Context: an optimization exercise on an open-source flow, tuned for small area. The choices shown serve that exercise and are no tape-out recipe.
The RTL was checked by simulation tests, not by an equivalence proof against the original design.
Not every run is shown, and edits may drop behaviour that the tests do not exercise.

==> design/flow/design.v <==
module apb_uart (
   input  wire          clk,
                        rst_n,
   input  wire          UART_RX_I,
   output reg           UART_TX_O,
   output wire          tx_fifo_empty,
                        tx_fifo_full,
                        rx_fifo_empty,
                        rx_fifo_full,
   input  wire          PENABLE,
                        PSEL,
                        PWRITE,
   input  wire [31:0]   PWDATA,
                        PADDR,
   output reg           PREADY,
   output wire          PSLVERR,
   output wire [31:0]   PRDATA
);
   wire       access   = PSEL & PENABLE;
   wire       addr_vld = ~|PADDR[31:3];
   wire [7:0] addr     = PADDR[7:0];
   reg        dap1, dap2;
   always @(posedge clk or negedge rst_n) begin
      if (!rst_n) begin
         dap1   <= 1'b0;
         dap2   <= 1'b0;
         PREADY <= 1'b0;
      end else begin
         dap1   <= access;
         dap2   <= dap1;
         PREADY <= dap2;
      end
   end
   wire acc_rdy = PREADY & access;
   wire w_en    = acc_rdy & addr_vld & PWRITE;
   assign PSLVERR = acc_rdy & ~addr_vld;
   reg       mdr;
   reg [7:0] dll, dlh, tbr;
   reg [5:0] lcr;
   reg [3:0] ier;
   reg [3:0] fsr_d;
   reg       tx_flag;
   wire      t_empty, t_full, r_empty, r_full;
   always @(posedge clk or negedge rst_n) begin
      if (!rst_n) begin
         mdr     <= 1'b0;
         dll     <= 8'd0;
         dlh     <= 8'd0;
         lcr     <= 6'd0;
         ier     <= 4'd0;
         tbr     <= 8'd0;
         fsr_d   <= 4'd0;
         tx_flag <= 1'b0;
      end else begin
         if (w_en) begin
            case (PADDR[2:0])
               3'd0: mdr <= PWDATA[0];
               3'd1: dll <= PWDATA[7:0];
               3'd2: dlh <= PWDATA[7:0];
               3'd3: lcr <= PWDATA[5:0];
               3'd4: ier <= PWDATA[3:0];
               3'd6: tbr <= PWDATA[7:0];
               default: ;
            endcase
         end
         fsr_d   <= {r_empty, r_full, t_empty, t_full};
         tx_flag <= w_en & (PADDR[2:0] == 3'd6);
      end
   end
   wire       osm = mdr;
   wire [1:0] wls = lcr[1:0];
   wire       stb = lcr[2];
   wire       pen = lcr[3];
   wire       eps = lcr[4];
   wire       bge = lcr[5];
   reg  [7:0] rbr;
   reg  [7:0] rd;
   always @(*) begin
      case (addr)
         8'd0: rd = {7'd0, mdr};
         8'd1: rd = dll;
         8'd2: rd = dlh;
         8'd3: rd = {2'd0, lcr};
         8'd4: rd = {4'd0, ier};
         8'd5: rd = {4'd0, fsr_d};
         8'd6: rd = tbr;
         default: rd = rbr;
      endcase
   end
   assign PRDATA = {24'd0, rd};
   reg  tx_flag_q, rx_flag_q;
   wire rx_flag = (addr == 8'd7);
   always @(posedge clk) begin
      tx_flag_q <= tx_flag;
      rx_flag_q <= rx_flag;
   end
   wire tx_push = tx_flag & ~tx_flag_q;
   wire rx_pop  = rx_flag & ~rx_flag_q;
   assign tx_fifo_empty = ier[1] & t_empty;
   assign tx_fifo_full  = ier[0] & t_full;
   assign rx_fifo_empty = ier[3] & r_empty;
   assign rx_fifo_full  = ier[2] & r_full;
   reg  [15:0] bcnt;
   reg         baud_clk;
   wire [15:0] bcnt_inc = bcnt + 16'd1;
   always @(posedge clk or negedge rst_n) begin
      if (!rst_n) begin
         bcnt     <= 16'd0;
         baud_clk <= 1'b0;
      end else if (bge) begin
         if (bcnt_inc == {dlh, dll}) begin
            baud_clk <= 1'b1;
            bcnt     <= 16'd0;
         end else begin
            baud_clk <= 1'b0;
            bcnt     <= bcnt_inc;
         end
      end
   end
   wire baud_en = baud_clk & bge;
   reg  [4:0] twp, trp;
   reg  [7:0] tram [0:15];
   reg  [7:0] tx_data;
   wire       tx_pop;
   assign t_empty = (twp == trp);
   assign t_full  = (twp[3:0] == trp[3:0]) & (twp[4] ^ trp[4]);
   wire   t_wen   = tx_push & ~t_full;
   wire   t_ren   = tx_pop & ~t_empty;
   always @(posedge clk) begin
      if (t_wen) tram[twp[3:0]] <= tbr;
      if (t_ren) tx_data <= tram[trp[3:0]];
   end
   always @(posedge clk or negedge rst_n) begin
      if (!rst_n) begin
         twp <= 5'd0;
         trp <= 5'd0;
      end else begin
         if (t_wen) twp <= twp + 5'd1;
         if (t_ren) trp <= trp + 5'd1;
      end
   end
   reg  [4:0] rwp, rrp;
   reg  [7:0] rram [0:15];
   wire       rx_push;
   reg  [7:0] rx_data;
   assign r_empty = (rwp == rrp);
   assign r_full  = (rwp[3:0] == rrp[3:0]) & (rwp[4] ^ rrp[4]);
   wire   r_wen   = rx_push & ~r_full;
   wire   r_ren   = rx_pop & ~r_empty;
   always @(posedge clk) begin
      if (r_wen) rram[rwp[3:0]] <= rx_data;
      if (r_ren) rbr <= rram[rrp[3:0]];
   end
   always @(posedge clk or negedge rst_n) begin
      if (!rst_n) begin
         rwp <= 5'd0;
         rrp <= 5'd0;
      end else begin
         if (r_wen) rwp <= rwp + 5'd1;
         if (r_ren) rrp <= rrp + 5'd1;
      end
   end
   localparam [2:0] S_IDLE = 3'd0, S_START = 3'd1, S_DATA = 3'd2,
                    S_PARITY = 3'd3, S_STOP1 = 3'd4, S_STOP2 = 3'd5;
   reg  [3:0] ttc;
   reg        ttick;
   wire       ttc_end = (ttc == (osm ? 4'd12 : 4'd15));
   always @(posedge clk or negedge rst_n) begin
      if (!rst_n) begin
         ttc   <= 4'd0;
         ttick <= 1'b0;
      end else begin
         ttick <= baud_en & ttc_end;
         if (baud_en) ttc <= ttc_end ? 4'd0 : ttc + 4'd1;
      end
   end
   reg  [2:0] tst;
   reg  [3:0] tcnt;
   wire       t_in_data = (tst == S_DATA);
   wire       tdone     = (tcnt == {2'b01, wls});
   always @(posedge clk or negedge rst_n) begin
      if (!rst_n) begin
         tst <= S_IDLE;
      end else if (ttick) begin
         case (tst)
            S_IDLE:   if (!t_empty) tst <= S_START;
            S_START:  tst <= S_DATA;
            S_DATA:   if (tdone) tst <= pen ? S_PARITY : S_STOP1;
            S_PARITY: tst <= S_STOP1;
            S_STOP1:  tst <= stb ? S_STOP2 : (t_empty ? S_IDLE : S_START);
            S_STOP2:  tst <= t_empty ? S_IDLE : S_START;
            default:  tst <= S_IDLE;
         endcase
      end
   end
   always @(posedge clk or negedge rst_n) begin
      if (!rst_n)
         tcnt <= 4'd0;
      else if (!t_in_data)
         tcnt <= 4'd0;
      else if (ttick)
         tcnt <= tcnt + 4'd1;
   end
   reg  tstart_q, tovf;
   always @(posedge clk) begin
      tstart_q <= (tst == S_START);
      tovf     <= t_in_data & (tovf | (ttick & (tcnt[2:0] == 3'd7)));
   end
   assign tx_pop = (tst == S_START) & ~tstart_q;
   wire serial_out = ~tovf & tx_data[tcnt[2:0]];
   reg  xor_all;
   always @(*) begin
      case (wls)
         2'b00: xor_all = ^tx_data[4:0];
         2'b01: xor_all = ^tx_data[5:0];
         2'b10: xor_all = ^tx_data[6:0];
         default: xor_all = ^tx_data[7:0];
      endcase
   end
   wire parity = eps ? xor_all : ~xor_all;
   always @(*) begin
      case (tst)
         S_START:  UART_TX_O = 1'b0;
         S_DATA:   UART_TX_O = serial_out;
         S_PARITY: UART_TX_O = parity;
         default:  UART_TX_O = 1'b1;
      endcase
   end
   reg  [2:0] rst_s;
   wire       r_idle = (rst_s == S_IDLE);
   wire       r_in_data = (rst_s == S_DATA);
   reg  [3:0] rtc;
   reg        rtmp, rtq;
   wire [3:0] rtc_mid = osm ? 4'd6 : 4'd7;
   wire [3:0] rtc_max = osm ? 4'd12 : 4'd15;
   always @(posedge clk or negedge rst_n) begin
      if (!rst_n) begin
         rtc  <= 4'd0;
         rtmp <= 1'b0;
      end else if (r_idle) begin
         rtc  <= 4'd0;
         rtmp <= 1'b0;
      end else if (baud_en) begin
         if (rtc == rtc_mid) begin
            rtmp <= 1'b1;
            rtc  <= rtc + 4'd1;
         end else begin
            rtmp <= 1'b0;
            rtc  <= (rtc == rtc_max) ? 4'd0 : rtc + 4'd1;
         end
      end
   end
   always @(posedge clk) rtq <= rtmp;
   wire rtick = rtmp & ~rtq;
   reg  [3:0] rcnt;
   wire       rdone = (rcnt == {2'b01, wls});
   always @(posedge clk or negedge rst_n) begin
      if (!rst_n) begin
         rst_s <= S_IDLE;
      end else begin
         case (rst_s)
            S_IDLE:   if (!UART_RX_I) rst_s <= S_START;
            S_START:  if (rtick) rst_s <= S_DATA;
            S_DATA:   if (rtick & rdone)
                         rst_s <= pen ? S_PARITY : (stb ? S_STOP1 : S_STOP2);
            S_PARITY: if (rtick) rst_s <= stb ? S_STOP1 : S_STOP2;
            S_STOP1:  if (rtick) rst_s <= S_STOP2;
            S_STOP2:  if (rtick) rst_s <= UART_RX_I ? S_IDLE : S_START;
            default:  rst_s <= S_IDLE;
         endcase
      end
   end
   always @(posedge clk or negedge rst_n) begin
      if (!rst_n)
         rcnt <= 4'd0;
      else if (!r_in_data)
         rcnt <= 4'd0;
      else if (rtick)
         rcnt <= rcnt + 4'd1;
   end
   reg [7:0] sipo;
   reg       rstop2_q;
   always @(posedge clk) begin
      if (rtick & r_in_data) sipo <= {UART_RX_I, sipo[7:1]};
      rstop2_q <= (rst_s == S_STOP2);
   end
   assign rx_push = (rst_s == S_STOP2) & ~rstop2_q;
   always @(*) begin
      case (wls)
         2'b00: rx_data = {3'b000, sipo[7:3]};
         2'b01: rx_data = {2'b00, sipo[7:2]};
         2'b10: rx_data = {1'b0, sipo[7:1]};
         default: rx_data = sipo;
      endcase
   end
endmodule
==> design/flow/flow/run.sh <==
#!/bin/bash
# Standard ORFS layout, with port buffers of the smallest buffer cell and a CTS with no dummy loads.
set -euo pipefail
CTS="-sink_clustering_enable -repair_clock_nets -dont_use_dummy_load -buf_list \"sky130_fd_sc_hd__clkbuf_8\" -sink_clustering_size 20 -sink_clustering_max_diameter 60"
bash standard.sh "BUFFER_PORTS_ARGS=-buffer_cell sky130_fd_sc_hd__buf_1" "CTS_ARGS=$CTS" finish > standard_flow.log 2>&1
==> design/flow/constraint.sdc <==
create_clock -name core_clock -period 10.0 [get_ports {clk}]
set_input_delay 2.0000 -clock core_clock [delete_from_list [all_inputs] [get_ports {clk}]]
set_output_delay 2.0000 -clock core_clock [all_outputs]
set_load 0.01 [all_outputs]
==> design/flow/config.mk <==
export PLATFORM = sky130hd
export DESIGN_NAME = apb_uart
export DESIGN_NICKNAME = apb_uart
export VERILOG_FILES = /design/flow/design.v
export SDC_FILE = /design/flow/constraint.sdc
export NUM_CORES = 4
export LEC_CHECK = 0
export CAP_MARGIN = 20
export CORE_MARGIN = 2
export CORE_UTILIZATION = 40
export SLEW_MARGIN = 20
==> design/flow/standard.sh <==
#!/bin/bash
# synth_recipe.tcl (not shown) runs the flow's synth.tcl, then flattens the netlist and writes it again
# the make line also repeats each setting of config.mk as NAME=value (left out here)
make -C /OpenROAD-flow-scripts/flow DESIGN_CONFIG=/design/flow/config.mk WORK_HOME=/design/flow/orfs CLKGATE_MAP_FILE= SYNTH_SCRIPT=/design/flow/synth_recipe.tcl "${@:-finish}"
Run 1, signal metal coverage by tile:
Bar = 50 um. The die is cut into 21 by 21 equal tiles; dark blue is low, red is high, scaled to the fullest tile. Values are wire area over tile area, all layers added.
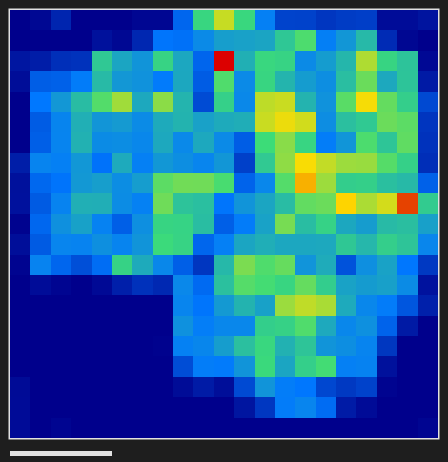
24% of the tiles are nearly empty. 12% of the tiles are over half the peak. The fullest tile reaches 0.47.

Run 1, metal 2:
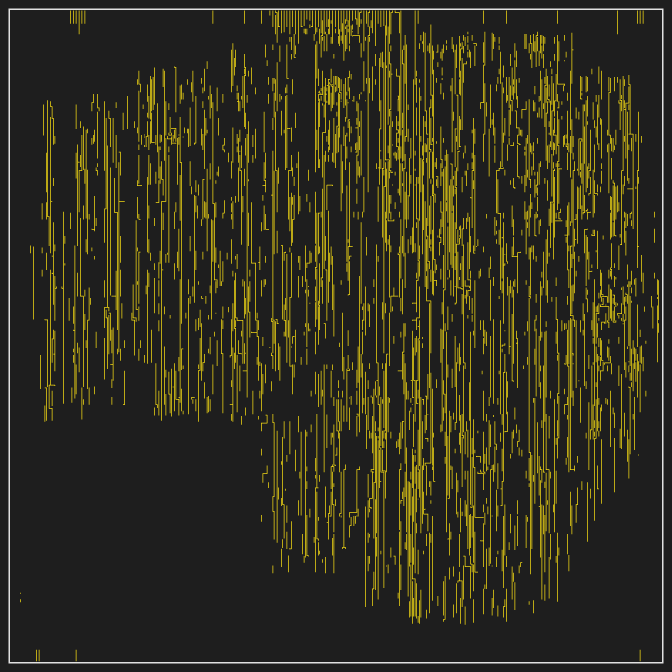
The wires run mostly vertical. The layer holds 48% of the routed length. The layer carries 16800 um of wire.
vias: 9267
WL final: 35100 um
M2 GR Usage: 25.3%

Run 1, top view of the die:
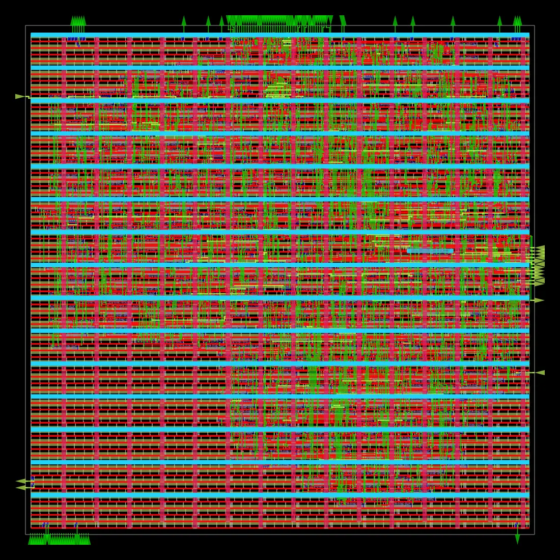
finished layout cell area: 18200 sq um
chip height: 211 um

==> flow_summary.json, run 1 <==
{
  "status": "finished clean",
  "cp_slowest_cell": "buf_1",
  "antenna_found_initial": 1,
  "ys_warn_count": 1,
  "r2r_start": "rrp[0]",
  "finalCriticalPeriod_ns": 5.87,
  "wl_met2_um": 16800,
  "num_rows": 75,
  "drv_slew": 0,
  "grt_max_degree": 58,
  "critical_path_depth": 8,
  "synthTopCellsByCount": "280 x edfxtp_1, 104 x dfrtp_1, 83 x mux4_2",
  "grt_pass1_vias": 9060,
  "regToRegSetupSlack_ns": 6.28,
  "ys_seq_elements": 390,
  "fmax_mhz": 170,
  "ioPinCount": 109,
  "yosysMostFrequentCell": "edfxtp_1",
  "cp_num_buf_inv": 3,
  "drtPass1Iterations": 5,
  "worstMarginPinSlew_ns": 1.01,
  "cts-root-buf": "clkbuf_8",
  "drc": 0,
  "routed_via_density": 5.47,
  "tns_ns": 0,
  "postCtsSetupBuffers": 0,
  "critical_path.endpoint": "PRDATA[3]",
  "syn_area_sq_um": 17100,
  "synth_edf_count": 280,
  "synth.area.mux_share_pct": 14.6,
  "met1_usage_pct": 23.7,
  "drive_above_1_share_pct": 16.5,
  "die_w_um": 211,
  "min_to": "tx_flag_q",
  "gp_congestion": 0.808,
  "wire_per_inst_um": 20.7,
  "cts.htree.levels": 1,
  "whs_path_depth": 0,
  "yosys.area_share.adder_pct": 1.17,
  "skew_ns": 0.111,
  "slew_headroom_pct": 32.7,
  "cp.arrival_ns": 3.87,
  "grt_overflow": 0,
  "numCtsBuffers": 29,
  "synthArstFlopShare_pct": 26.7,
  "setup_viol": 0,
  "core_sq_um": 42000,
  "r2r_cells": 7,
  "track_usage_pct": 16.0,
  "n_antenna_cell": 0,
  "grt.met3_usage_pct": 2.31,
  "pre_cts_ws_ns": 4.12,
  "rsz0062_at_grt": "no",
  "clockBufferDepth": 3,
  "worst_slack_ns": 4.13,
  "highest_layer": "met5",
  "grt_pass1_wl_um": 54600,
  "synthFlopType": "edfxtp_1",
  "cts_tree": "yes",
  "yosysTopAreaCellShare_pct": 49.2,
  "final_common_cell": "edfxtp_1",
  "drtIter0Drc": 846,
  "port_buffers": 60,
  "reg2reg_to": "rram[15][2]",
  "yosysUniqueCellTypes": 65,
  "cts_sinks": 390
}
run 1: per-stage QoR:
stage | hold WS [ns] | instance area (sq um) | instances
2_1_floorplan | 0.331 | 17200 | 1129
3_3_place_gp | 0.336 | 17800 | 1664
3_5_place_dp | 0.344 | 17800 | 1664
4_1_cts | 0.334 | 18200 | 1693
5_1_grt | 0.341 | 18200 | 1693
6_report | 0.323 | 18200 | 1693
run 1: sequential cells by signal (all words and copies together) (netlist names), 4 cells and up:
| signal | cells |
|---|---|
| rram | 128 |
| tram | 128 |
| bcnt | 16 |
| dlh | 8 |
| dll | 8 |
| rbr | 8 |
| sipo | 8 |
| tbr | 8 |
| tx_data | 8 |
| lcr | 6 |
| rrp | 5 |
| rwp | 5 |
| trp | 5 |
| twp | 5 |
| fsr_d | 4 |
| ier | 4 |
| rcnt | 4 |
| rtc | 4 |
| tcnt | 4 |
| ttc | 4 |
run 1: area by class of cell:
class / count / area (sq um)
Sequential cell: 390 / 11100
Fill cell: 3782 / 23900
Tap cell: 539 / 674
Multi-Input combinational cell: 637 / 5560
Timing Repair Buffer: 74 / 334
Clock buffer: 29 / 399
Inverter: 24 / 90.1
==> run 2, diff against run 1 <==
==> design/flow/flow/run.sh (replaced) <==
#!/bin/bash
# Standard ORFS layout, with port buffers of the smallest buffer cell and a CTS with no dummy loads.
set -euo pipefail
CTS="-sink_clustering_enable -repair_clock_nets -dont_use_dummy_load -buf_list \"sky130_fd_sc_hd__clkbuf_4\" -sink_clustering_size 10 -sink_clustering_max_diameter 40"
bash standard.sh "BUFFER_PORTS_ARGS=-buffer_cell sky130_fd_sc_hd__buf_1" "CTS_ARGS=$CTS" finish > standard_flow.log 2>&1
==> run 2 against run 1 <==
Effect of this change:
- die area is the same
- via count grew 1.9%
- critical path type unchanged
- global-route usage increased by 0.35 points
- first-iteration DRC count grew 3.9%
- still clean on timing, DRC and antenna
- clock skew is 0.027 ns lower
- clock-buffer cell count increased by 28
- wire length increased by 1.3%
- sequential cell count did not move
- register-to-register slack improved by 0.03 ns
- cell area up 0.19%
- sequential share of layout area decreased by 0.11 points
==> flow_summary.json, run 2 <==
{
  "status": "finished clean",
  "final_common_cell": "edfxtp_1",
  "final_antenna_net_count": 0,
  "multi_input_area_sq_um": 5560,
  "busiest_layer": "met2",
  "cts-resized-gates": 0,
  "rsz0062_at_grt": "no",
  "ys_warn_count": 1,
  "clockBufferDepth": 3,
  "hp-class": "reg -> reg",
  "antenna_found_initial": 3,
  "cts.htree.levels": 2,
  "yosys.area_share.adder_pct": 1.17,
  "setup_viol": 0,
  "worstMarginPinSlew_ns": 0.994,
  "cp_common_cell": "buf_1",
  "wire_per_inst_um": 20.6,
  "cp-start-kind": "input port",
  "path_cells": "buf_1 > nor3_1 > nand2_1 > nor2_1 > a22oi_1 > o22ai_1 > buf_1",
  "die_w_um": 211,
  "synthArstFlopShare_pct": 26.7,
  "yosysMostFrequentCell": "edfxtp_1",
  "finalCritPeriodShare_pct": 58.6,
  "yosys.area_share.simple_pct": 8.08,
  "netlist_top_cells_area": "edfxtp_1 49%, dfrtp_1 15%, mux4_2 11%",
  "cts_sinks": 390,
  "routed-wl-met3_um": 1780,
  "grt_overflow": 0,
  "numCtsBuffers": 57,
  "end_kind": "primary output",
  "track_usage_pct": 16.3,
  "drtIter0Drc": 879,
  "yosysUniqueCellTypes": 65,
  "register_area_sq_um": 11100,
  "cp_slowest_cell": "nor2_1",
  "cts-root-buf": "clkbuf_4",
  "syn_area_sq_um": 17100,
  "maxCapViolations": 0,
  "postCtsHoldBufs": 0,
  "syn_area_per_cell_sq_um": 15.4,
  "use_met2_pct": 25.4,
  "dr_total_vias": 9445,
  "grt_pass1_vias": 9355,
  "port_buffers": 60,
  "ys_seq_elements": 390,
  "drc": 0,
  "cts_tree": "yes",
  "die_h_um": 211,
  "synth_edf_count": 280,
  "synthCells": 1106,
  "worst_slack_ns": 4.14,
  "postCtsSetupBuffers": 0,
  "synthFlopType": "edfxtp_1",
  "yosysTopAreaCellShare_pct": 49.2,
  "cp.arrival_ns": 3.86,
  "synthTopCellsByCount": "280 x edfxtp_1, 104 x dfrtp_1, 83 x mux4_2",
  "mostFrequentLayoutCells": "280 x edfxtp_1, 102 x dfrtp_1, 83 x mux4_2, 66 x nor2_1, 66 x nand2_1",
  "synth.area.mux_share_pct": 14.6,
  "met1_usage_pct": 23.6,
  "drtPass1Iterations": 5,
  "synth_top_family_by_area": "multiplexers",
  "gp_congestion": 0.808,
  "skew_ns": 0.0844,
  "yosys.area_share.xor_xnor_pct": 3.23,
  "grt_pass1_wl_um": 55300,
  "tns_ns": 0,
  "routed_wl_um": 35600,
  "clk_latency_ns": 0.82,
  "drive_above_1_share_pct": 18.4,
  "num_rows": 75,
  "fmax_mhz": 171,
  "routed_via_density": 5.48,
  "pre_cts_ws_ns": 4.12,
  "cp_slowest_stage_delay_ns": 0.48,
  "highest_layer": "met5",
  "grt.met3_usage_pct": 3.17,
  "wl_met2_um": 16800,
  "drv_slew": 0,
  "slew_headroom_pct": 33.6,
  "dpl_cell_area_sq_um": 17800,
  "finalInstanceArea_sq_um": 18200,
  "fillers": 3809,
  "finalCriticalPeriod_ns": 5.86,
  "cp_num_buf_inv": 2,
  "core_sq_um": 42000,
  "grt_max_degree": 58
}
==> run 2: cell types whose count changed in the layout (fill, tap and decap cells not counted), sizes merged <==
cell,previous run,this run
clkbuf,30,58
diode,0,2
==> run 2: metrics by stage <==
step                      instances  util, %  hold slack, ns
after CTS                      1721     43.3           0.369
after global routing           1723     43.3           0.384
after global placement         1664     42.3           0.336
after detailed placement       1664     42.3           0.344
after floorplan                1129        -           0.331
final                          1723     43.3           0.363
==> run 2: worst paths after layout <==
kind / slack, ns / endpoint / start / cells past startpoint
worst max-delay path: 4.14 / PRDATA[3] / PADDR[3] / 7
worst min register to register: 0.36 / dap2 / dap1 / 0
max in group asynchronous: 7.44 / rrp[0] / rst_n / 2
worst min-delay path: 0.36 / dap2 / dap1 / 0
min in group asynchronous: 1.28 / tcnt[1] / rst_n / 1
worst max register to register: 6.31 / rram[15][3] / rrp[0] / 7
==> run 2: cell type report <==
type | instances | area share, %
Antenna cell | 2 | 0.0275
Multi-Input combinational cell | 637 | 30.5
Timing Repair Buffer | 74 | 1.83
Sequential cell | 390 | 61.1
Clock buffer | 57 | 2.35
Tap cell | 539 | 3.70
Inverter | 24 | 0.494
Run 2, top view of the die:
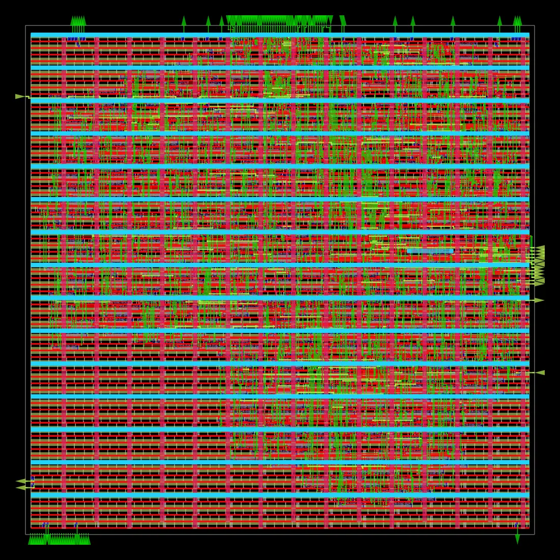
Finished Layout Cells: 1723
io pins: 109

Run 2, signal metal coverage by tile:
Bar = 50 um. The die is cut into 21 by 21 equal tiles; dark blue is low, red is high, scaled to the fullest tile. Values are wire area over tile area, all layers added.
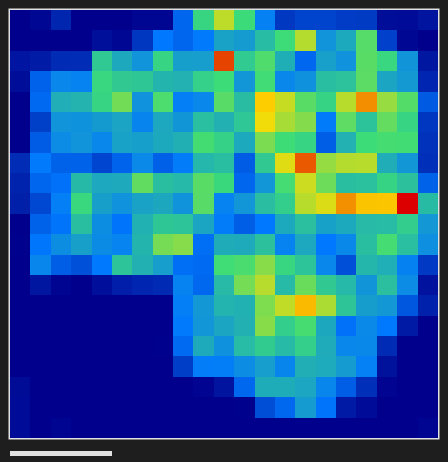
The mean over all tiles is 0.13. 24% of the tiles are nearly empty. 14% of the tiles are over half the peak.

## Run 3: files that changed since run 2, shown whole
==> design/flow/design.v <==
module apb_uart (
   input  wire          clk,
                        rst_n,
   input  wire          UART_RX_I,
   output reg           UART_TX_O,
   output wire          tx_fifo_empty,
                        tx_fifo_full,
                        rx_fifo_empty,
                        rx_fifo_full,
   input  wire          PENABLE,
                        PSEL,
                        PWRITE,
   input  wire [31:0]   PWDATA,
                        PADDR,
   output reg           PREADY,
   output wire          PSLVERR,
   output wire [31:0]   PRDATA
);
   wire       access   = PSEL & PENABLE;
   wire       addr_vld = ~|PADDR[31:3];
   wire [7:0] addr     = PADDR[7:0];
   reg        dap1, dap2;
   always @(posedge clk or negedge rst_n) begin
      if (!rst_n) begin
         dap1   <= 1'b0;
         dap2   <= 1'b0;
         PREADY <= 1'b0;
      end else begin
         dap1   <= access;
         dap2   <= dap1;
         PREADY <= dap2;
      end
   end
   wire acc_rdy = PREADY & access;
   wire w_en    = acc_rdy & addr_vld & PWRITE;
   assign PSLVERR = acc_rdy & ~addr_vld;
   reg       mdr;
   reg [7:0] dll, dlh, tbr;
   reg [5:0] lcr;
   reg [3:0] ier;
   reg [3:0] fsr_d;
   reg       tx_flag;
   wire      t_empty, t_full, r_empty, r_full;
   always @(posedge clk or negedge rst_n) begin
      if (!rst_n) begin
         mdr     <= 1'b0;
         dll     <= 8'd0;
         dlh     <= 8'd0;
         lcr     <= 6'd0;
         ier     <= 4'd0;
         tbr     <= 8'd0;
         fsr_d   <= 4'd0;
         tx_flag <= 1'b0;
      end else begin
         if (w_en) begin
            case (PADDR[2:0])
               3'd0: mdr <= PWDATA[0];
               3'd1: dll <= PWDATA[7:0];
               3'd2: dlh <= PWDATA[7:0];
               3'd3: lcr <= PWDATA[5:0];
               3'd4: ier <= PWDATA[3:0];
               3'd6: tbr <= PWDATA[7:0];
               default: ;
            endcase
         end
         fsr_d   <= {r_empty, r_full, t_empty, t_full};
         tx_flag <= w_en & (PADDR[2:0] == 3'd6);
      end
   end
   wire       osm = mdr;
   wire [1:0] wls = lcr[1:0];
   wire       stb = lcr[2];
   wire       pen = lcr[3];
   wire       eps = lcr[4];
   wire       bge = lcr[5];
   reg  [7:0] rbr;
   reg  [7:0] rd;
   always @(*) begin
      case (addr)
         8'd0: rd = {7'd0, mdr};
         8'd1: rd = dll;
         8'd2: rd = dlh;
         8'd3: rd = {2'd0, lcr};
         8'd4: rd = {4'd0, ier};
         8'd5: rd = {4'd0, fsr_d};
         8'd6: rd = tbr;
         default: rd = rbr;
      endcase
   end
   assign PRDATA = {24'd0, rd};
   reg  tx_flag_q, rx_flag_q;
   wire rx_flag = (addr == 8'd7);
   always @(posedge clk) begin
      tx_flag_q <= tx_flag;
      rx_flag_q <= rx_flag;
   end
   wire tx_push = tx_flag & ~tx_flag_q;
   wire rx_pop  = rx_flag & ~rx_flag_q;
   assign tx_fifo_empty = ier[1] & t_empty;
   assign tx_fifo_full  = ier[0] & t_full;
   assign rx_fifo_empty = ier[3] & r_empty;
   assign rx_fifo_full  = ier[2] & r_full;
   reg  [15:0] bcnt;
   reg         baud_clk;
   wire [15:0] bcnt_inc = bcnt + {15'd0, bge};
   wire        bmatch   = bge & (bcnt_inc == {dlh, dll});
   always @(posedge clk or negedge rst_n) begin
      if (!rst_n) begin
         bcnt     <= 16'd0;
         baud_clk <= 1'b0;
      end else begin
         bcnt     <= bmatch ? 16'd0 : bcnt_inc;
         baud_clk <= bge ? bmatch : baud_clk;
      end
   end
   wire baud_en = baud_clk & bge;
   reg  [4:0] twp, trp;
   reg  [7:0] tram [0:15];
   reg  [7:0] tx_data;
   wire       tx_pop;
   assign t_empty = (twp == trp);
   assign t_full  = (twp[3:0] == trp[3:0]) & (twp[4] ^ trp[4]);
   wire   t_wen   = tx_push & ~t_full;
   wire   t_ren   = tx_pop & ~t_empty;
   always @(posedge clk) begin
      if (t_wen) tram[twp[3:0]] <= tbr;
      if (t_ren) tx_data <= tram[trp[3:0]];
   end
   always @(posedge clk or negedge rst_n) begin
      if (!rst_n) begin
         twp <= 5'd0;
         trp <= 5'd0;
      end else begin
         twp <= twp + {4'd0, t_wen};
         trp <= trp + {4'd0, t_ren};
      end
   end
   reg  [4:0] rwp, rrp;
   reg  [7:0] rram [0:15];
   wire       rx_push;
   reg  [7:0] rx_data;
   assign r_empty = (rwp == rrp);
   assign r_full  = (rwp[3:0] == rrp[3:0]) & (rwp[4] ^ rrp[4]);
   wire   r_wen   = rx_push & ~r_full;
   wire   r_ren   = rx_pop & ~r_empty;
   always @(posedge clk) begin
      if (r_wen) rram[rwp[3:0]] <= rx_data;
      if (r_ren) rbr <= rram[rrp[3:0]];
   end
   always @(posedge clk or negedge rst_n) begin
      if (!rst_n) begin
         rwp <= 5'd0;
         rrp <= 5'd0;
      end else begin
         rwp <= rwp + {4'd0, r_wen};
         rrp <= rrp + {4'd0, r_ren};
      end
   end
   localparam [2:0] S_IDLE = 3'd0, S_START = 3'd1, S_DATA = 3'd2,
                    S_PARITY = 3'd3, S_STOP1 = 3'd4, S_STOP2 = 3'd5;
   reg  [3:0] ttc;
   reg        ttick;
   wire       ttc_end = (ttc == (osm ? 4'd12 : 4'd15));
   always @(posedge clk or negedge rst_n) begin
      if (!rst_n) begin
         ttc   <= 4'd0;
         ttick <= 1'b0;
      end else begin
         ttick <= baud_en & ttc_end;
         ttc   <= (baud_en & ttc_end) ? 4'd0 : ttc + {3'd0, baud_en};
      end
   end
   reg  [4:0] ts;
   wire       t_in_data = ts[4] | ts[3];
   wire [3:0] tc        = {ts[4] & ts[3], ts[2:0]};
   wire [3:0] tc1       = tc + 4'd1;
   wire       tovf1     = ~ts[4] | (tc[2:0] == 3'd7);
   wire       tdone     = (tc == {2'b01, wls});
   wire [4:0] t_stop    = t_empty ? {2'b00, S_IDLE} : {2'b00, S_START};
   always @(posedge clk or negedge rst_n) begin
      if (!rst_n) begin
         ts <= {2'b00, S_IDLE};
      end else if (ttick) begin
         if (t_in_data) begin
            if (tdone)
               ts <= {2'b00, pen ? S_PARITY : S_STOP1};
            else
               ts <= (tovf1 & ~tc1[3]) ? {2'b01, tc1[2:0]} : {1'b1, tc1};
         end else begin
            case (ts[2:0])
               S_IDLE:   if (!t_empty) ts <= {2'b00, S_START};
               S_START:  ts <= 5'b10000;
               S_PARITY: ts <= {2'b00, S_STOP1};
               S_STOP1:  ts <= stb ? {2'b00, S_STOP2} : t_stop;
               S_STOP2:  ts <= t_stop;
               default:  ts <= {2'b00, S_IDLE};
            endcase
         end
      end
   end
   wire t_start = (ts == {2'b00, S_START});
   reg  tstart_q;
   always @(posedge clk) tstart_q <= t_start;
   assign tx_pop = t_start & ~tstart_q;
   wire serial_out = ts[4] & ~ts[3] & tx_data[ts[2:0]];
   reg  xor_all;
   always @(*) begin
      case (wls)
         2'b00: xor_all = ^tx_data[4:0];
         2'b01: xor_all = ^tx_data[5:0];
         2'b10: xor_all = ^tx_data[6:0];
         default: xor_all = ^tx_data[7:0];
      endcase
   end
   wire parity = eps ? xor_all : ~xor_all;
   always @(*) begin
      if (t_in_data)
         UART_TX_O = serial_out;
      else if (ts[2:0] == S_START)
         UART_TX_O = 1'b0;
      else if (ts[2:0] == S_PARITY)
         UART_TX_O = parity;
      else
         UART_TX_O = 1'b1;
   end
   reg  [4:0] rs;
   wire       r_in_data = rs[4];
   wire       r_idle    = (rs == {2'b00, S_IDLE});
   reg  [3:0] rtc;
   reg        rtmp, rtq;
   wire       rtc_mid = (rtc == (osm ? 4'd6 : 4'd7));
   wire       rtc_max = (rtc == (osm ? 4'd12 : 4'd15));
   always @(posedge clk or negedge rst_n) begin
      if (!rst_n) begin
         rtc  <= 4'd0;
         rtmp <= 1'b0;
      end else begin
         rtc  <= (r_idle | (baud_en & rtc_max)) ? 4'd0 : rtc + {3'd0, baud_en};
         rtmp <= ~r_idle & (baud_en ? rtc_mid : rtmp);
      end
   end
   always @(posedge clk) rtq <= rtmp;
   wire rtick = rtmp & ~rtq;
   wire rdone = (rs[3:0] == {2'b01, wls});
   wire [4:0] r_stop = {2'b00, stb ? S_STOP1 : S_STOP2};
   always @(posedge clk or negedge rst_n) begin
      if (!rst_n) begin
         rs <= {2'b00, S_IDLE};
      end else if (r_in_data) begin
         if (rtick)
            rs <= rdone ? (pen ? {2'b00, S_PARITY} : r_stop) : {1'b1, rs[3:0] + 4'd1};
      end else begin
         case (rs[3:0])
            {1'b0, S_IDLE}:   if (!UART_RX_I) rs <= {2'b00, S_START};
            {1'b0, S_START}:  if (rtick) rs <= 5'b10000;
            {1'b0, S_PARITY}: if (rtick) rs <= r_stop;
            {1'b0, S_STOP1}:  if (rtick) rs <= {2'b00, S_STOP2};
            {1'b0, S_STOP2}:  if (rtick) rs <= UART_RX_I ? {2'b00, S_IDLE} : {2'b00, S_START};
            default:          rs <= {2'b00, S_IDLE};
         endcase
      end
   end
   wire r_stop2 = (rs == {2'b00, S_STOP2});
   reg [7:0] sipo;
   reg       rstop2_q;
   always @(posedge clk) begin
      if (rtick & r_in_data) sipo <= {UART_RX_I, sipo[7:1]};
      rstop2_q <= r_stop2;
   end
   assign rx_push = r_stop2 & ~rstop2_q;
   always @(*) begin
      case (wls)
         2'b00: rx_data = {3'b000, sipo[7:3]};
         2'b01: rx_data = {2'b00, sipo[7:2]};
         2'b10: rx_data = {1'b0, sipo[7:1]};
         default: rx_data = sipo;
      endcase
   end
endmodule
==> design/flow/flow/run.sh <==
#!/bin/bash
# Standard ORFS layout, with port buffers of the smallest buffer cell and a CTS with no dummy loads.
set -euo pipefail
CTS="-sink_clustering_enable -repair_clock_nets -dont_use_dummy_load -buf_list \"sky130_fd_sc_hd__clkbuf_8\" -sink_clustering_size 20 -sink_clustering_max_diameter 60"
bash standard.sh "BUFFER_PORTS_ARGS=-buffer_cell sky130_fd_sc_hd__buf_1" "CTS_ARGS=$CTS" finish > standard_flow.log 2>&1
==> run 3 against run 2 <==
Effect of this change:
- still clean
- setup slack got worse by 0.091 ns
- sequential share of layout area is 0.17 points lower
- synthesized area decreased by 1.1%
- global-route usage is 0.32 points lower
- critical endpoint is now PRDATA[1]
- highest routed layer is now met4
==> flow_summary.json, run 3 <==
{
  "fmax_mhz": 168,
  "grt_overflow": 0,
  "min_to": "dap2",
  "cp.arrival_ns": 3.95,
  "die_w_um": 210,
  "grt_pass1_wl_um": 53800,
  "cp_num_buf_inv": 3,
  "slew_headroom_pct": 38.3,
  "synth_edf_count": 280,
  "cp_slowest_cell": "o21ai_0",
  "synthFlopType": "edfxtp_1",
  "routed_via_density": 5.40,
  "regToRegSetupSlack_ns": 6.49,
  "ioPinCount": 109,
  "mostFrequentLayoutCells": "280 x edfxtp_1, 98 x dfrtp_1, 82 x mux4_2, 59 x buf_1, 53 x nor2_1",
  "yosysMostFrequentCell": "edfxtp_1",
  "r2r_start": "lcr[5]",
  "r2r_cells": 8,
  "cts.htree.levels": 1,
  "antenna_found_initial": 0,
  "finalCriticalPeriod_ns": 5.95,
  "worstMarginPinSlew_ns": 0.923,
  "ys_warn_count": 1,
  "whs_ns": 0.361,
  "synthTopCellsByCount": "280 x edfxtp_1, 100 x dfrtp_1, 82 x mux4_2",
  "final_common_cell": "edfxtp_1",
  "netlist_top_cells_area": "edfxtp_1 50%, dfrtp_1 15%, mux4_2 11%",
  "whs_path_depth": 0,
  "cp-start-kind": "input port",
  "synthCells": 1056,
  "tns_ns": 0,
  "cts_tree": "yes",
  "reg2reg_to": "bcnt[9]",
  "cp_slowest_stage_delay_ns": 0.54,
  "place_inst": 1619,
  "die_h_um": 210,
  "finalCritPeriodShare_pct": 59.5,
  "routed-wl-met3_um": 1180,
  "wire_per_inst_um": 21.0,
  "track_usage_pct": 16.0,
  "rsz0062_at_grt": "no",
  "clockBufferDepth": 3,
  "met1_usage_pct": 22.8,
  "drv_slew": 0,
  "drtPass1Iterations": 5,
  "drc": 0,
  "status": "finished clean",
  "setup_viol": 0,
  "worst_slack_ns": 4.05,
  "syn_area_per_cell_sq_um": 16.0,
  "yosysTopAreaCellShare_pct": 49.8,
  "fillers": 3717,
  "busiest_layer": "met2",
  "wl_met2_um": 16700,
  "register_area_sq_um": 11000,
  "end_kind": "primary output",
  "num_rows": 75,
  "multi_input_area_sq_um": 5510,
  "drive_above_1_share_pct": 17.5,
  "yosysUniqueCellTypes": 65,
  "maxCapViolations": 0,
  "finalInstanceArea_sq_um": 18100,
  "pre_cts_ws_ns": 4.05,
  "clk_latency_ns": 0.66,
  "postCtsSetupBuffers": 0,
  "hp-start": "dap1",
  "dpl_cell_area_sq_um": 17600,
  "core_sq_um": 41900,
  "skew_ns": 0.121,
  "gp_congestion": 0.788,
  "critPathMaxFanout": 24,
  "critical_path_depth": 8,
  "crit_start": "PADDR[0]",
  "path_cells": "buf_1 > buf_4 > nor2b_1 > nand2_1 > o211ai_1 > o21ai_0 > o21ai_0 > buf_1",
  "ys_seq_elements": 385,
  "instances_no_fill": 1652,
  "cts_sinks": 385,
  "port_buffers": 60,
  "cts-root-buf": "clkbuf_8"
}
==> run 3: cells by family (layout without fill, tap and decap cells) <==
logic type | count (synthesis) | count (layout) | synth area share (%)
DFF | 385 | 385 | 65.2
and+or+nand+nor | 223 | 223 | 7.01
muxes | 143 | 143 | 14.8
AOI/OAI and AO/OA | 110 | 110 | 4.20
buffers and inverters | 96 | 129 | 2.85
xor gates and xnor gates | 75 | 75 | 4.21
adders and majority gates | 23 | 23 | 1.70
other | 1 | 25 | 0.0222
==> run 3: worst max-delay path by stage <==
stage           endpoint  slack, ns
6_report       PRDATA[1]       4.05
5_1_grt        PRDATA[6]       3.85
4_1_cts        PRDATA[6]       4.06
3_5_place_dp   PRDATA[6]       4.05
3_3_place_gp   PRDATA[6]       4.08
2_1_floorplan  PRDATA[3]       4.70
==> run 3: layout make-up <==
class | count | area share [%]
clock buffers | 31 | 2.36
repair buffers | 79 | 2.06
inverters | 19 | 0.395
well taps | 539 | 3.73
flip-flops and latches | 385 | 60.9
multi-input cells | 598 | 30.5
diodes | 1 | 0.0138
Run 3, metal 2:
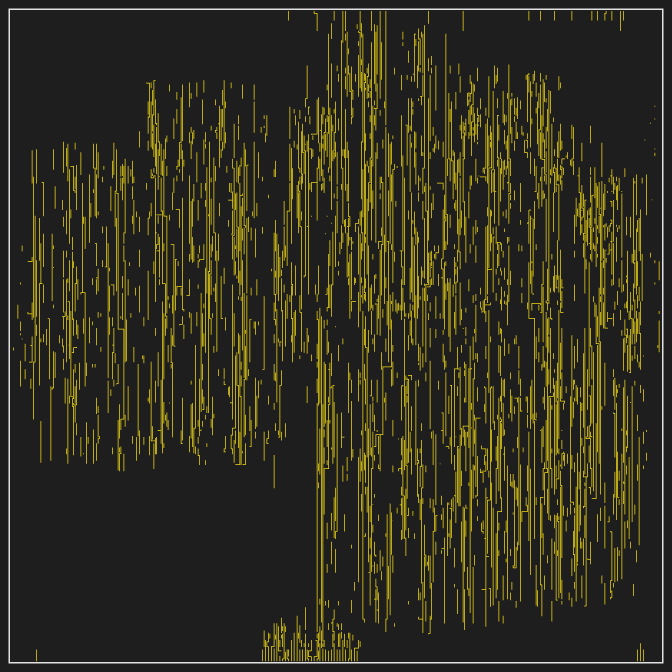
The wires run mostly vertical. 1032 nets have wire on it. The layer carries 16700 um of wire. The layer holds 48% of the routed length. The longest straight run is 98.9 um.
WL final: 34700 um
vias: 8913
M2 GR Usage: 26.4%

Run 3, routed clock nets over the placement:
Bar = 50 um.
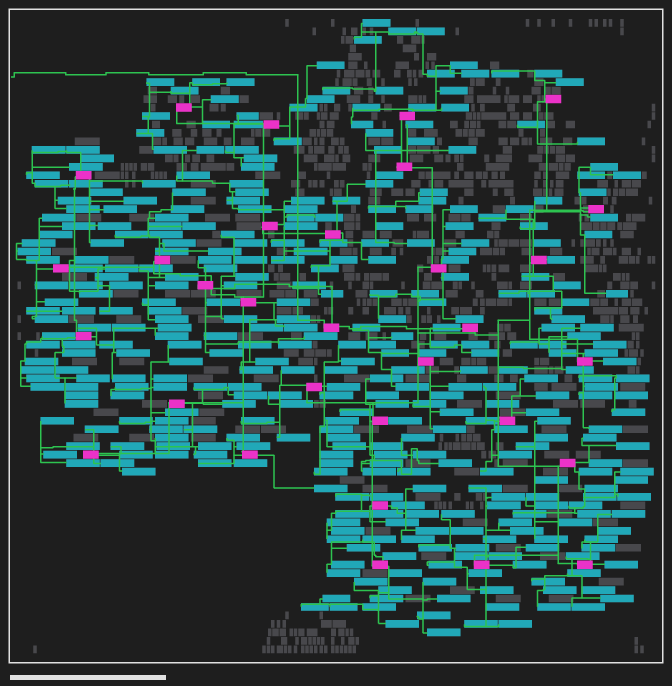
Key: clock wires = green [length 4350 um]; flip-flops = cyan [count 385]; clock-net drivers = magenta [count 31]
Position of the flops: widely spread. There are 32 routed clock nets.

==> run 4, diff against run 3 <==
==> design/flow/flow/run.sh (replaced) <==
#!/bin/bash
# The standard layout, with three changes:
#  - synthesis: the standard synthesis (synth_recipe.tcl), then the combinational cells are
#    mapped again by ABC for area (flow/remap.tcl); the registers stay as they are;
#  - the port buffers are the smallest buffer cell (buf_1), and the buffers ABC added are removed;
#  - clock tree: clkbuf_8 cells, clusters of up to 20 sinks, no dummy loads.
# Each tool's output is in the ORFS logs under orfs/logs; make's output goes to standard_flow.log.
set -euo pipefail
WORK=$(pwd)
printf 'source %s/synth_recipe.tcl\nsource %s/flow/remap.tcl\n' "$WORK" "$WORK" > "$WORK/remap_synth.tcl"
CTS="-sink_clustering_enable -repair_clock_nets -dont_use_dummy_load -buf_list sky130_fd_sc_hd__clkbuf_8 -sink_clustering_size 20 -sink_clustering_max_diameter 60"
bash standard.sh "SYNTH_SCRIPT=$WORK/remap_synth.tcl" "BUFFER_PORTS_ARGS=-buffer_cell sky130_fd_sc_hd__buf_1" \
   "CTS_ARGS=$CTS" REMOVE_ABC_BUFFERS=1 finish > standard_flow.log 2>&1
==> design/flow/flow/area.script (new file) <==
strash
dch
map -a -B 0
&get -n
&st
&dch
&nf -R 1000
&put
topo
==> design/flow/flow/genmodels.py (new file) <==
# Writes Verilog models of the combinational cells of a liberty file (from each output pin's
# function), for yosys to techmap mapped cells back into logic.
import re, sys
lib = open(sys.argv[1]).read()
out = open(sys.argv[2], 'w')
names = []
cells = [(m.start(), m.group(1)) for m in re.finditer(r'\bcell\s*\(\s*"?([\w]+)"?\s*\)', lib)]
for i, (p, name) in enumerate(cells):
    body = lib[p:cells[i + 1][0] if i + 1 < len(cells) else len(lib)]
    if re.search(r'\b(ff|latch|statetable)\s*\(', body):
        continue
    pins = []
    for m in re.finditer(r'\bpin\s*\(\s*"?(\w+)"?\s*\)\s*\{', body):
        # pin body up to the matching brace
        d, j = 1, m.end()
        while d:
            d += {'{': 1, '}': -1}.get(body[j], 0); j += 1
        pb = body[m.end():j]
        dirm = re.search(r'direction\s*:\s*"?(\w+)"?', pb)
        fm = re.search(r'\bfunction\s*:\s*"([^"]*)"', pb)
        pins.append((m.group(1), dirm.group(1) if dirm else '', fm.group(1) if fm else None))
    outs = [p for p in pins if p[1] == 'output']
    ins = [p for p in pins if p[1] == 'input']
    if not outs or any(o[2] is None for o in outs) or 'tristate' in body or not ins and not outs:
        continue
    if any(re.search(r'\b(three_state)\b', body) for _ in [0]):
        continue
    names.append(name)
    out.write(f'module {name} ({", ".join(p[0] for p in ins + outs)});\n')
    for p in ins: out.write(f'  input {p[0]};\n')
    for p in outs:
        f = p[2]
        f = re.sub(r'\)\s*\(', ') & (', f)
        f = re.sub(r'(\w|\))\s+(?=[\w!(])', r'\1 & ', f)
        f = f.replace('!', '~').replace('*', '&').replace('+', '|')
        out.write(f'  output {p[0]};\n  assign {p[0]} = {f};\n')
    out.write('endmodule\n')
print(len(names), 'cells', file=sys.stderr)
==> design/flow/flow/remap.tcl (new file) <==
# Runs after synth_recipe.tcl, in the same Yosys session: maps the combinational cells of the
# standard synthesis back to logic and has ABC map that logic again for area. The registers are
# left as the standard synthesis made them (same instances, names and cell types).
set flowdir [file dirname [file normalize [info script]]]
set models $::env(OBJECTS_DIR)/comb_models.v
exec -- $::env(PYTHON_EXE) $flowdir/genmodels.py [lindex $::env(LIB_FILES) 0] $models
techmap -map $models
techmap
abc -script $flowdir/area.script {*}$lib_args {*}$lib_dont_use_args -constr $::env(OBJECTS_DIR)/abc.constr
opt_clean -purge
hilomap -singleton -hicell {*}$::env(TIEHI_CELL_AND_PORT) -locell {*}$::env(TIELO_CELL_AND_PORT)
splitnets
# left out here: clean up, hide names made inside functions
tee -o $::env(REPORTS_DIR)/remap_stat.txt stat {*}$lib_args
# left out here: write 1_2_yosys.v
==> run 4 against run 3 <==
Effect of this change:
- the flow now stops in 1_2_yosys
==> flow_summary.json, run 4 <==
{
  "ys_warn_count": 1,
  "status": "aborted with a tool error",
  "error": "ERROR: TCL interpreter returned an error: 334 cells",
  "stop_stage": "1_2_yosys"
}
==> run 5, diff against run 4 <==
==> design/flow/flow/area.script (replaced) <==
strash
&get -n
&deepsyn -T 30
&put
dch
map -a -B 0
mfs2
&get -n
&st
&dch
&nf -R 1000
&put
topo
--- a/design/flow/flow/genmodels.py
+++ b/design/flow/flow/genmodels.py
@@ -37,2 +37 @@
     out.write('endmodule\n')
-print(len(names), 'cells', file=sys.stderr)
==> run 5 against run 4 <==
Effect of this change:
- now clean on timing, DRC and antenna
==> flow_summary.json, run 5 <==
{
  "routed_via_density": 5.60,
  "cp_slowest_stage_delay_ns": 0.59,
  "path_cells": "buf_1 > and2_0 > a21oi_1 > o221ai_1 > o31ai_1 > buf_1",
  "finalCriticalPeriod_ns": 5.97,
  "die_h_um": 201,
  "syn_area_per_cell_sq_um": 13.9,
  "initial_core_util_pct": 40.3,
  "drive_above_1_share_pct": 5.67,
  "wl_met2_um": 18400,
  "final_antenna_net_count": 0,
  "clk_latency_ns": 0.64,
  "worstMarginPinSlew_ns": 1.16,
  "clk_pin_slew_ns": 0.09,
  "ioPinCount": 109,
  "ys_warn_count": 1,
  "gp_congestion": 0.847,
  "cts_sinks": 385,
  "area_delta_synth_final_pct": 10.4,
  "grt_pass1_wl_um": 58300,
  "skew_ns": 0.0646,
  "worst_slack_ns": 4.03,
  "slew_headroom_pct": 22.6,
  "cp.required_ns": 8.00,
  "fin_nets": 1325,
  "postCtsHoldBufs": 0,
  "rsz0062_at_grt": "no",
  "met1_length_um": 16800,
  "dpl.hpwl_um": 24600,
  "track_usage_pct": 18.8,
  "synthCells": 1116,
  "wire_per_inst_um": 21.5,
  "n_antenna_cell": 0,
  "cp_num_buf_inv": 2,
  "num_rows": 72,
  "drc": 0,
  "numCtsBuffers": 30,
  "hp-class": "reg -> reg",
  "cp_slowest_cell": "a21oi_1",
  "drtIter0Drc": 882,
  "maxCapViolations": 0,
  "pre_cts_ws_ns": 4.08,
  "cts_tree": "yes",
  "busiest_layer": "met2",
  "die_w_um": 201,
  "cp-start-kind": "input port",
  "syn_area_sq_um": 15500,
  "setup_viol": 0,
  "core_sq_um": 38400,
  "grt_max_degree": 67,
  "cts-resized-gates": 0,
  "grt_pass1_vias": 9584,
  "met1_usage_pct": 26.4,
  "cp_common_cell": "buf_1",
  "grt.met3_usage_pct": 2.40,
  "antenna_found_initial": 1,
  "cts-root-buf": "clkbuf_8",
  "critPathMaxFanout": 13,
  "finalHoldViolCount": 0,
  "port_buffers": 60,
  "cp.arrival_ns": 3.97,
  "routed-wl-met3_um": 1860,
  "fmax_mhz": 167,
  "worstSetupPathType": "in -> out",
  "grt_overflow": 0,
  "end_kind": "primary output",
  "tns_ns": 0,
  "final_common_cell": "edfxtp_1",
  "highest_layer": "met5",
  "drv_slew": 0,
  "cts.htree.levels": 1,
  "clockBufferDepth": 3,
  "crit_family": "compound AO/OA/AOI/OAI gates",
  "mostFrequentLayoutCells": "280 x edfxtp_1, 107 x nor2_1, 100 x dfrtp_1, 79 x nand2_1, 59 x buf_1",
  "status": "finished clean",
  "whs_ns": 0.330,
  "drtPass1Iterations": 7,
  "die_area_sq_um": 40200,
  "finalCritPeriodShare_pct": 59.7,
  "postCtsSetupBuffers": 0
}
run 5: area by class of cell:
type                       instances  area [sq um]
sequential                       385         11000
inverter                          19          71.3
tap                              518           648
fill                            3567         21300
clock buffer                      30           413
timing repair buffer              84           409
multi-input combinational        735          4520
run 5: worst paths after layout:
path / from / end / slack [ns] / depth (start not counted)
max: PADDR[0] / PRDATA[1] / 4.03 / 6
min: dap2 / PREADY / 0.33 / 0
max reg2reg: lcr[5] / bcnt[0] / 5.79 / 15
min reg2reg: dap2 / PREADY / 0.33 / 0
max in group asynchronous: rst_n / bcnt[10] / 7.33 / 2
min in group asynchronous: rst_n / trp[0] / 1.34 / 1
run 5: metrics by stage:
stage | cell area (sq um) | util (%) | cells
floorplan | 15500 | - | 1139
global placement | 16700 | 43.4 | 1741
detailed placement | 16700 | 43.4 | 1741
CTS | 17100 | 44.5 | 1771
global route | 17100 | 44.5 | 1771
finish | 17100 | 44.5 | 1771
Run 5, metal 2:
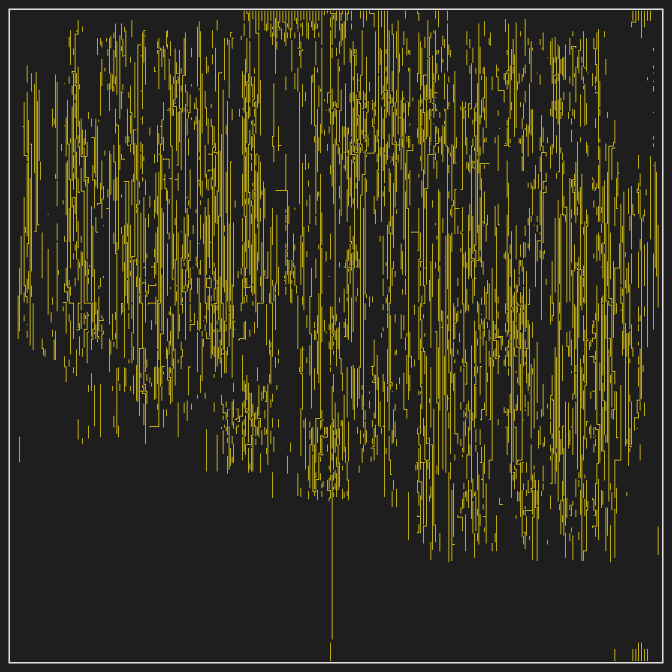
The longest straight run is 92.5 um. The layer holds 48% of the routed length.
WL final: 38100 um
vias: 9916
M2 GR Usage: 31.1%

Run 5, the metal 1 layer:
Bar = 50 um.
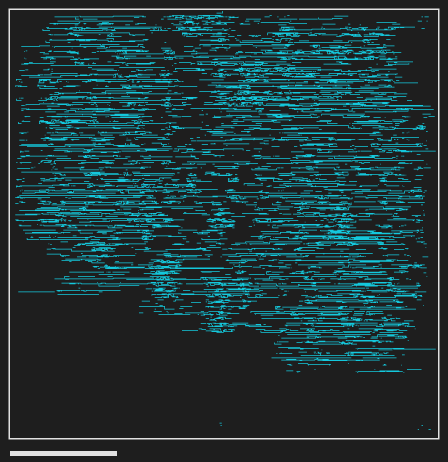
The layer holds 44% of the routed length. 1225 nets have wire on it. The longest straight run is 62.6 um. The wires run mostly horizontal. The layer carries 16800 um of wire.

==> run 6, diff against run 5 <==
==> design/flow/flow/area.script (replaced) <==
strash
dch
map -a -B 0
&get -n
&st
&dch
&nf -R 1000
&put
topo
==> run 6 against run 5 <==
Effect of this change:
- first-iteration DRC count down 29%
- sequential cell count did not move
- worst hold slack improved by 0.016 ns
- sequential share of layout area shrank 1.4 points
- synthesized area rose by 3.2%
- cell area increased by 2.2%
- critical endpoint is now PRDATA[4]
==> flow_summary.json, run 6 <==
{
  "rsz0062_at_grt": "no",
  "postCtsHoldBufs": 0,
  "worst_slack_ns": 4.12,
  "routed_via_density": 5.41,
  "tns_ns": 0,
  "fin_nets": 1219,
  "path_cells": "buf_1 > nor2b_1 > o21ai_0 > a22oi_1 > a21oi_1 > o21ai_0 > buf_1",
  "die_area_sq_um": 41500,
  "setup_viol": 0,
  "dpl_cell_area_sq_um": 17100,
  "cts-root-buf": "clkbuf_8",
  "port_buffers": 60,
  "drv_slew": 0,
  "cts-resized-gates": 0,
  "n_antenna_cell": 0,
  "final_antenna_net_count": 0,
  "hp-class": "reg -> reg",
  "routed_wl_um": 34100,
  "cp_slowest_cell": "nor2b_1",
  "critPathMaxFanout": 11,
  "drc": 0,
  "area_delta_synth_final_pct": 9.27,
  "grt_pass1_vias": 8736,
  "clk_latency_ns": 0.60,
  "skew_ns": 0.0743,
  "final_common_cell": "edfxtp_1",
  "wire_per_inst_um": 20.4,
  "die_h_um": 204,
  "maxCapViolations": 0,
  "whs_ns": 0.345,
  "cts_tree": "yes",
  "gp_congestion": 0.835,
  "cp.arrival_ns": 3.88,
  "crit_family": "compound AO/OA/AOI/OAI gates",
  "num_rows": 73,
  "core_sq_um": 39500,
  "ys_warn_count": 1,
  "cp_num_buf_inv": 2,
  "initial_core_util_pct": 40.4,
  "synthCells": 1021,
  "numCtsBuffers": 27,
  "finalCritPeriodShare_pct": 58.8,
  "grt_pass1_wl_um": 52200,
  "clockBufferDepth": 3,
  "finalHoldViolCount": 0,
  "slew_headroom_pct": 32.2,
  "worstMarginPinSlew_ns": 1.02,
  "antenna_found_initial": 1,
  "postCtsSetupBuffers": 0,
  "place_inst": 1645,
  "ioPinCount": 109,
  "syn_area_per_cell_sq_um": 15.6,
  "track_usage_pct": 16.4,
  "finalInstanceArea_sq_um": 17400,
  "clk_pin_slew_ns": 0.12,
  "grt_overflow": 0,
  "dr_total_vias": 9050,
  "worstSetupPathType": "in -> out",
  "cp-start-kind": "input port",
  "finalCriticalPeriod_ns": 5.88,
  "mostFrequentLayoutCells": "280 x edfxtp_1, 98 x dfrtp_1, 78 x nor2_1, 60 x mux4_2, 59 x buf_1",
  "cts.htree.levels": 1,
  "final_util_pct": 44.1,
  "fmax_mhz": 170,
  "instances_no_fill": 1672,
  "die_w_um": 204,
  "dpl.hpwl_um": 22500,
  "cp_slowest_stage_delay_ns": 0.68,
  "grt_max_degree": 74,
  "drtIter0Drc": 622,
  "syn_area_sq_um": 16000,
  "drtPass1Iterations": 5,
  "end_kind": "primary output",
  "pre_cts_ws_ns": 4.15,
  "cts_sinks": 385,
  "cp.required_ns": 8.00,
  "status": "finished clean",
  "drive_above_1_share_pct": 9.50
}
==> run 6: layout make-up <==
| class | instances | area, sq um |
|---|---|---|
| Timing Repair Buffer | 76 | 349 |
| Clock buffer | 27 | 372 |
| Inverter | 31 | 116 |
| Sequential cell | 385 | 11000 |
| Tap cell | 525 | 657 |
| Fill cell | 3556 | 22100 |
| Multi-Input combinational cell | 628 | 4930 |
==> run 6: final timing paths <==
path | cells after the start | slack, ns | from | endpoint
worst max-delay path | 7 | 4.12 | PADDR[1] | PRDATA[4]
worst min register to register | 0 | 0.35 | tx_flag | tx_flag_q
worst min-delay path | 0 | 0.35 | tx_flag | tx_flag_q
max in group asynchronous | 2 | 7.29 | rst_n | rs[3]
worst max register to register | 14 | 6.31 | lcr[5] | bcnt[0]
min in group asynchronous | 1 | 1.33 | rst_n | bcnt[11]
==> run 6: per-layer routing <==
layer	part of all wire (%)	vias to the layer above	global-route usage, %
met3	3.2	44	1.61
met4	2.2	0	3.75
met2	49	180	27.1
met5	0	-	0
li1	-	4197	-
met1	45	4629	23.6
Run 6, routed clock nets over the placement:
Bar = 50 um.
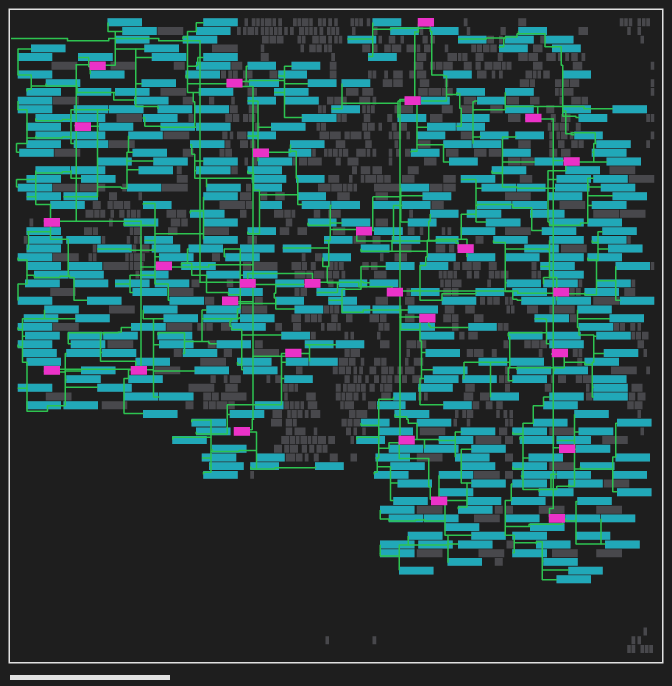
Key: flip-flops = cyan [count 385]; clock-net drivers = magenta [count 27]; clock wires = green [length 4090 um]
There are 28 routed clock nets.

Run 6, metal 2:
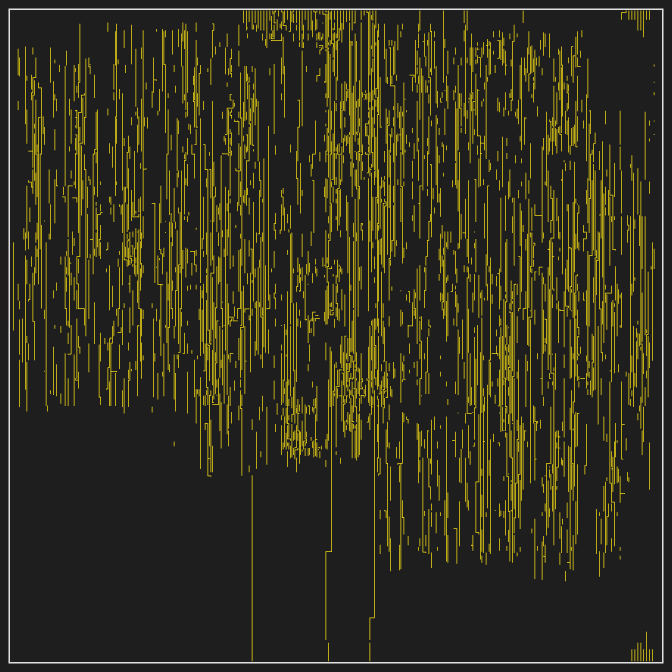
The longest straight run is 71.0 um. The wires run mostly vertical. 1027 nets have wire on it. The layer holds 49% of the routed length.

==> run 7, diff against run 6 <==
--- a/design/flow/config.mk
+++ b/design/flow/config.mk
@@ -7,5 +7,5 @@
 export LEC_CHECK = 0
-export CAP_MARGIN = 20
+export CAP_MARGIN = 0
 export CORE_MARGIN = 2
 export CORE_UTILIZATION = 40
-export SLEW_MARGIN = 20
+export SLEW_MARGIN = 0
==> run 7 against run 6 <==
Effect of this change:
- setup slack is essentially flat
- sequential cell count unchanged
- synthesized area is the same
- die area unchanged
- worst hold slack about the same
- sequential share of layout area is essentially flat
- synthesized cell count unchanged
- wire length about the same
==> flow_summary.json, run 7 <==
{
  "status": "finished clean",
  "dr_total_vias": 9064,
  "die_area_sq_um": 41500,
  "end_kind": "primary output",
  "slew_headroom_pct": 19.0,
  "syn_area_per_cell_sq_um": 15.6,
  "cp.required_ns": 8.00,
  "skew_ns": 0.0734,
  "drtPass1Iterations": 5,
  "worstMarginPinSlew_ns": 1.21,
  "clk_latency_ns": 0.60,
  "pre_cts_ws_ns": 4.15,
  "cts_tree": "yes",
  "drv_slew": 0,
  "track_usage_pct": 16.4,
  "gp_congestion": 0.835,
  "routed_via_density": 5.42,
  "n_antenna_cell": 0,
  "rsz0062_at_grt": "no",
  "grt_overflow": 0,
  "finalCriticalPeriod_ns": 5.88,
  "grt_max_degree": 74,
  "drc": 0,
  "cts-resized-gates": 0,
  "r2r_cells": 14,
  "hp-start": "tx_flag",
  "grt_pass1_vias": 8736,
  "whs_ns": 0.346,
  "hp-class": "reg -> reg",
  "fmax_mhz": 170,
  "setup_viol": 0,
  "regToRegSetupSlack_ns": 6.31,
  "core_sq_um": 39500,
  "crit_start": "PADDR[1]",
  "whs_path_depth": 0,
  "final_common_cell": "edfxtp_1",
  "port_buffers": 60,
  "min_to": "tx_flag_q"
}
[run 7: metrics by stage]
stage / instances / util [%] / instance area, sq um
6_report: 1672 / 44.1 / 17400
5_1_grt: 1672 / 44.1 / 17400
4_1_cts: 1672 / 44.1 / 17400
3_5_place_dp: 1645 / 43.1 / 17100
3_3_place_gp: 1645 / 43.1 / 17100
2_1_floorplan: 1044 / - / 16000
[run 7: final cells by class]
class	instances	area [sq um]	area share, %
tap	525	657	3.77
timing repair buffer	76	349	2.00
multi-input combinational	628	4920	28.3
inverter	31	116	0.668
sequential	385	11000	63.2
clock buffer	27	372	2.13
[run 7: per-layer routing]
metal | routed length [um] | track usage, % | vias up
li1 | - | - | 4199
met2 | 16800 | 27.1 | 186
met1 | 15500 | 23.6 | 4635
met5 | 0 | 0 | -
met3 | 1090 | 1.61 | 44
met4 | 754 | 3.75 | 0
[run 7: critical path: stages]
cell	delay [ns]
buf_1	0.30
nor2b_1	0.68
o21ai_0	0.20
a22oi_1	0.21
a21oi_1	0.07
o21ai_0	0.23
buf_1	0.18
Run 7, signal metal coverage by tile:
Bar = 50 um. The die is cut into 20 by 20 equal tiles; dark blue is low, red is high, scaled to the fullest tile. Values are wire area over tile area, all layers added.
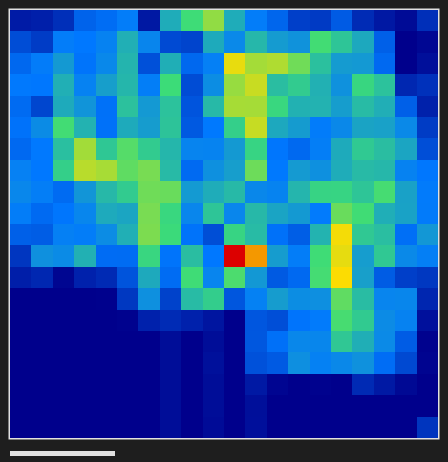
The mean over all tiles is 0.13. 9.5% of the tiles are over half the peak. The fullest tile reaches 0.51. The emptiest ninth of the die: south-west. 21% of the tiles are nearly empty.

Run 7, metal 2:
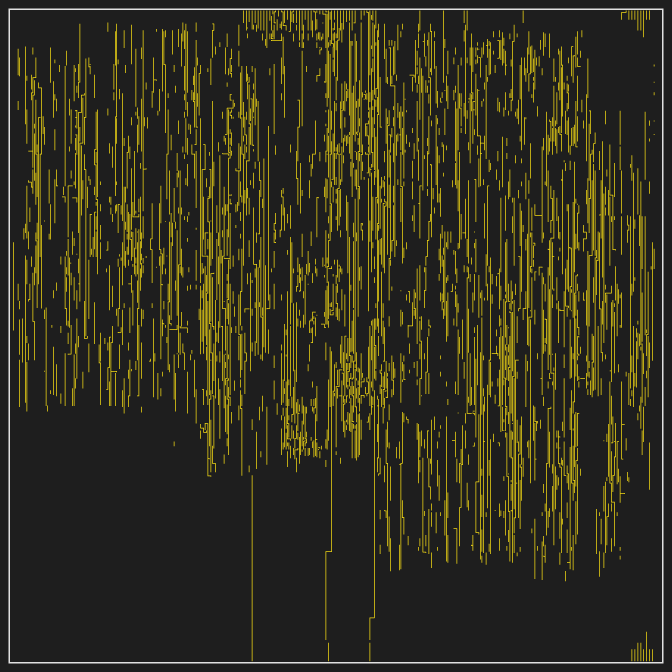
The layer holds 49% of the routed length. The layer carries 16800 um of wire. 1026 nets have wire on it. The wires run mostly vertical. The longest straight run is 71.0 um.

==> run 8, diff against run 7 <==
--- a/design/flow/config.mk
+++ b/design/flow/config.mk
@@ -7,5 +7,6 @@
 export LEC_CHECK = 0
-export CAP_MARGIN = 0
+export CAP_MARGIN = 20
 export CORE_MARGIN = 2
-export CORE_UTILIZATION = 40
-export SLEW_MARGIN = 0
+export CORE_UTILIZATION = 60
+export GPL_TIMING_DRIVEN = 0
+export SLEW_MARGIN = 20
==> run 8 against run 7 <==
Effect of this change:
- clock-buffer cell count rose by 2
- sequential cell count did not move
- sequential share of layout area rose by 0.50 points
- critical path depth did not move
- register-to-register slack improved by 0.05 ns
- synthesized area did not move
- fmax fell by 3.8%
- utilization rose by 22 points
- cell count fell by 12%
- setup slack got worse by 0.23 ns
- largest cell class unchanged
==> flow_summary.json, run 8 <==
{
  "fillers": 1840,
  "path_cells": "buf_1 > nor2b_1 > o21ai_0 > a22oi_1 > a21oi_1 > o21ai_0 > buf_1",
  "finalHoldViolCount": 0,
  "busiest_layer": "met2",
  "gp_congestion": 0.857,
  "instances_no_fill": 1475,
  "numCtsBuffers": 29,
  "cp.arrival_ns": 4.11,
  "drc": 0,
  "postCtsHoldBufs": 0,
  "clockBufferDepth": 3,
  "clk_pin_slew_ns": 0.06,
  "end_kind": "primary output",
  "setup_viol": 0,
  "grt.met3_usage_pct": 2.51,
  "cts_tree": "yes",
  "syn_area_per_cell_sq_um": 15.6,
  "cts-root-buf": "clkbuf_8",
  "cts.htree.levels": 1,
  "maxCapViolations": 0,
  "status": "finished clean",
  "r2r_start": "lcr[5]",
  "drv_slew": 0,
  "routed_via_density": 6.19,
  "dr_total_vias": 9129,
  "final_antenna_net_count": 0,
  "final_common_cell": "edfxtp_1",
  "grt_max_degree": 45,
  "fmax_mhz": 164,
  "hp-start": "dap1",
  "hp-class": "reg -> reg",
  "die_area_sq_um": 27900,
  "cp.required_ns": 8.00,
  "core_sq_um": 26100,
  "area_delta_synth_final_pct": 8.44,
  "cts_sinks": 385,
  "antenna_found_initial": 0,
  "grt_pass1_vias": 8861,
  "use_met2_pct": 37.5,
  "r2r_cells": 14,
  "worstSetupPathType": "in -> out",
  "slew_headroom_pct": 34.0,
  "grt_pass1_wl_um": 51500,
  "finalCriticalPeriod_ns": 6.11,
  "cp_slowest_cell": "nor2b_1",
  "critPathMaxFanout": 11,
  "ioPinCount": 109,
  "clk_latency_ns": 0.63,
  "cp-start-kind": "input port",
  "whs_path_depth": 0,
  "routed-wl-met3_um": 2160,
  "cts-resized-gates": 0,
  "met1_length_um": 14700,
  "mostFrequentLayoutCells": "280 x edfxtp_1, 96 x dfrtp_1, 77 x nor2_1, 60 x mux4_2, 59 x buf_1",
  "syn_area_sq_um": 16000,
  "finalInstanceArea_sq_um": 17300,
  "rsz0062_at_grt": "no",
  "drtPass1Iterations": 5,
  "initial_core_util_pct": 61.2,
  "dpl.hpwl_um": 22200,
  "num_rows": 59,
  "skew_ns": 0.0903,
  "highest_layer": "met4",
  "crit_start": "PADDR[1]",
  "fin_nets": 1212,
  "dpl_cell_area_sq_um": 16900,
  "worstMarginPinSlew_ns": 0.986,
  "drive_above_1_share_pct": 10.1,
  "grt_overflow": 0,
  "place_inst": 1446,
  "met1_usage_pct": 37.4,
  "postCtsSetupBuffers": 0,
  "drtIter0Drc": 905,
  "n_antenna_cell": 0,
  "wl_met2_um": 15600,
  "synthCells": 1021,
  "track_usage_pct": 23.9,
  "cp_slowest_stage_delay_ns": 0.70,
  "wire_per_inst_um": 22.5,
  "tns_ns": 0,
  "finalCritPeriodShare_pct": 61.1,
  "ys_warn_count": 1,
  "port_buffers": 60
}
## run 8: worst paths after layout
check                           slack (ns)   endpoint
worst min-delay path                  0.35       dap2
min in group asynchronous             1.43     trp[2]
worst min register to register        0.35       dap2
worst max-delay path                  3.89  PRDATA[4]
worst max register to register        6.36    bcnt[0]
max in group asynchronous             7.65     rrp[0]
## run 8: cell type report
type / count / area, sq um / area share (%)
Inverter: 31 / 116 / 0.672
Sequential cell: 385 / 11000 / 63.7
Tap cell: 335 / 419 / 2.42
Timing Repair Buffer: 67 / 367 / 2.12
Clock buffer: 29 / 399 / 2.31
Multi-Input combinational cell: 628 / 4980 / 28.8
## run 8: stage by stage
stage	setup slack (ns)	hold WS [ns]	util, %
floorplan	4.95	0.331	-
global placement	2.52	0.332	64.0
detailed placement	3.94	0.335	64.9
CTS	3.92	0.339	66.4
global route	3.78	0.365	66.4
finish	3.89	0.349	66.4
## run 8: critical path: cells and delay by family
family / cells / cell delay (ns)
compound gates: 4 / 0.92
buf+inv: 2 / 0.49
simple gates: 1 / 0.70
Run 8, top view of the die:
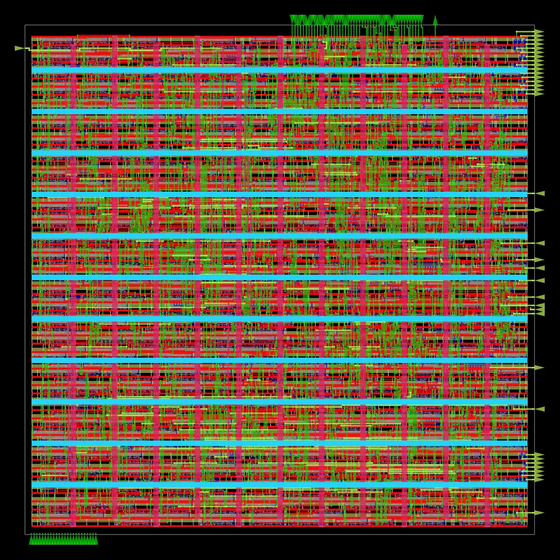
WL final: 33100 um
die width: 167 um

Run 8, metal 2:
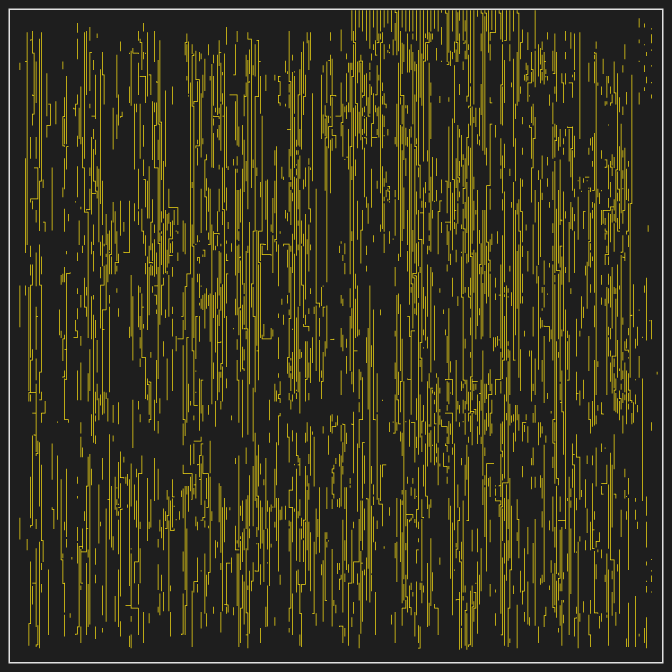
The layer carries 15600 um of wire. The layer holds 47% of the routed length.

==> run 9, diff against run 8 <==
--- a/design/flow/flow/run.sh
+++ b/design/flow/flow/run.sh
@@ -12,2 +12,2 @@
 bash standard.sh "SYNTH_SCRIPT=$WORK/remap_synth.tcl" "BUFFER_PORTS_ARGS=-buffer_cell sky130_fd_sc_hd__buf_1" \
-   "CTS_ARGS=$CTS" REMOVE_ABC_BUFFERS=1 finish > standard_flow.log 2>&1
+   "CTS_ARGS=$CTS" REMOVE_ABC_BUFFERS=1 SKIP_REPAIR_TIE_FANOUT=1 finish > standard_flow.log 2>&1
--- a/design/flow/config.mk
+++ b/design/flow/config.mk
@@ -9,4 +9,3 @@
 export CORE_MARGIN = 2
-export CORE_UTILIZATION = 60
-export GPL_TIMING_DRIVEN = 0
+export CORE_UTILIZATION = 40
 export SLEW_MARGIN = 20
==> run 9 against run 8 <==
Effect of this change:
- sequential cell count unchanged
- synthesized cell count is the same
- setup slack better by 0.14 ns
- fmax is 2.4% higher
- largest cell class unchanged
==> flow_summary.json, run 9 <==
{
  "status": "finished clean",
  "rsz0062_at_grt": "no",
  "worstSetupPathType": "in -> out",
  "port_buffers": 60,
  "finalHoldViolCount": 0,
  "met1_length_um": 15400,
  "dr_total_vias": 8986,
  "ys_warn_count": 1,
  "worstMarginPinSlew_ns": 1.10,
  "whs_path_depth": 0,
  "end_kind": "primary output",
  "r2r_cells": 14,
  "setup_viol": 0,
  "met1_usage_pct": 23.7,
  "reg2reg_to": "bcnt[0]",
  "dpl_cell_area_sq_um": 17000,
  "ioPinCount": 109,
  "mostFrequentLayoutCells": "280 x edfxtp_1, 98 x dfrtp_1, 78 x nor2_1, 60 x mux4_2, 59 x buf_1",
  "hp-class": "reg -> reg",
  "regToRegSetupSlack_ns": 6.26,
  "drive_above_1_share_pct": 10.1,
  "min_to": "dap2",
  "syn_area_sq_um": 16000,
  "tns_ns": 0,
  "grt_max_degree": 71,
  "cts.htree.levels": 1,
  "cp.arrival_ns": 3.97,
  "hp-start": "dap1",
  "drtIter0Drc": 665,
  "cts_tree": "yes",
  "grt.met3_usage_pct": 2.21,
  "track_usage_pct": 16.9,
  "highest_layer": "met4",
  "numCtsBuffers": 30,
  "cts-root-buf": "clkbuf_8",
  "synthCells": 1021,
  "final_antenna_net_count": 0,
  "cp.required_ns": 8.00,
  "finalCritPeriodShare_pct": 59.7,
  "postCtsHoldBufs": 0,
  "drc": 0,
  "wl_met2_um": 16800,
  "skew_ns": 0.0508,
  "num_rows": 73,
  "grt_overflow": 0,
  "busiest_layer": "met2",
  "grt_pass1_wl_um": 53500,
  "routed_wl_um": 34500,
  "r2r_start": "lcr[5]",
  "slew_headroom_pct": 26.4,
  "critPathMaxFanout": 8,
  "cts_sinks": 385,
  "fmax_mhz": 168,
  "die_area_sq_um": 41500,
  "n_antenna_cell": 0
}
-- run 9: cell type report --
type | instances | area [sq um]
clock buffers | 30 | 413
fillers | 3546 | 22100
inverters | 31 | 116
multi-input cells | 605 | 4840
flip-flops and latches | 385 | 11000
well taps | 525 | 657
repair buffers | 78 | 364
-- run 9: per-stage QoR --
step                      hold slack [ns]  cells  utilization [%]  worst slack [ns]
after floorplan                     0.331   1021                -              4.95
after global placement              0.335   1624             43.0              4.01
after detailed placement            0.337   1624             43.0              4.01
after CTS                           0.356   1654             44.0              4.01
after global routing                0.363   1654             44.0              3.86
final                               0.352   1654             44.0              4.03
-- run 9: critical path: stages --
cell,delay (ns)
buf_1,0.07
nor3_1,0.47
and2_0,0.46
nand2_1,0.31
a21oi_1,0.21
o21ai_0,0.23
buf_1,0.22
-- run 9: worst max-delay path by stage --
stage / from / endpoint / cells after the start
CTS: PADDR[4] / PRDATA[2] / 7
detailed placement: PADDR[4] / PRDATA[2] / 7
floorplan: PADDR[4] / PRDATA[6] / 4
finish: PADDR[4] / PRDATA[2] / 7
global route: PADDR[4] / PRDATA[2] / 7
global placement: PADDR[4] / PRDATA[2] / 7
Run 9, routed clock nets over the placement:
Bar = 50 um.
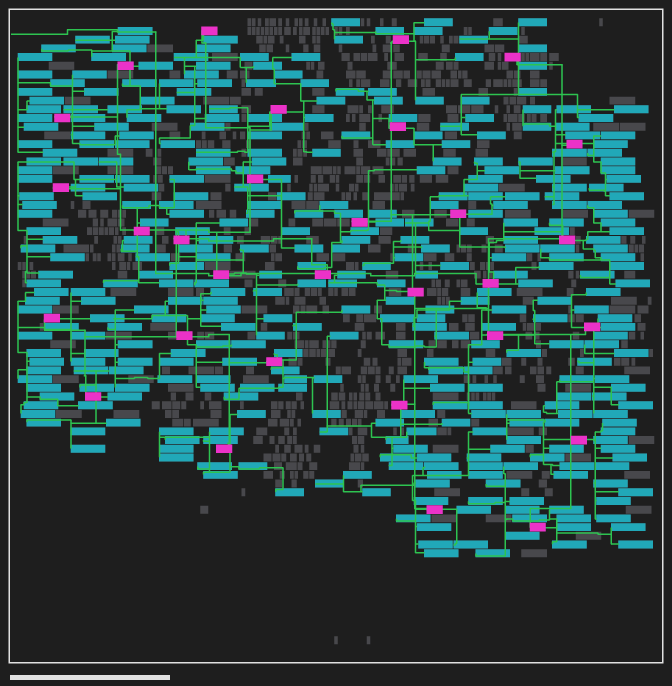
Key: flip-flops = cyan [count 385]; clock wires = green [length 4260 um]; clock-net drivers = magenta [count 30]
There are 31 routed clock nets.

Run 9, top view of the die:
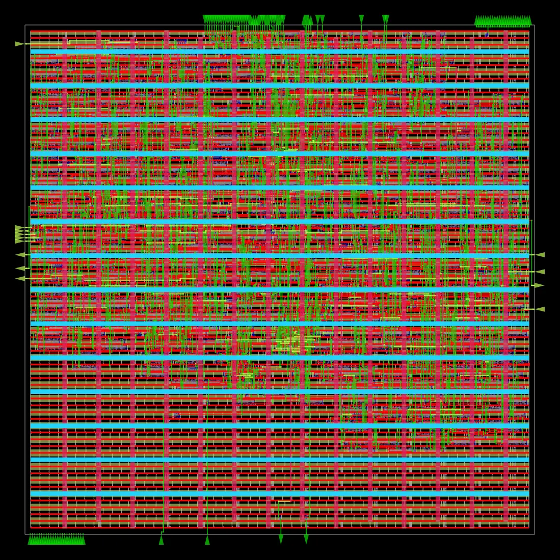
die width: 204 um
chip height: 204 um
finished layout cell area: 17400 sq um

==> run 10, diff against run 9 <==
--- a/design/flow/flow/run.sh
+++ b/design/flow/flow/run.sh
@@ -5,2 +5,3 @@
 #  - the port buffers are the smallest buffer cell (buf_1), and the buffers ABC added are removed;
+#  - one tie cell drives all the constant outputs;
 #  - clock tree: clkbuf_8 cells, clusters of up to 20 sinks, no dummy loads.
==> design/flow/flow/area.script (replaced) <==
strash
&get -n
&deepsyn -T 30
&put
dch
map -a -B 0
mfs2
&get -n
&st
&dch
&nf -R 1000
&put
topo
==> run 10 against run 9 <==
Effect of this change:
- sequential cell count unchanged
- register-to-register slack got worse by 0.38 ns
- critical path type unchanged
- sequential share of layout area is 1.6 points higher
- via count grew 9.5%
- first-iteration DRC count increased by 33%
- highest routed layer unchanged
- wire length rose by 8.4%
- setup slack better by 0.016 ns
==> flow_summary.json, run 10 <==
{
  "hp-class": "reg -> reg",
  "seqAreaFraction_pct": 64.9,
  "cp.required_ns": 8.00,
  "whs_path_depth": 0,
  "path_cells": "buf_1 > and2_0 > a21oi_1 > o221ai_1 > o31ai_1 > buf_1",
  "critPathMaxFanout": 11,
  "setup_viol": 0,
  "status": "finished clean",
  "cp_slowest_stage_delay_ns": 0.58,
  "crit_start": "PADDR[1]",
  "numCtsBuffers": 29,
  "tns_ns": 0,
  "drtIter0Drc": 886,
  "final_antenna_net_count": 0,
  "multi_input_area_share_pct": 26.0,
  "reg2reg_to": "bcnt[0]",
  "port_buffers": 60,
  "multi_input_area_sq_um": 4410,
  "postCtsHoldBufs": 0,
  "seq_cell_count": 385,
  "critical_path.endpoint": "PRDATA[1]",
  "fillers": 3563,
  "dpl_cell_area_sq_um": 16600,
  "r2r_cells": 15,
  "worstMarginPinSlew_ns": 1.20,
  "n_antenna_cell": 0,
  "register_area_sq_um": 11000,
  "syn_area_sq_um": 15500,
  "cts_sinks": 385,
  "rsz0062_at_grt": "no",
  "finalHoldViolCount": 0,
  "busiest_layer": "met2",
  "worstSetupPathType": "in -> out",
  "grt_pass1_wl_um": 57500,
  "drive_above_1_share_pct": 5.60,
  "cp.arrival_ns": 3.95,
  "wl_met2_um": 18000,
  "finalCritPeriodShare_pct": 59.5,
  "finalInstanceArea_sq_um": 17000,
  "cts_tree": "yes",
  "bufAreaShareNonClock_pct": 2.54,
  "inv_count": 19
}
==> run 10: cell count changes in the layout (fill, tap and decap cells not counted), sizes merged, moves of 9 or more <==
cell	delta
a21oi	+21
o22ai	+31
nor2	+30
nand3	+12
buf	+9
nor3	+33
nand2	+33
mux4	-56
o221ai	+17
mux2i	-16
clkinv	-12
a222oi	+18
==> run 10: through the flow <==
step / util [%] / std cells / setup slack, ns / hold WS (ns)
2_1_floorplan: - / 1116 / 4.72 / 0.331
4_1_cts: 44.2 / 1750 / 4.08 / 0.363
3_3_place_gp: 43.2 / 1721 / 4.02 / 0.335
6_report: 44.2 / 1750 / 4.05 / 0.360
5_1_grt: 44.2 / 1750 / 3.84 / 0.366
3_5_place_dp: 43.2 / 1721 / 4.10 / 0.342
==> run 10: worst max-delay path: cells and delay by family <==
family / cells / cell delay, ns
simple gates: 1 / 0.36
buf+inv: 2 / 0.40
compound gates: 3 / 1.18
Run 10, top view of the die:
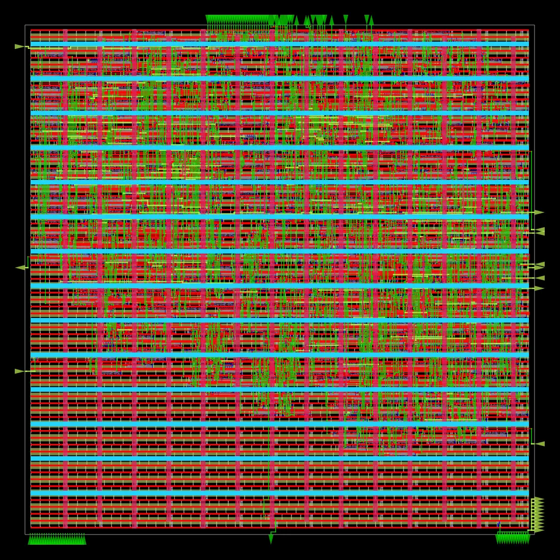
Rows: 72
chip height: 201 um
die area: 40200 sq um

Run 10, the metal 1 layer:
Bar = 50 um.
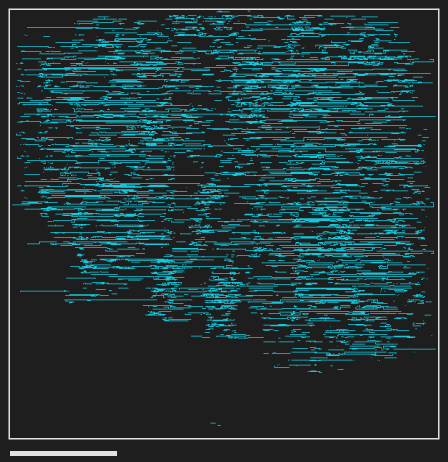
The layer holds 45% of the routed length. The layer carries 16900 um of wire.
WL final: 37400 um
vias: 9836
met1 global-route usage: 26.4%

==> run 11, diff against run 10 <==
==> design/flow/flow/holdmux_map.v (new file) <==
module sky130_fd_sc_hd__mux2_1 (A0, A1, S, X);
  input A0, A1, S;
  output X;
  sky130_fd_sc_hd__a22o_1 _TECHMAP_REPLACE_ (.A1(S), .A2(A1), .B1(~S), .B2(A0), .X(X));
endmodule
==> design/flow/flow/not_map.v (new file) <==
module \$_NOT_ (A, Y);
  input A;
  output Y;
  sky130_fd_sc_hd__inv_1 _TECHMAP_REPLACE_ (.A(A), .Y(Y));
endmodule
--- a/design/flow/flow/remap.tcl
+++ b/design/flow/flow/remap.tcl
@@ -10,2 +10,9 @@
 opt_clean -purge
+# ABC maps the hold multiplexers of the async-reset registers to mux2 cells; an a22o with the
+# inverted select, shared by the bits of a register, is smaller.
+select -set holdmux t:sky130_fd_sc_hd__dfrtp_* %ci1:+[D] %ci1:+[X] t:sky130_fd_sc_hd__mux2_1 %i
+techmap -map $flowdir/holdmux_map.v @holdmux
+opt_merge
+techmap -map $flowdir/not_map.v
+opt_clean -purge
 hilomap -singleton -hicell {*}$::env(TIEHI_CELL_AND_PORT) -locell {*}$::env(TIELO_CELL_AND_PORT)
==> run 11 against run 10 <==
Effect of this change:
- the run now fails in 1_2_yosys
==> flow_summary.json, run 11 <==
{
  "stop_stage": "1_2_yosys",
  "status": "aborted with a tool error",
  "error": "ERROR: TCL interpreter returned an error: invalid command name \"D\"",
  "ys_warn_count": 1
}
==> run 12, diff against run 11 <==
--- a/design/flow/flow/remap.tcl
+++ b/design/flow/flow/remap.tcl
@@ -12,5 +12,5 @@
 # inverted select, shared by the bits of a register, is smaller.
-select -set holdmux t:sky130_fd_sc_hd__dfrtp_* %ci1:+[D] %ci1:+[X] t:sky130_fd_sc_hd__mux2_1 %i
+select -set holdmux t:sky130_fd_sc_hd__dfrtp_* %ci1:+\[D\] %ci1:+\[X\] t:sky130_fd_sc_hd__mux2_1 %i
 techmap -map $flowdir/holdmux_map.v @holdmux
-opt_merge
+opt_merge t:\$_NOT_
 techmap -map $flowdir/not_map.v
==> run 12 against run 11 <==
Effect of this change:
- the run fails in 1_synth
==> flow_summary.json, run 12 <==
{
  "status": "aborted with a tool error",
  "stop_stage": "1_synth",
  "error": "[ERROR STA-0171] /design/flow/orfs/results/sky130hd/apb_uart/base/1_2_yosys.v line 5512, syntax error",
  "ys_warn_count": 1
}
==> run 13, diff against run 12 <==
==> design/flow/flow/area.script (replaced) <==
strash
&get -n
&deepsyn -T 30
&put
dch
map -a -B 0
mfs2
&get -n
&st
&dch
&nf -R 1000
&put
topo
stime -c
upsize -c
dnsize -c
--- a/design/flow/flow/remap.tcl
+++ b/design/flow/flow/remap.tcl
@@ -14,2 +14,3 @@
 techmap -map $flowdir/holdmux_map.v @holdmux
+simplemap
 opt_merge t:\$_NOT_
==> run 13 against run 12 <==
Effect of this change:
- the run now finishes clean
==> flow_summary.json, run 13 <==
{
  "status": "finished clean",
  "drc": 0,
  "dpl.hpwl_um": 24300,
  "place_inst": 1725,
  "final_util_pct": 44.2,
  "mostFrequentLayoutCells": "280 x edfxtp_1, 106 x nor2_1, 100 x dfrtp_1, 78 x nand2_1, 59 x buf_1",
  "fmax_mhz": 172,
  "drv_slew": 0,
  "end_kind": "primary output",
  "numCtsBuffers": 29,
  "cts-root-buf": "clkbuf_8",
  "ys_warn_count": 1,
  "worstSetupPathType": "in -> out",
  "grt_overflow": 0,
  "skew_ns": 0.0780,
  "syn_area_per_cell_sq_um": 13.8,
  "met1_usage_pct": 25.5,
  "final_antenna_net_count": 0,
  "finalCriticalPeriod_ns": 5.82,
  "synthCells": 1122,
  "grt_max_degree": 68,
  "postCtsSetupBuffers": 0,
  "rsz0062_at_grt": "no",
  "highest_layer": "met4",
  "area_delta_synth_final_pct": 9.60,
  "grt_pass1_vias": 9555,
  "n_antenna_cell": 0,
  "initial_core_util_pct": 40.3,
  "ioPinCount": 109,
  "multi_input_area_sq_um": 4390,
  "antenna_found_initial": 0,
  "fin_nets": 1308,
  "drive_above_1_share_pct": 6.07,
  "grt.met3_usage_pct": 2.11,
  "routed_wl_um": 37300,
  "routed-wl-met3_um": 1690,
  "clk_latency_ns": 0.61,
  "setup_viol": 0,
  "wl_met2_um": 18200,
  "drtIter0Drc": 874,
  "gp_congestion": 0.847,
  "use_met2_pct": 30.3
}
==> run 13: cell type report <==
type / instances / share of cell area (%)
Timing Repair Buffer: 85 / 2.46
Tap cell: 518 / 3.82
Clock buffer: 29 / 2.35
Sequential cell: 385 / 64.9
Multi-Input combinational cell: 712 / 25.9
Inverter: 25 / 0.553
==> run 13: critical path: stages <==
cell,delay [ns]
buf_1,0.40
and2_0,0.41
nand2_1,0.17
nand3_1,0.32
a221oi_1,0.11
a31oi_1,0.23
buf_1,0.18
==> run 13: final timing paths <==
check                           startpoint        end  slack, ns  depth (start not counted)
worst max register to register      lcr[5]    bcnt[0]       6.09                         14
worst max-delay path              PADDR[0]  PRDATA[3]       4.18                          7
max in group asynchronous            rst_n      ts[0]       7.34                          2
min in group asynchronous            rst_n     twp[1]       1.38                          1
worst min-delay path                  dap2     PREADY       0.33                          0
worst min register to register        dap2     PREADY       0.33                          0
Run 13, routed clock nets over the placement:
Bar = 50 um.
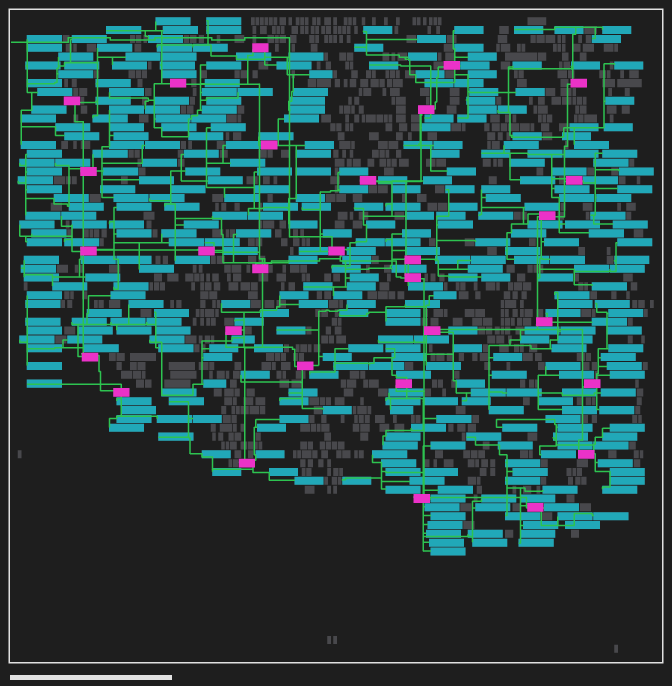
Key: clock-net drivers = magenta [count 29]; flip-flops = cyan [count 385]; clock wires = green [length 4070 um]
There are 30 routed clock nets.

Run 13, signal metal coverage by tile:
Bar = 50 um. The die is cut into 20 by 20 equal tiles; dark blue is low, red is high, scaled to the fullest tile. Values are wire area over tile area, all layers added.
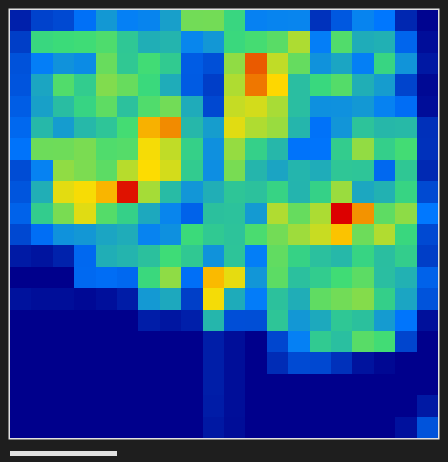
22% of the tiles are over half the peak. The emptiest ninth of the die: south-west. The fullest tile reaches 0.48.

==> run 14, diff against run 13 <==
==> design/flow/flow/area.script (replaced) <==
strash
&get -n
&deepsyn -T 30
&put
dch
map -a -B 0
mfs2
&get -n
&st
&dch
&nf -R 1000
&put
topo
==> run 14 against run 13 <==
Effect of this change:
- still clean on timing, DRC and antenna
- sequential cell count did not move
- clock skew fell by 0.016 ns
- wire length rose by 3.9%
- setup slack got worse by 0.038 ns
- synthesized area fell by 0.50%
- fmax fell by 0.65%
- critical path type unchanged
==> flow_summary.json, run 14 <==
{
  "numCtsBuffers": 27,
  "dpl.hpwl_um": 25300,
  "antenna_found_initial": 1,
  "fmax_mhz": 171,
  "slew_headroom_pct": 22.2,
  "routed_via_density": 5.70,
  "place_inst": 1722,
  "cp_common_cell": "buf_1",
  "multi_input_area_share_pct": 25.6,
  "clk_latency_ns": 0.61,
  "critical_path.endpoint": "PRDATA[1]",
  "cts-root-buf": "clkbuf_8",
  "drc": 0,
  "final-clk-cell-share_pct": 2.20,
  "syn_area_sq_um": 15400,
  "final_common_cell": "edfxtp_1",
  "cp-start-kind": "input port",
  "cp_num_buf_inv": 2,
  "reg2reg_to": "bcnt[0]",
  "seq_cell_count": 385,
  "maxCapViolations": 0,
  "final_antenna_net_count": 0,
  "final_util_pct": 44.7,
  "multi_input_area_sq_um": 4320,
  "multi_input_gates": 712,
  "syn_area_per_cell_sq_um": 13.7,
  "initial_core_util_pct": 40.8,
  "grt_max_degree": 55,
  "finalCriticalPeriod_ns": 5.85,
  "ys_warn_count": 1,
  "fin_nets": 1310,
  "grt_pass1_vias": 9825,
  "largest_cell_class": "sequential cells",
  "gp_congestion": 0.842,
  "drv_slew": 0,
  "drive_above_1_share_pct": 5.65,
  "min_to": "dap2",
  "num_rows": 71,
  "signal_buffers": 89,
  "worstSetupPathType": "in -> out",
  "regToRegSetupSlack_ns": 5.79,
  "n_antenna_cell": 0,
  "path_cells": "buf_1 > and2_0 > a21oi_1 > o221ai_1 > o31ai_1 > buf_1",
  "whs_path_depth": 0,
  "critical_path_depth": 6,
  "status": "finished clean",
  "end_kind": "primary output",
  "rsz0062_at_grt": "no",
  "hp-start": "dap1",
  "port_buffers": 60,
  "crit_start": "PADDR[0]",
  "skew_ns": 0.0621,
  "num_tap_cells": 511,
  "crit_family": "compound AO/OA/AOI/OAI gates",
  "nClkBuffers": 27,
  "area_delta_synth_final_pct": 9.70,
  "synthCells": 1122,
  "drtIter0Drc": 965,
  "finalCritPeriodShare_pct": 58.5,
  "finalInstanceArea_sq_um": 16900,
  "finalHoldViolCount": 0,
  "cts_sinks": 385,
  "cp_slowest_cell": "a21oi_1",
  "r2r_start": "lcr[5]",
  "mostFrequentLayoutCells": "280 x edfxtp_1, 105 x nor2_1, 100 x dfrtp_1, 79 x nand2_1, 59 x buf_1",
  "ioPinCount": 109,
  "setup_viol": 0,
  "cp_slowest_stage_delay_ns": 0.49,
  "postCtsSetupBuffers": 0,
  "cp.arrival_ns": 3.85,
  "seqAreaFraction_pct": 65.2,
  "inv_count": 25
}
## run 14: cell count changes in the layout (fill, tap and decap cells not counted), moves of 2 or more
cell | before | now
buf_4 | 25 | 29
nor2_2 | 1 | 4
clkbuf_8 | 29 | 27
nor2_4 | 2 | 0
## run 14: per-layer routing
metal / GRT usage [%] / vias up / part of all wire (%)
met4: 5.68 / 2 / 2.9
li1: - / 4583 / -
met3: 2.70 / 68 / 5.4
met5: 0 / - / 0.013
met2: 31.7 / 293 / 48
met1: 26.4 / 5023 / 43
## run 14: worst reg2reg max path: stages, from the launching register on
cell and delay [ns]:
dfrtp_1 0.66, nand2_1 0.16, nor3_1 0.26, and2_0 0.32, and3_1 0.34, nand4_1 0.15
nor2_1 0.35, nand3_1 0.19, nor2_1 0.26, xnor2_1 0.22, o21ai_0 0.16, xnor2_1 0.18
a2111oi_2 0.40, buf_4 0.28, o21bai_1 0.13, a21oi_1 0.06
Run 14, routed clock nets over the placement:
Bar = 50 um.
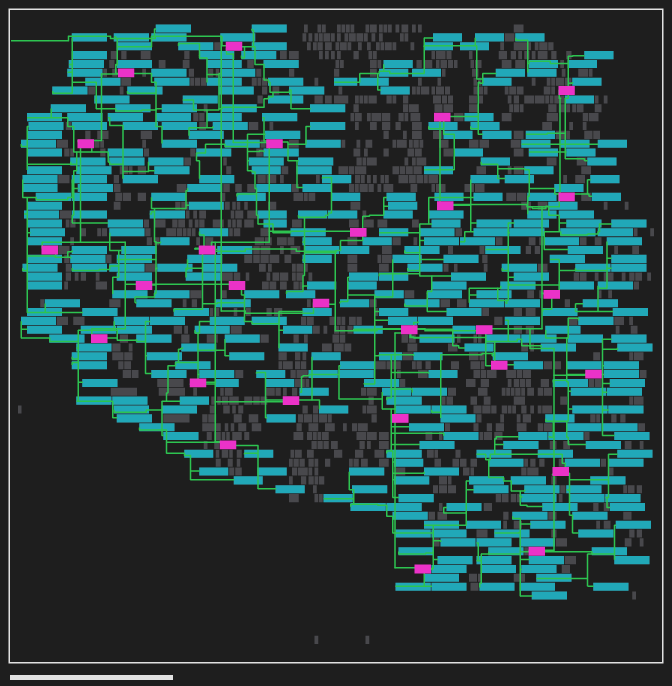
Key: flip-flops = cyan [count 385]; clock-net drivers = magenta [count 27]; clock wires = green [length 4110 um]
There are 28 routed clock nets.

Run 14, the metal 1 layer:
Bar = 50 um.
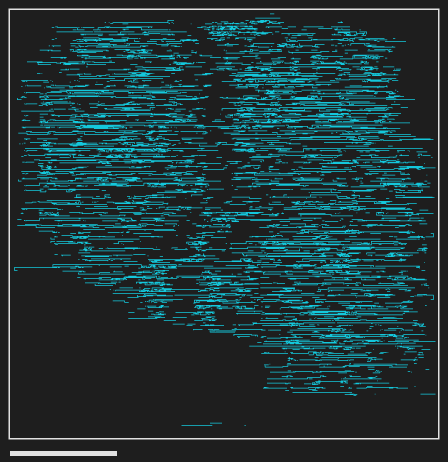
The longest straight run is 66.7 um. The layer holds 43% of the routed length. The wires run mostly horizontal.
vias: 9969
met1 global-route usage: 26.4%
WL final: 38800 um

==> run 15, diff against run 14 <==
--- a/design/flow/config.mk
+++ b/design/flow/config.mk
@@ -9,3 +9,3 @@
 export CORE_MARGIN = 2
-export CORE_UTILIZATION = 40
+export CORE_UTILIZATION = 30
 export SLEW_MARGIN = 20
==> run 15 against run 14 <==
Effect of this change:
- sequential cell count unchanged
- clock-buffer cell count down 1
- wire length up 0.95%
- sequential share of layout area down 0.83 points
- still clean
- critical path depth up 1
- global-route usage down 4.7 points
- clock skew down 0.013 ns
- largest cell class unchanged
==> flow_summary.json, run 15 <==
{
  "grt.met3_usage_pct": 2.37,
  "cp_slowest_stage_delay_ns": 0.45,
  "multi_input_gates": 712,
  "gp_congestion": 0.805,
  "cp.required_ns": 8.00,
  "dpl.hpwl_um": 26200,
  "grt_overflow": 0,
  "cp_slowest_cell": "and2_0",
  "largest_cell_class": "sequential cells",
  "numCtsBuffers": 26,
  "tns_ns": 0,
  "path_cells": "buf_1 > and2_0 > nand2_1 > nand3_1 > a221oi_1 > a21oi_1 > buf_1",
  "cts.htree.levels": 1,
  "postCtsSetupBuffers": 0,
  "cts_sinks": 385,
  "routed-wl-met3_um": 2490,
  "syn_area_per_cell_sq_um": 13.7,
  "drtIter0Drc": 910,
  "antenna_found_initial": 5,
  "port_buffers": 60,
  "finalHoldViolCount": 0,
  "die_h_um": 231,
  "mostFrequentLayoutCells": "280 x edfxtp_1, 106 x nor2_1, 100 x dfrtp_1, 79 x nand2_1, 59 x buf_1",
  "critPathMaxFanout": 13,
  "num_tap_cells": 680,
  "n_antenna_cell": 3,
  "maxCapViolations": 0,
  "drive_above_1_share_pct": 5.74,
  "cp_common_cell": "buf_1",
  "multi_input_area_share_pct": 25.4,
  "clockBufferDepth": 3,
  "status": "finished clean",
  "bufAreaShareNonClock_pct": 2.59,
  "core_sq_um": 51000,
  "seq_cell_count": 385,
  "ioPinCount": 109,
  "final_antenna_net_count": 0,
  "worstSetupPathType": "in -> out",
  "finalCriticalPeriod_ns": 6.08,
  "register_area_sq_um": 11000,
  "setup_viol": 0,
  "wl_met2_um": 18000,
  "ys_warn_count": 1,
  "final-clk-cell-share_pct": 2.09,
  "grt_pass1_vias": 9691,
  "grt_pass1_wl_um": 59100,
  "cts-resized-gates": 0,
  "postCtsHoldBufs": 0,
  "wire_per_inst_um": 20.4,
  "finalCritPeriodShare_pct": 60.8,
  "fin_nets": 1308,
  "drv_slew": 0,
  "worstMarginPinSlew_ns": 1.05,
  "slew_headroom_pct": 29.5,
  "track_usage_pct": 14.5,
  "fillers": 4952,
  "whs_ns": 0.368,
  "met1_usage_pct": 20.3,
  "drtPass1Iterations": 5,
  "fmax_mhz": 164,
  "final_common_cell": "edfxtp_1",
  "signal_buffers": 88,
  "clk_latency_ns": 0.62,
  "crit_family": "simple AND/OR/NAND/NOR gates",
  "inv_count": 25,
  "routed_via_density": 5.25,
  "clk_pin_slew_ns": 0.10,
  "die_area_sq_um": 53100,
  "cts-root-buf": "clkbuf_8",
  "skew_ns": 0.0489,
  "highest_layer": "met5",
  "cp.arrival_ns": 4.08,
  "nClkBuffers": 26,
  "rsz0062_at_grt": "no",
  "area_delta_synth_final_pct": 11.1,
  "cts_tree": "yes",
  "initial_core_util_pct": 30.2,
  "synthCells": 1122,
  "end_kind": "primary output",
  "multi_input_area_sq_um": 4340,
  "num_rows": 83,
  "grt_max_degree": 79,
  "die_w_um": 231,
  "cp_num_buf_inv": 2,
  "syn_area_sq_um": 15400,
  "hp-class": "reg -> reg",
  "busiest_layer": "met2",
  "met1_length_um": 17600,
  "cp-start-kind": "input port",
  "drc": 0,
  "seqAreaFraction_pct": 64.4
}
## run 15: worst paths after layout
check / cells after the start / start / to / slack, ns
max in group asynchronous: 2 / rst_n / rrp[0] / 7.67
min in group asynchronous: 1 / rst_n / tbr[4] / 1.31
min reg2reg: 0 / dap2 / PREADY / 0.37
max reg2reg: 15 / lcr[5] / bcnt[0] / 5.90
max: 7 / PADDR[0] / PRDATA[4] / 3.92
min: 0 / dap2 / PREADY / 0.37
## run 15: metrics by stage
| step | setup WS (ns) | area, sq um | instances | utilization (%) |
|---|---|---|---|---|
| global placement | 3.89 | 16700 | 1889 | 32.8 |
| finish | 3.92 | 17100 | 1919 | 33.5 |
| CTS | 3.92 | 17100 | 1915 | 33.5 |
| global route | 3.79 | 17100 | 1917 | 33.5 |
| floorplan | 4.72 | 15400 | 1122 | - |
| detailed placement | 3.92 | 16700 | 1889 | 32.8 |
Run 15, metal 2:
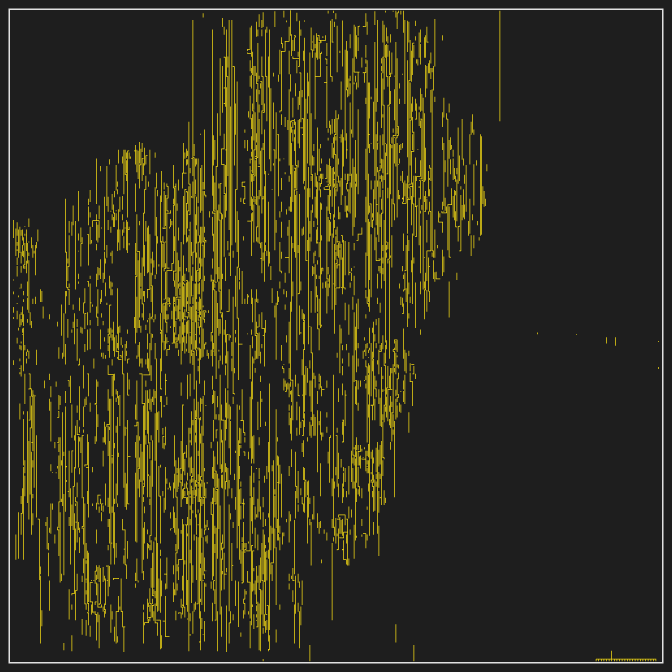
1068 nets have wire on it. The layer holds 46% of the routed length.
vias: 10.1k
WL final: 39100 um
M2 GR Usage: 23.1%

Run 15, signal metal coverage by tile:
Bar = 50 um. The die is cut into 23 by 23 equal tiles; dark blue is low, red is high, scaled to the fullest tile. Values are wire area over tile area, all layers added.
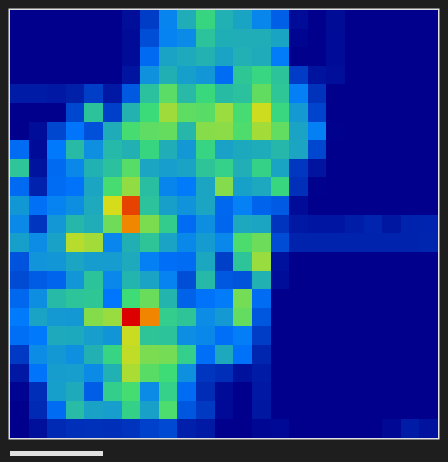
The densest ninth of the die: north. The mean over all tiles is 0.12. 36% of the tiles are nearly empty. The fullest tile reaches 0.60. 8.9% of the tiles are over half the peak. The emptiest ninth of the die: south-east.

==> run 16, diff against run 15 <==
--- a/design/flow/config.mk
+++ b/design/flow/config.mk
@@ -9,3 +9,3 @@
 export CORE_MARGIN = 2
-export CORE_UTILIZATION = 30
+export CORE_UTILIZATION = 55
 export SLEW_MARGIN = 20
==> run 16 against run 15 <==
Effect of this change:
- global-route usage grew 11 points
- non-clock buffer count shrank 5
- critical endpoint is now PRDATA[1]
- still clean on timing, DRC and antenna
- sequential share of layout area grew 1.5 points
- synthesized cell count is the same
==> flow_summary.json, run 16 <==
{
  "worstMarginPinSlew_ns": 1.08,
  "area_delta_synth_final_pct": 8.61,
  "dr_total_vias": 9831,
  "grt_max_degree": 55,
  "drtIter0Drc": 979,
  "critPathMaxFanout": 13,
  "routed_wl_um": 36600,
  "regToRegSetupSlack_ns": 5.78,
  "ioPinCount": 109,
  "finalHoldViolCount": 0,
  "path_cells": "buf_1 > and2_0 > a21oi_1 > o221ai_1 > o31ai_1 > buf_1",
  "place_inst": 1583,
  "cp.required_ns": 8.00,
  "track_usage_pct": 25.2,
  "worstSetupPathType": "in -> out",
  "cts-resized-gates": 0,
  "syn_area_per_cell_sq_um": 13.7,
  "final_common_cell": "edfxtp_1",
  "ys_warn_count": 1,
  "cp-start-kind": "input port",
  "finalCritPeriodShare_pct": 60.6,
  "synthCells": 1122,
  "crit_family": "compound AO/OA/AOI/OAI gates",
  "use_met2_pct": 40.8,
  "drc": 0,
  "highest_layer": "met4",
  "setup_viol": 0,
  "routed-wl-met3_um": 1800,
  "cts_tree": "yes",
  "reg2reg_to": "bcnt[0]",
  "drive_above_1_share_pct": 5.51,
  "r2r_cells": 15,
  "r2r_start": "lcr[5]",
  "drtPass1Iterations": 5,
  "crit_start": "PADDR[0]",
  "grt_pass1_wl_um": 55700,
  "cp_num_buf_inv": 2,
  "cp_slowest_stage_delay_ns": 0.56,
  "grt.met3_usage_pct": 3.18,
  "n_antenna_cell": 0,
  "hp-class": "reg -> reg",
  "antenna_found_initial": 0,
  "dpl.hpwl_um": 24400,
  "critical_path_depth": 6,
  "postCtsSetupBuffers": 0,
  "mostFrequentLayoutCells": "280 x edfxtp_1, 107 x nor2_1, 100 x dfrtp_1, 79 x nand2_1, 59 x buf_1",
  "gp_congestion": 0.873,
  "cp_common_cell": "buf_1",
  "critical_path.endpoint": "PRDATA[1]",
  "end_kind": "primary output",
  "initial_core_util_pct": 55.6,
  "routed_via_density": 6.10,
  "met1_usage_pct": 36.9,
  "fillers": 2270,
  "busiest_layer": "met2",
  "cts_sinks": 385,
  "postCtsHoldBufs": 0,
  "clockBufferDepth": 3,
  "clk_pin_slew_ns": 0.07,
  "syn_area_sq_um": 15400,
  "core_sq_um": 27700,
  "met1_length_um": 16600,
  "cp.arrival_ns": 4.06,
  "cp_slowest_cell": "a21oi_1",
  "final_antenna_net_count": 0,
  "drv_slew": 0,
  "cts.htree.levels": 1,
  "status": "finished clean",
  "grt_overflow": 0,
  "fin_nets": 1306,
  "cts-root-buf": "clkbuf_8",
  "clk_latency_ns": 0.63
}
run 16: worst min path at each step:
stage / startpoint / to / slack, ns / cells past startpoint
2_1_floorplan: dap2 / PREADY / 0.33 / 0
3_3_place_gp: dap1 / dap2 / 0.33 / 0
3_5_place_dp: dap1 / dap2 / 0.33 / 0
4_1_cts: dap1 / dap2 / 0.35 / 0
5_1_grt: dap1 / dap2 / 0.35 / 0
6_report: dap1 / dap2 / 0.35 / 0
run 16: layout make-up:
type	count	area, sq um	share of cell area, %
Clock buffer	29	399	2.39
Multi-Input combinational cell	712	4340	26.0
Sequential cell	385	11000	65.9
Tap cell	378	473	2.83
Inverter	25	93.8	0.561
Timing Repair Buffer	83	402	2.40
run 16: stage by stage:
stage	instance area (sq um)	setup WS (ns)	util [%]	hold WS, ns
5_1_grt	16700	3.82	60.3	0.354
4_1_cts	16700	4.03	60.3	0.350
2_1_floorplan	15400	4.72	-	0.331
6_report	16700	3.94	60.3	0.350
3_5_place_dp	16300	4.04	58.9	0.335
3_3_place_gp	16300	4.04	58.9	0.333
Run 16, top view of the die:
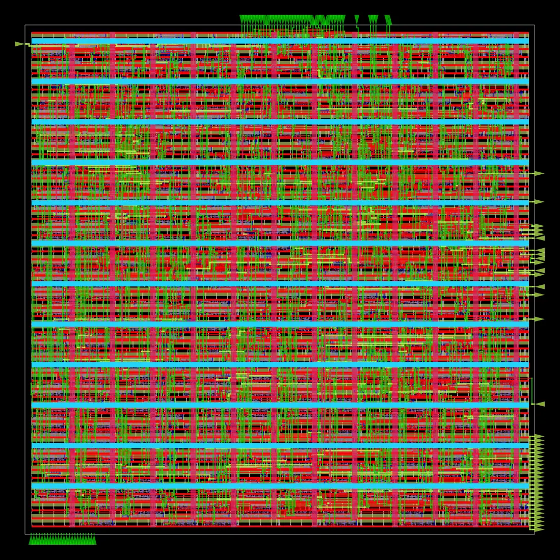
die area: 29300 sq um
finished layout cell area: 16700 sq um
die width: 171 um
Rows: 61
Finished Layout Cells: 1612

Run 16, routed clock nets over the placement:
Bar = 50 um.
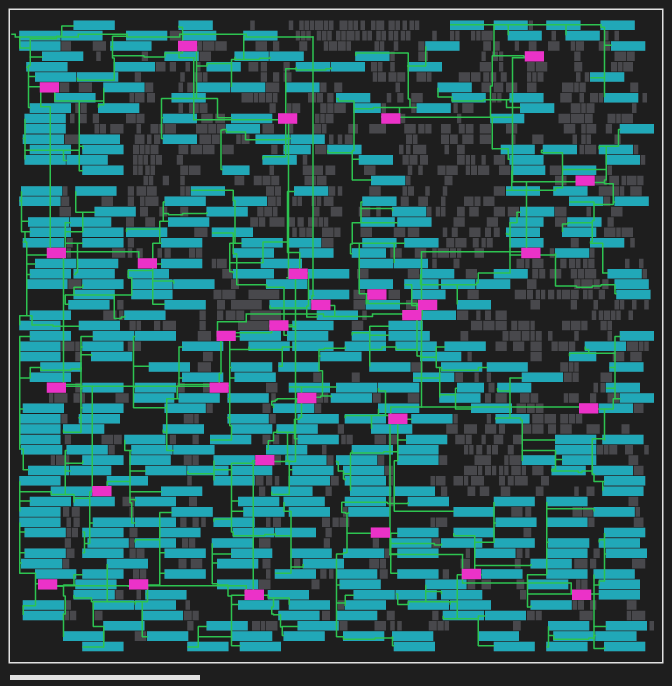
Key: flip-flops = cyan [count 385]; clock-net drivers = magenta [count 29]; clock wires = green [length 3910 um]
There are 30 routed clock nets.
Worst Skew: 0.0798 ns

==> run 17, diff against run 16 <==
--- a/design/flow/flow/run.sh
+++ b/design/flow/flow/run.sh
@@ -13,2 +13,2 @@
 bash standard.sh "SYNTH_SCRIPT=$WORK/remap_synth.tcl" "BUFFER_PORTS_ARGS=-buffer_cell sky130_fd_sc_hd__buf_1" \
-   "CTS_ARGS=$CTS" REMOVE_ABC_BUFFERS=1 SKIP_REPAIR_TIE_FANOUT=1 finish > standard_flow.log 2>&1
+   "CTS_ARGS=$CTS" REMOVE_ABC_BUFFERS=1 SKIP_REPAIR_TIE_FANOUT=1 EARLY_SIZING_CAP_RATIO=2 "PRE_GLOBAL_PLACE_TCL=$WORK/flow/pre_gpl.tcl" finish > standard_flow.log 2>&1
==> design/flow/flow/pre_gpl.tcl (new file) <==
# Before global placement: size drivers up by their load early, before buffering.
set_opt_config -set_early_sizing_cap_ratio $::env(EARLY_SIZING_CAP_RATIO)
--- a/design/flow/config.mk
+++ b/design/flow/config.mk
@@ -9,3 +9,3 @@
 export CORE_MARGIN = 2
-export CORE_UTILIZATION = 55
+export CORE_UTILIZATION = 40
 export SLEW_MARGIN = 20
==> run 17 against run 16 <==
Effect of this change:
- still clean on timing, DRC and antenna
- cell count is 8.5% higher
- die area rose by 37%
- synthesized cell count did not move
- cell area increased by 1.0%
==> flow_summary.json, run 17 <==
{
  "gp_congestion": 0.842,
  "min_to": "dap2",
  "tns_ns": 0,
  "whs_path_depth": 0,
  "drv_slew": 0,
  "antenna_found_initial": 1,
  "drtPass1Iterations": 5,
  "synthCells": 1122,
  "grt_overflow": 0,
  "worst_slack_ns": 4.15,
  "die_h_um": 200,
  "postCtsHoldBufs": 0,
  "clk_pin_slew_ns": 0.11,
  "regToRegSetupSlack_ns": 5.79,
  "grt_max_degree": 55,
  "cts-resized-gates": 0,
  "cts.htree.levels": 1,
  "ioPinCount": 109,
  "cp.required_ns": 8.00,
  "clk_latency_ns": 0.61,
  "place_inst": 1722,
  "multi_input_area_sq_um": 4320,
  "die_area_sq_um": 40100,
  "skew_ns": 0.0621,
  "pre_cts_ws_ns": 4.19,
  "cts_tree": "yes",
  "instances_no_fill": 1749,
  "fillers": 3434,
  "worstSetupPathType": "in -> out",
  "critPathMaxFanout": 13,
  "r2r_cells": 15,
  "slew_headroom_pct": 22.2,
  "dpl_cell_area_sq_um": 16500,
  "cp-start-kind": "input port",
  "finalCriticalPeriod_ns": 5.85,
  "num_rows": 71,
  "final_antenna_net_count": 0,
  "finalHoldViolCount": 0,
  "hp-start": "dap1",
  "final_util_pct": 44.7,
  "cp.arrival_ns": 3.85,
  "port_buffers": 60,
  "drc": 0,
  "rsz0062_at_grt": "no",
  "syn_area_per_cell_sq_um": 13.7,
  "critical_path.endpoint": "PRDATA[1]",
  "status": "finished clean",
  "fin_nets": 1310,
  "cts-root-buf": "clkbuf_8",
  "finalInstanceArea_sq_um": 16900,
  "clockBufferDepth": 3,
  "track_usage_pct": 19.2,
  "whs_ns": 0.363,
  "cts_sinks": 385,
  "drive_above_1_share_pct": 5.65,
  "drtIter0Drc": 965,
  "area_delta_synth_final_pct": 9.70,
  "register_area_sq_um": 11000,
  "dpl.hpwl_um": 25300,
  "routed_via_density": 5.70,
  "reg2reg_to": "bcnt[0]",
  "grt_pass1_vias": 9825,
  "end_kind": "primary output",
  "fmax_mhz": 171,
  "ys_warn_count": 1,
  "hp-class": "reg -> reg",
  "n_antenna_cell": 0,
  "r2r_start": "lcr[5]",
  "numCtsBuffers": 27,
  "syn_area_sq_um": 15400,
  "initial_core_util_pct": 40.8,
  "die_w_um": 200,
  "final_common_cell": "edfxtp_1",
  "worstMarginPinSlew_ns": 1.16,
  "grt_pass1_wl_um": 59600,
  "setup_viol": 0,
  "maxCapViolations": 0,
  "mostFrequentLayoutCells": "280 x edfxtp_1, 105 x nor2_1, 100 x dfrtp_1, 79 x nand2_1, 59 x buf_1",
  "finalCritPeriodShare_pct": 58.5,
  "crit_start": "PADDR[0]",
  "postCtsSetupBuffers": 0,
  "core_sq_um": 37800
}
==> run 17: changes by cell type in the layout (fill, tap and decap cells not counted) <==
| cell | delta |
|---|---|
| buf_4 | +6 |
| clkbuf_8 | -2 |
| nor2_1 | -2 |
| nor2_2 | +2 |
| nor3_1 | +3 |
| nor3_2 | -3 |
| nor4_1 | +1 |
| nor4_2 | -1 |
==> run 17: metal layers <==
metal	wire [um]	global-route usage [%]
met5	5	0
met1	16800	26.4
met4	1110	5.68
met3	2080	2.70
met2	18700	31.7
==> run 17: area by class of cell <==
| type | instances | area share (%) |
|---|---|---|
| Tap cell | 511 | 3.79 |
| Inverter | 25 | 0.556 |
| Multi-Input combinational cell | 712 | 25.6 |
| Clock buffer | 27 | 2.20 |
| Sequential cell | 385 | 65.2 |
| Timing Repair Buffer | 89 | 2.65 |
==> run 17: worst max-delay path, stage by stage <==
cell	delay, ns
buf_1	0.23
and2_0	0.34
a21oi_1	0.49
o221ai_1	0.26
o31ai_1	0.33
buf_1	0.19
Run 17, signal metal coverage by tile:
Bar = 50 um. The die is cut into 20 by 20 equal tiles; dark blue is low, red is high, scaled to the fullest tile. Values are wire area over tile area, all layers added.
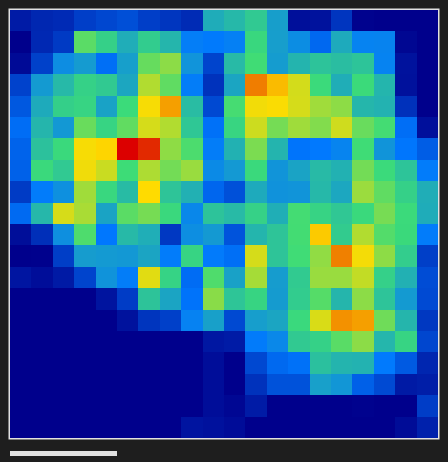
The mean over all tiles is 0.15. 20% of the tiles are over half the peak. 21% of the tiles are nearly empty. The fullest tile reaches 0.51. The emptiest ninth of the die: south-west.
DR WL/cell: 22.2 um
vias: 9969

Run 17, metal 2:
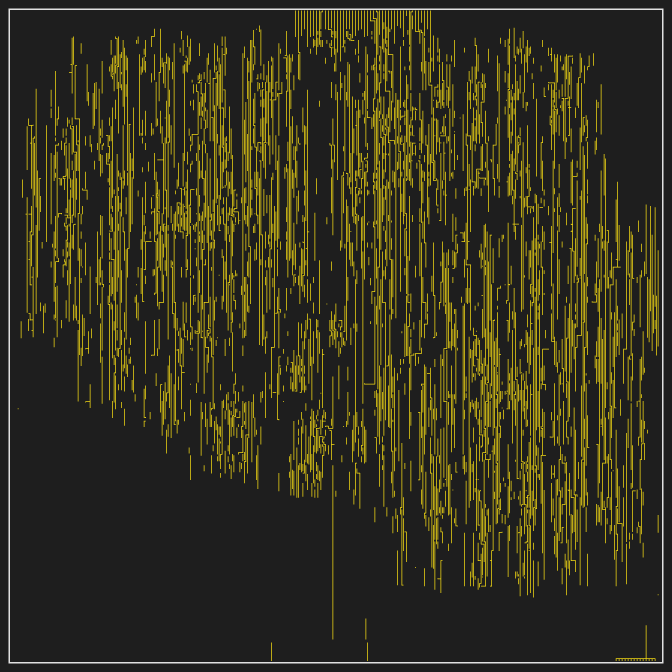
The layer carries 18700 um of wire. The layer holds 48% of the routed length.
WL final: 38800 um
M2 GR Usage: 31.7%


==> gallery <==
Routed clock nets over the placement.
Bar = 50 um.
image #1
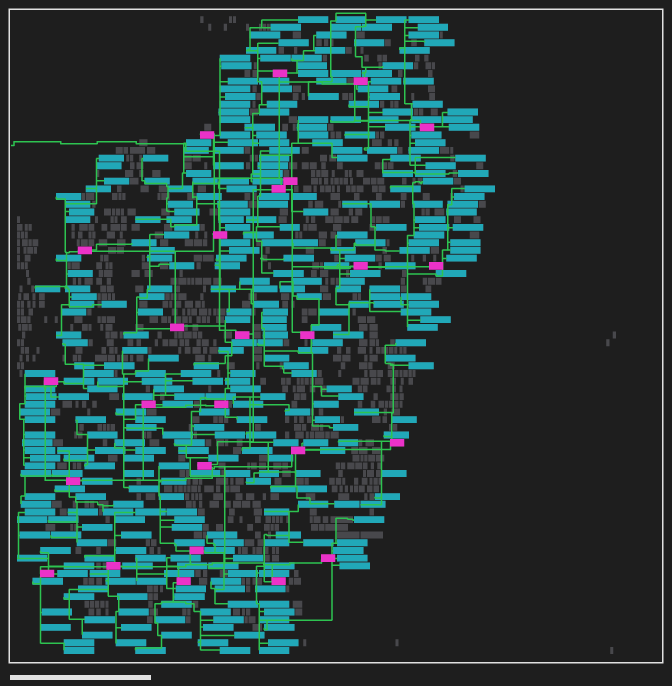
image #2
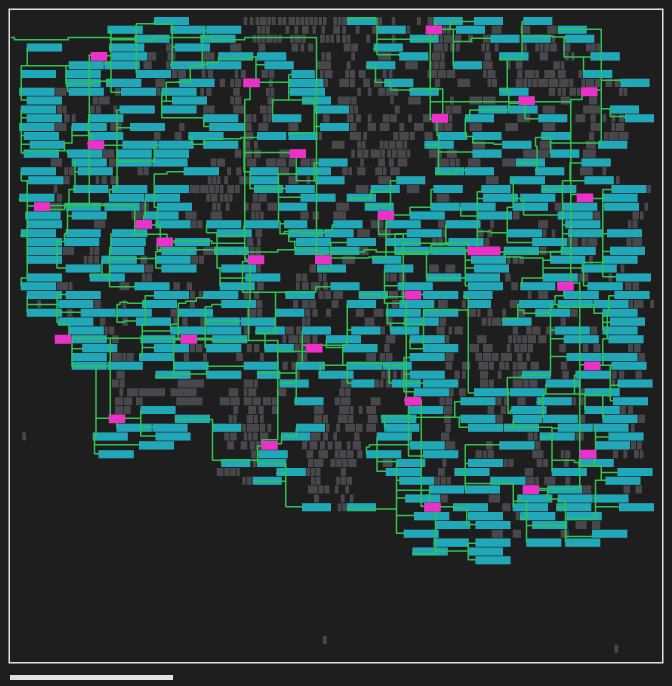
image #3
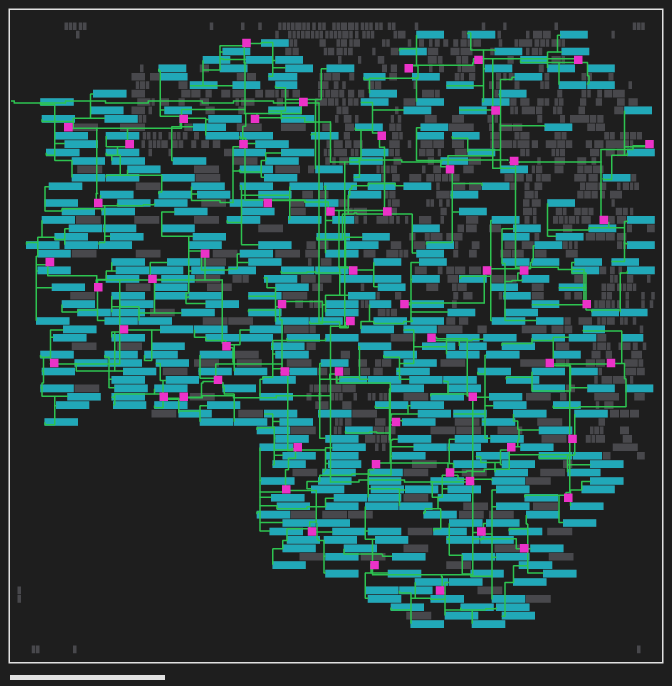
image #4
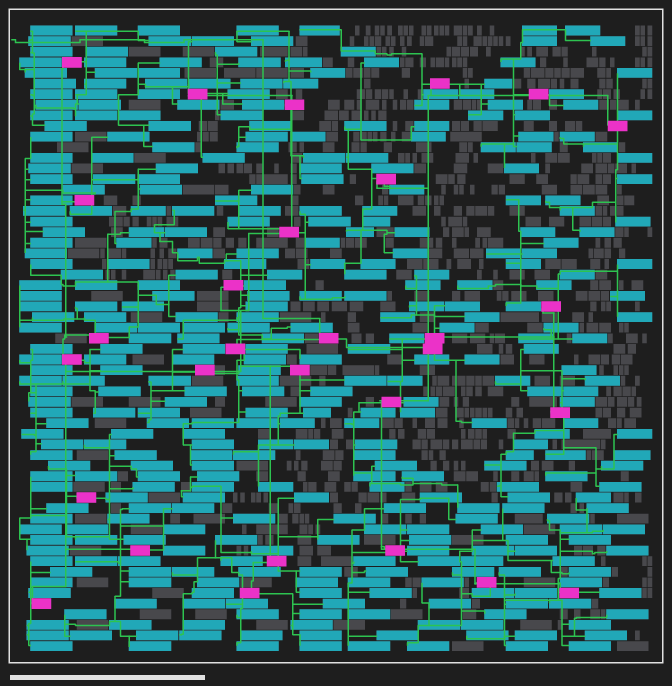
image #2: run 10
image #3: run 2
image #4: run 8
image #1: run 15
- largest die: image #1
- smallest die: image #4

Key to image #4:
Key: flip-flops = cyan [count 385]; clock wires = green [length 3900 um]; clock-net drivers = magenta [count 29]
There are 30 routed clock nets.


==> gallery <==
Metal 2.
picture 1
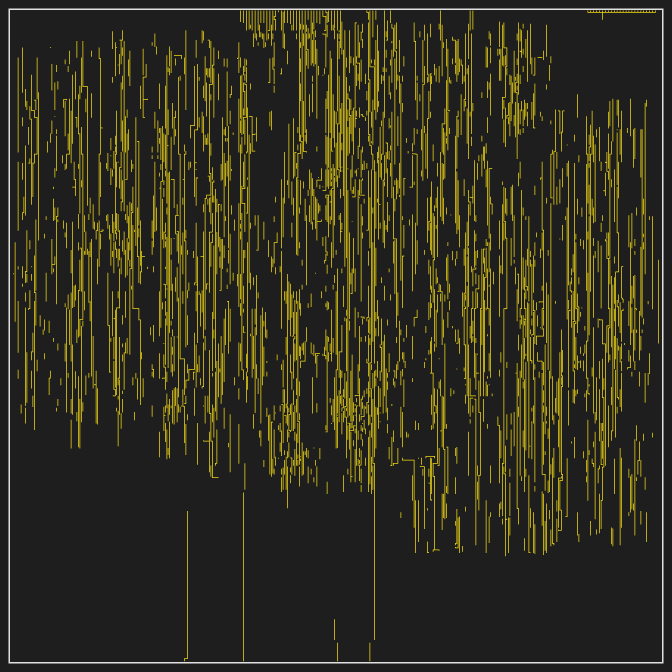
picture 2
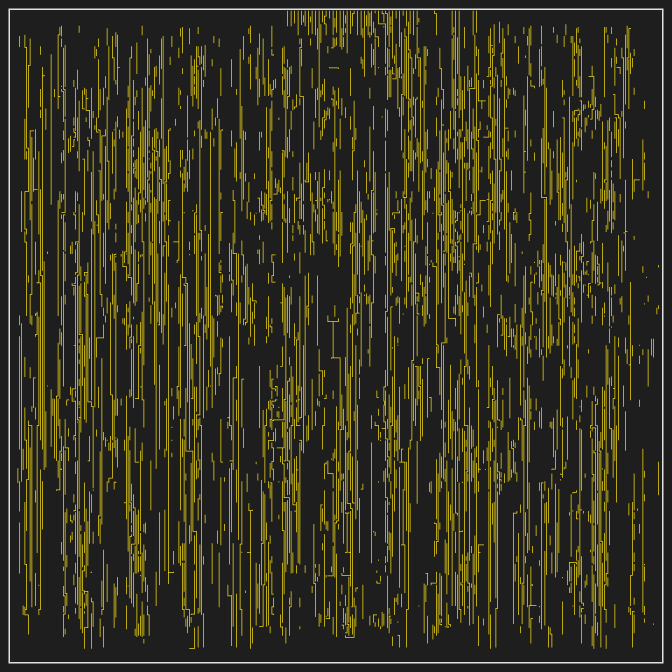
For run 9, see picture 1.
For run 16, see picture 2.

Key to picture 2:
The wires run mostly vertical. The layer carries 17500 um of wire. The layer holds 48% of the routed length. 1026 nets have wire on it. The longest straight run is 78.5 um.

## afterwards: timing with drivers on the ports
In the flow no input, the clock included, has a driving cell. The finished layouts below were timed again as built, in two steps.
Step 1 assumes that a clkbuf_16 drives the clock port and a buf_2 every other input.
Step 2 moves the port delays by t, midway between the first and last clock arrival at a register: inputs arrive t later, outputs are due t later. That takes back most of the time a late clock gives input paths.
Three values: no drivers, after step 1, after step 2; two values: the first two.
run	shift t [ns]	slack for setup (ns)	pins driven straight from the clock port
run 1	0.653	4.130 / 4.074 / 4.074	1
run 2	0.818	4.141 / 4.113 / 4.113	1
run 3	0.649	4.050 / 4.027 / 4.027	1
run 5	0.658	4.026 / 3.994 / 3.994	1
run 6	0.615	4.120 / 4.082 / 4.082	1
run 7	0.615	4.120 / 4.083 / 4.083	1
run 8	0.627	3.890 / 3.854 / 3.854	1
run 9	0.656	4.031 / 4.009 / 4.009	1
run 10	0.636	4.047 / 4.017 / 4.017	1
run 13	0.622	4.184 / 4.158 / 4.158	1
run 14	0.635	4.146 / 4.114 / 4.114	1
run 15	0.635	3.919 / 3.868 / 3.868	1
run 16	0.631	3.937 / 3.897 / 3.897	1
run 17	0.635	4.146 / 4.114 / 4.114	1
After both steps setup and hold are still met in every run listed. The setup slack of run 1, which loses most, moves by -0.056 ns with the drivers and by -0.056 ns with both steps.
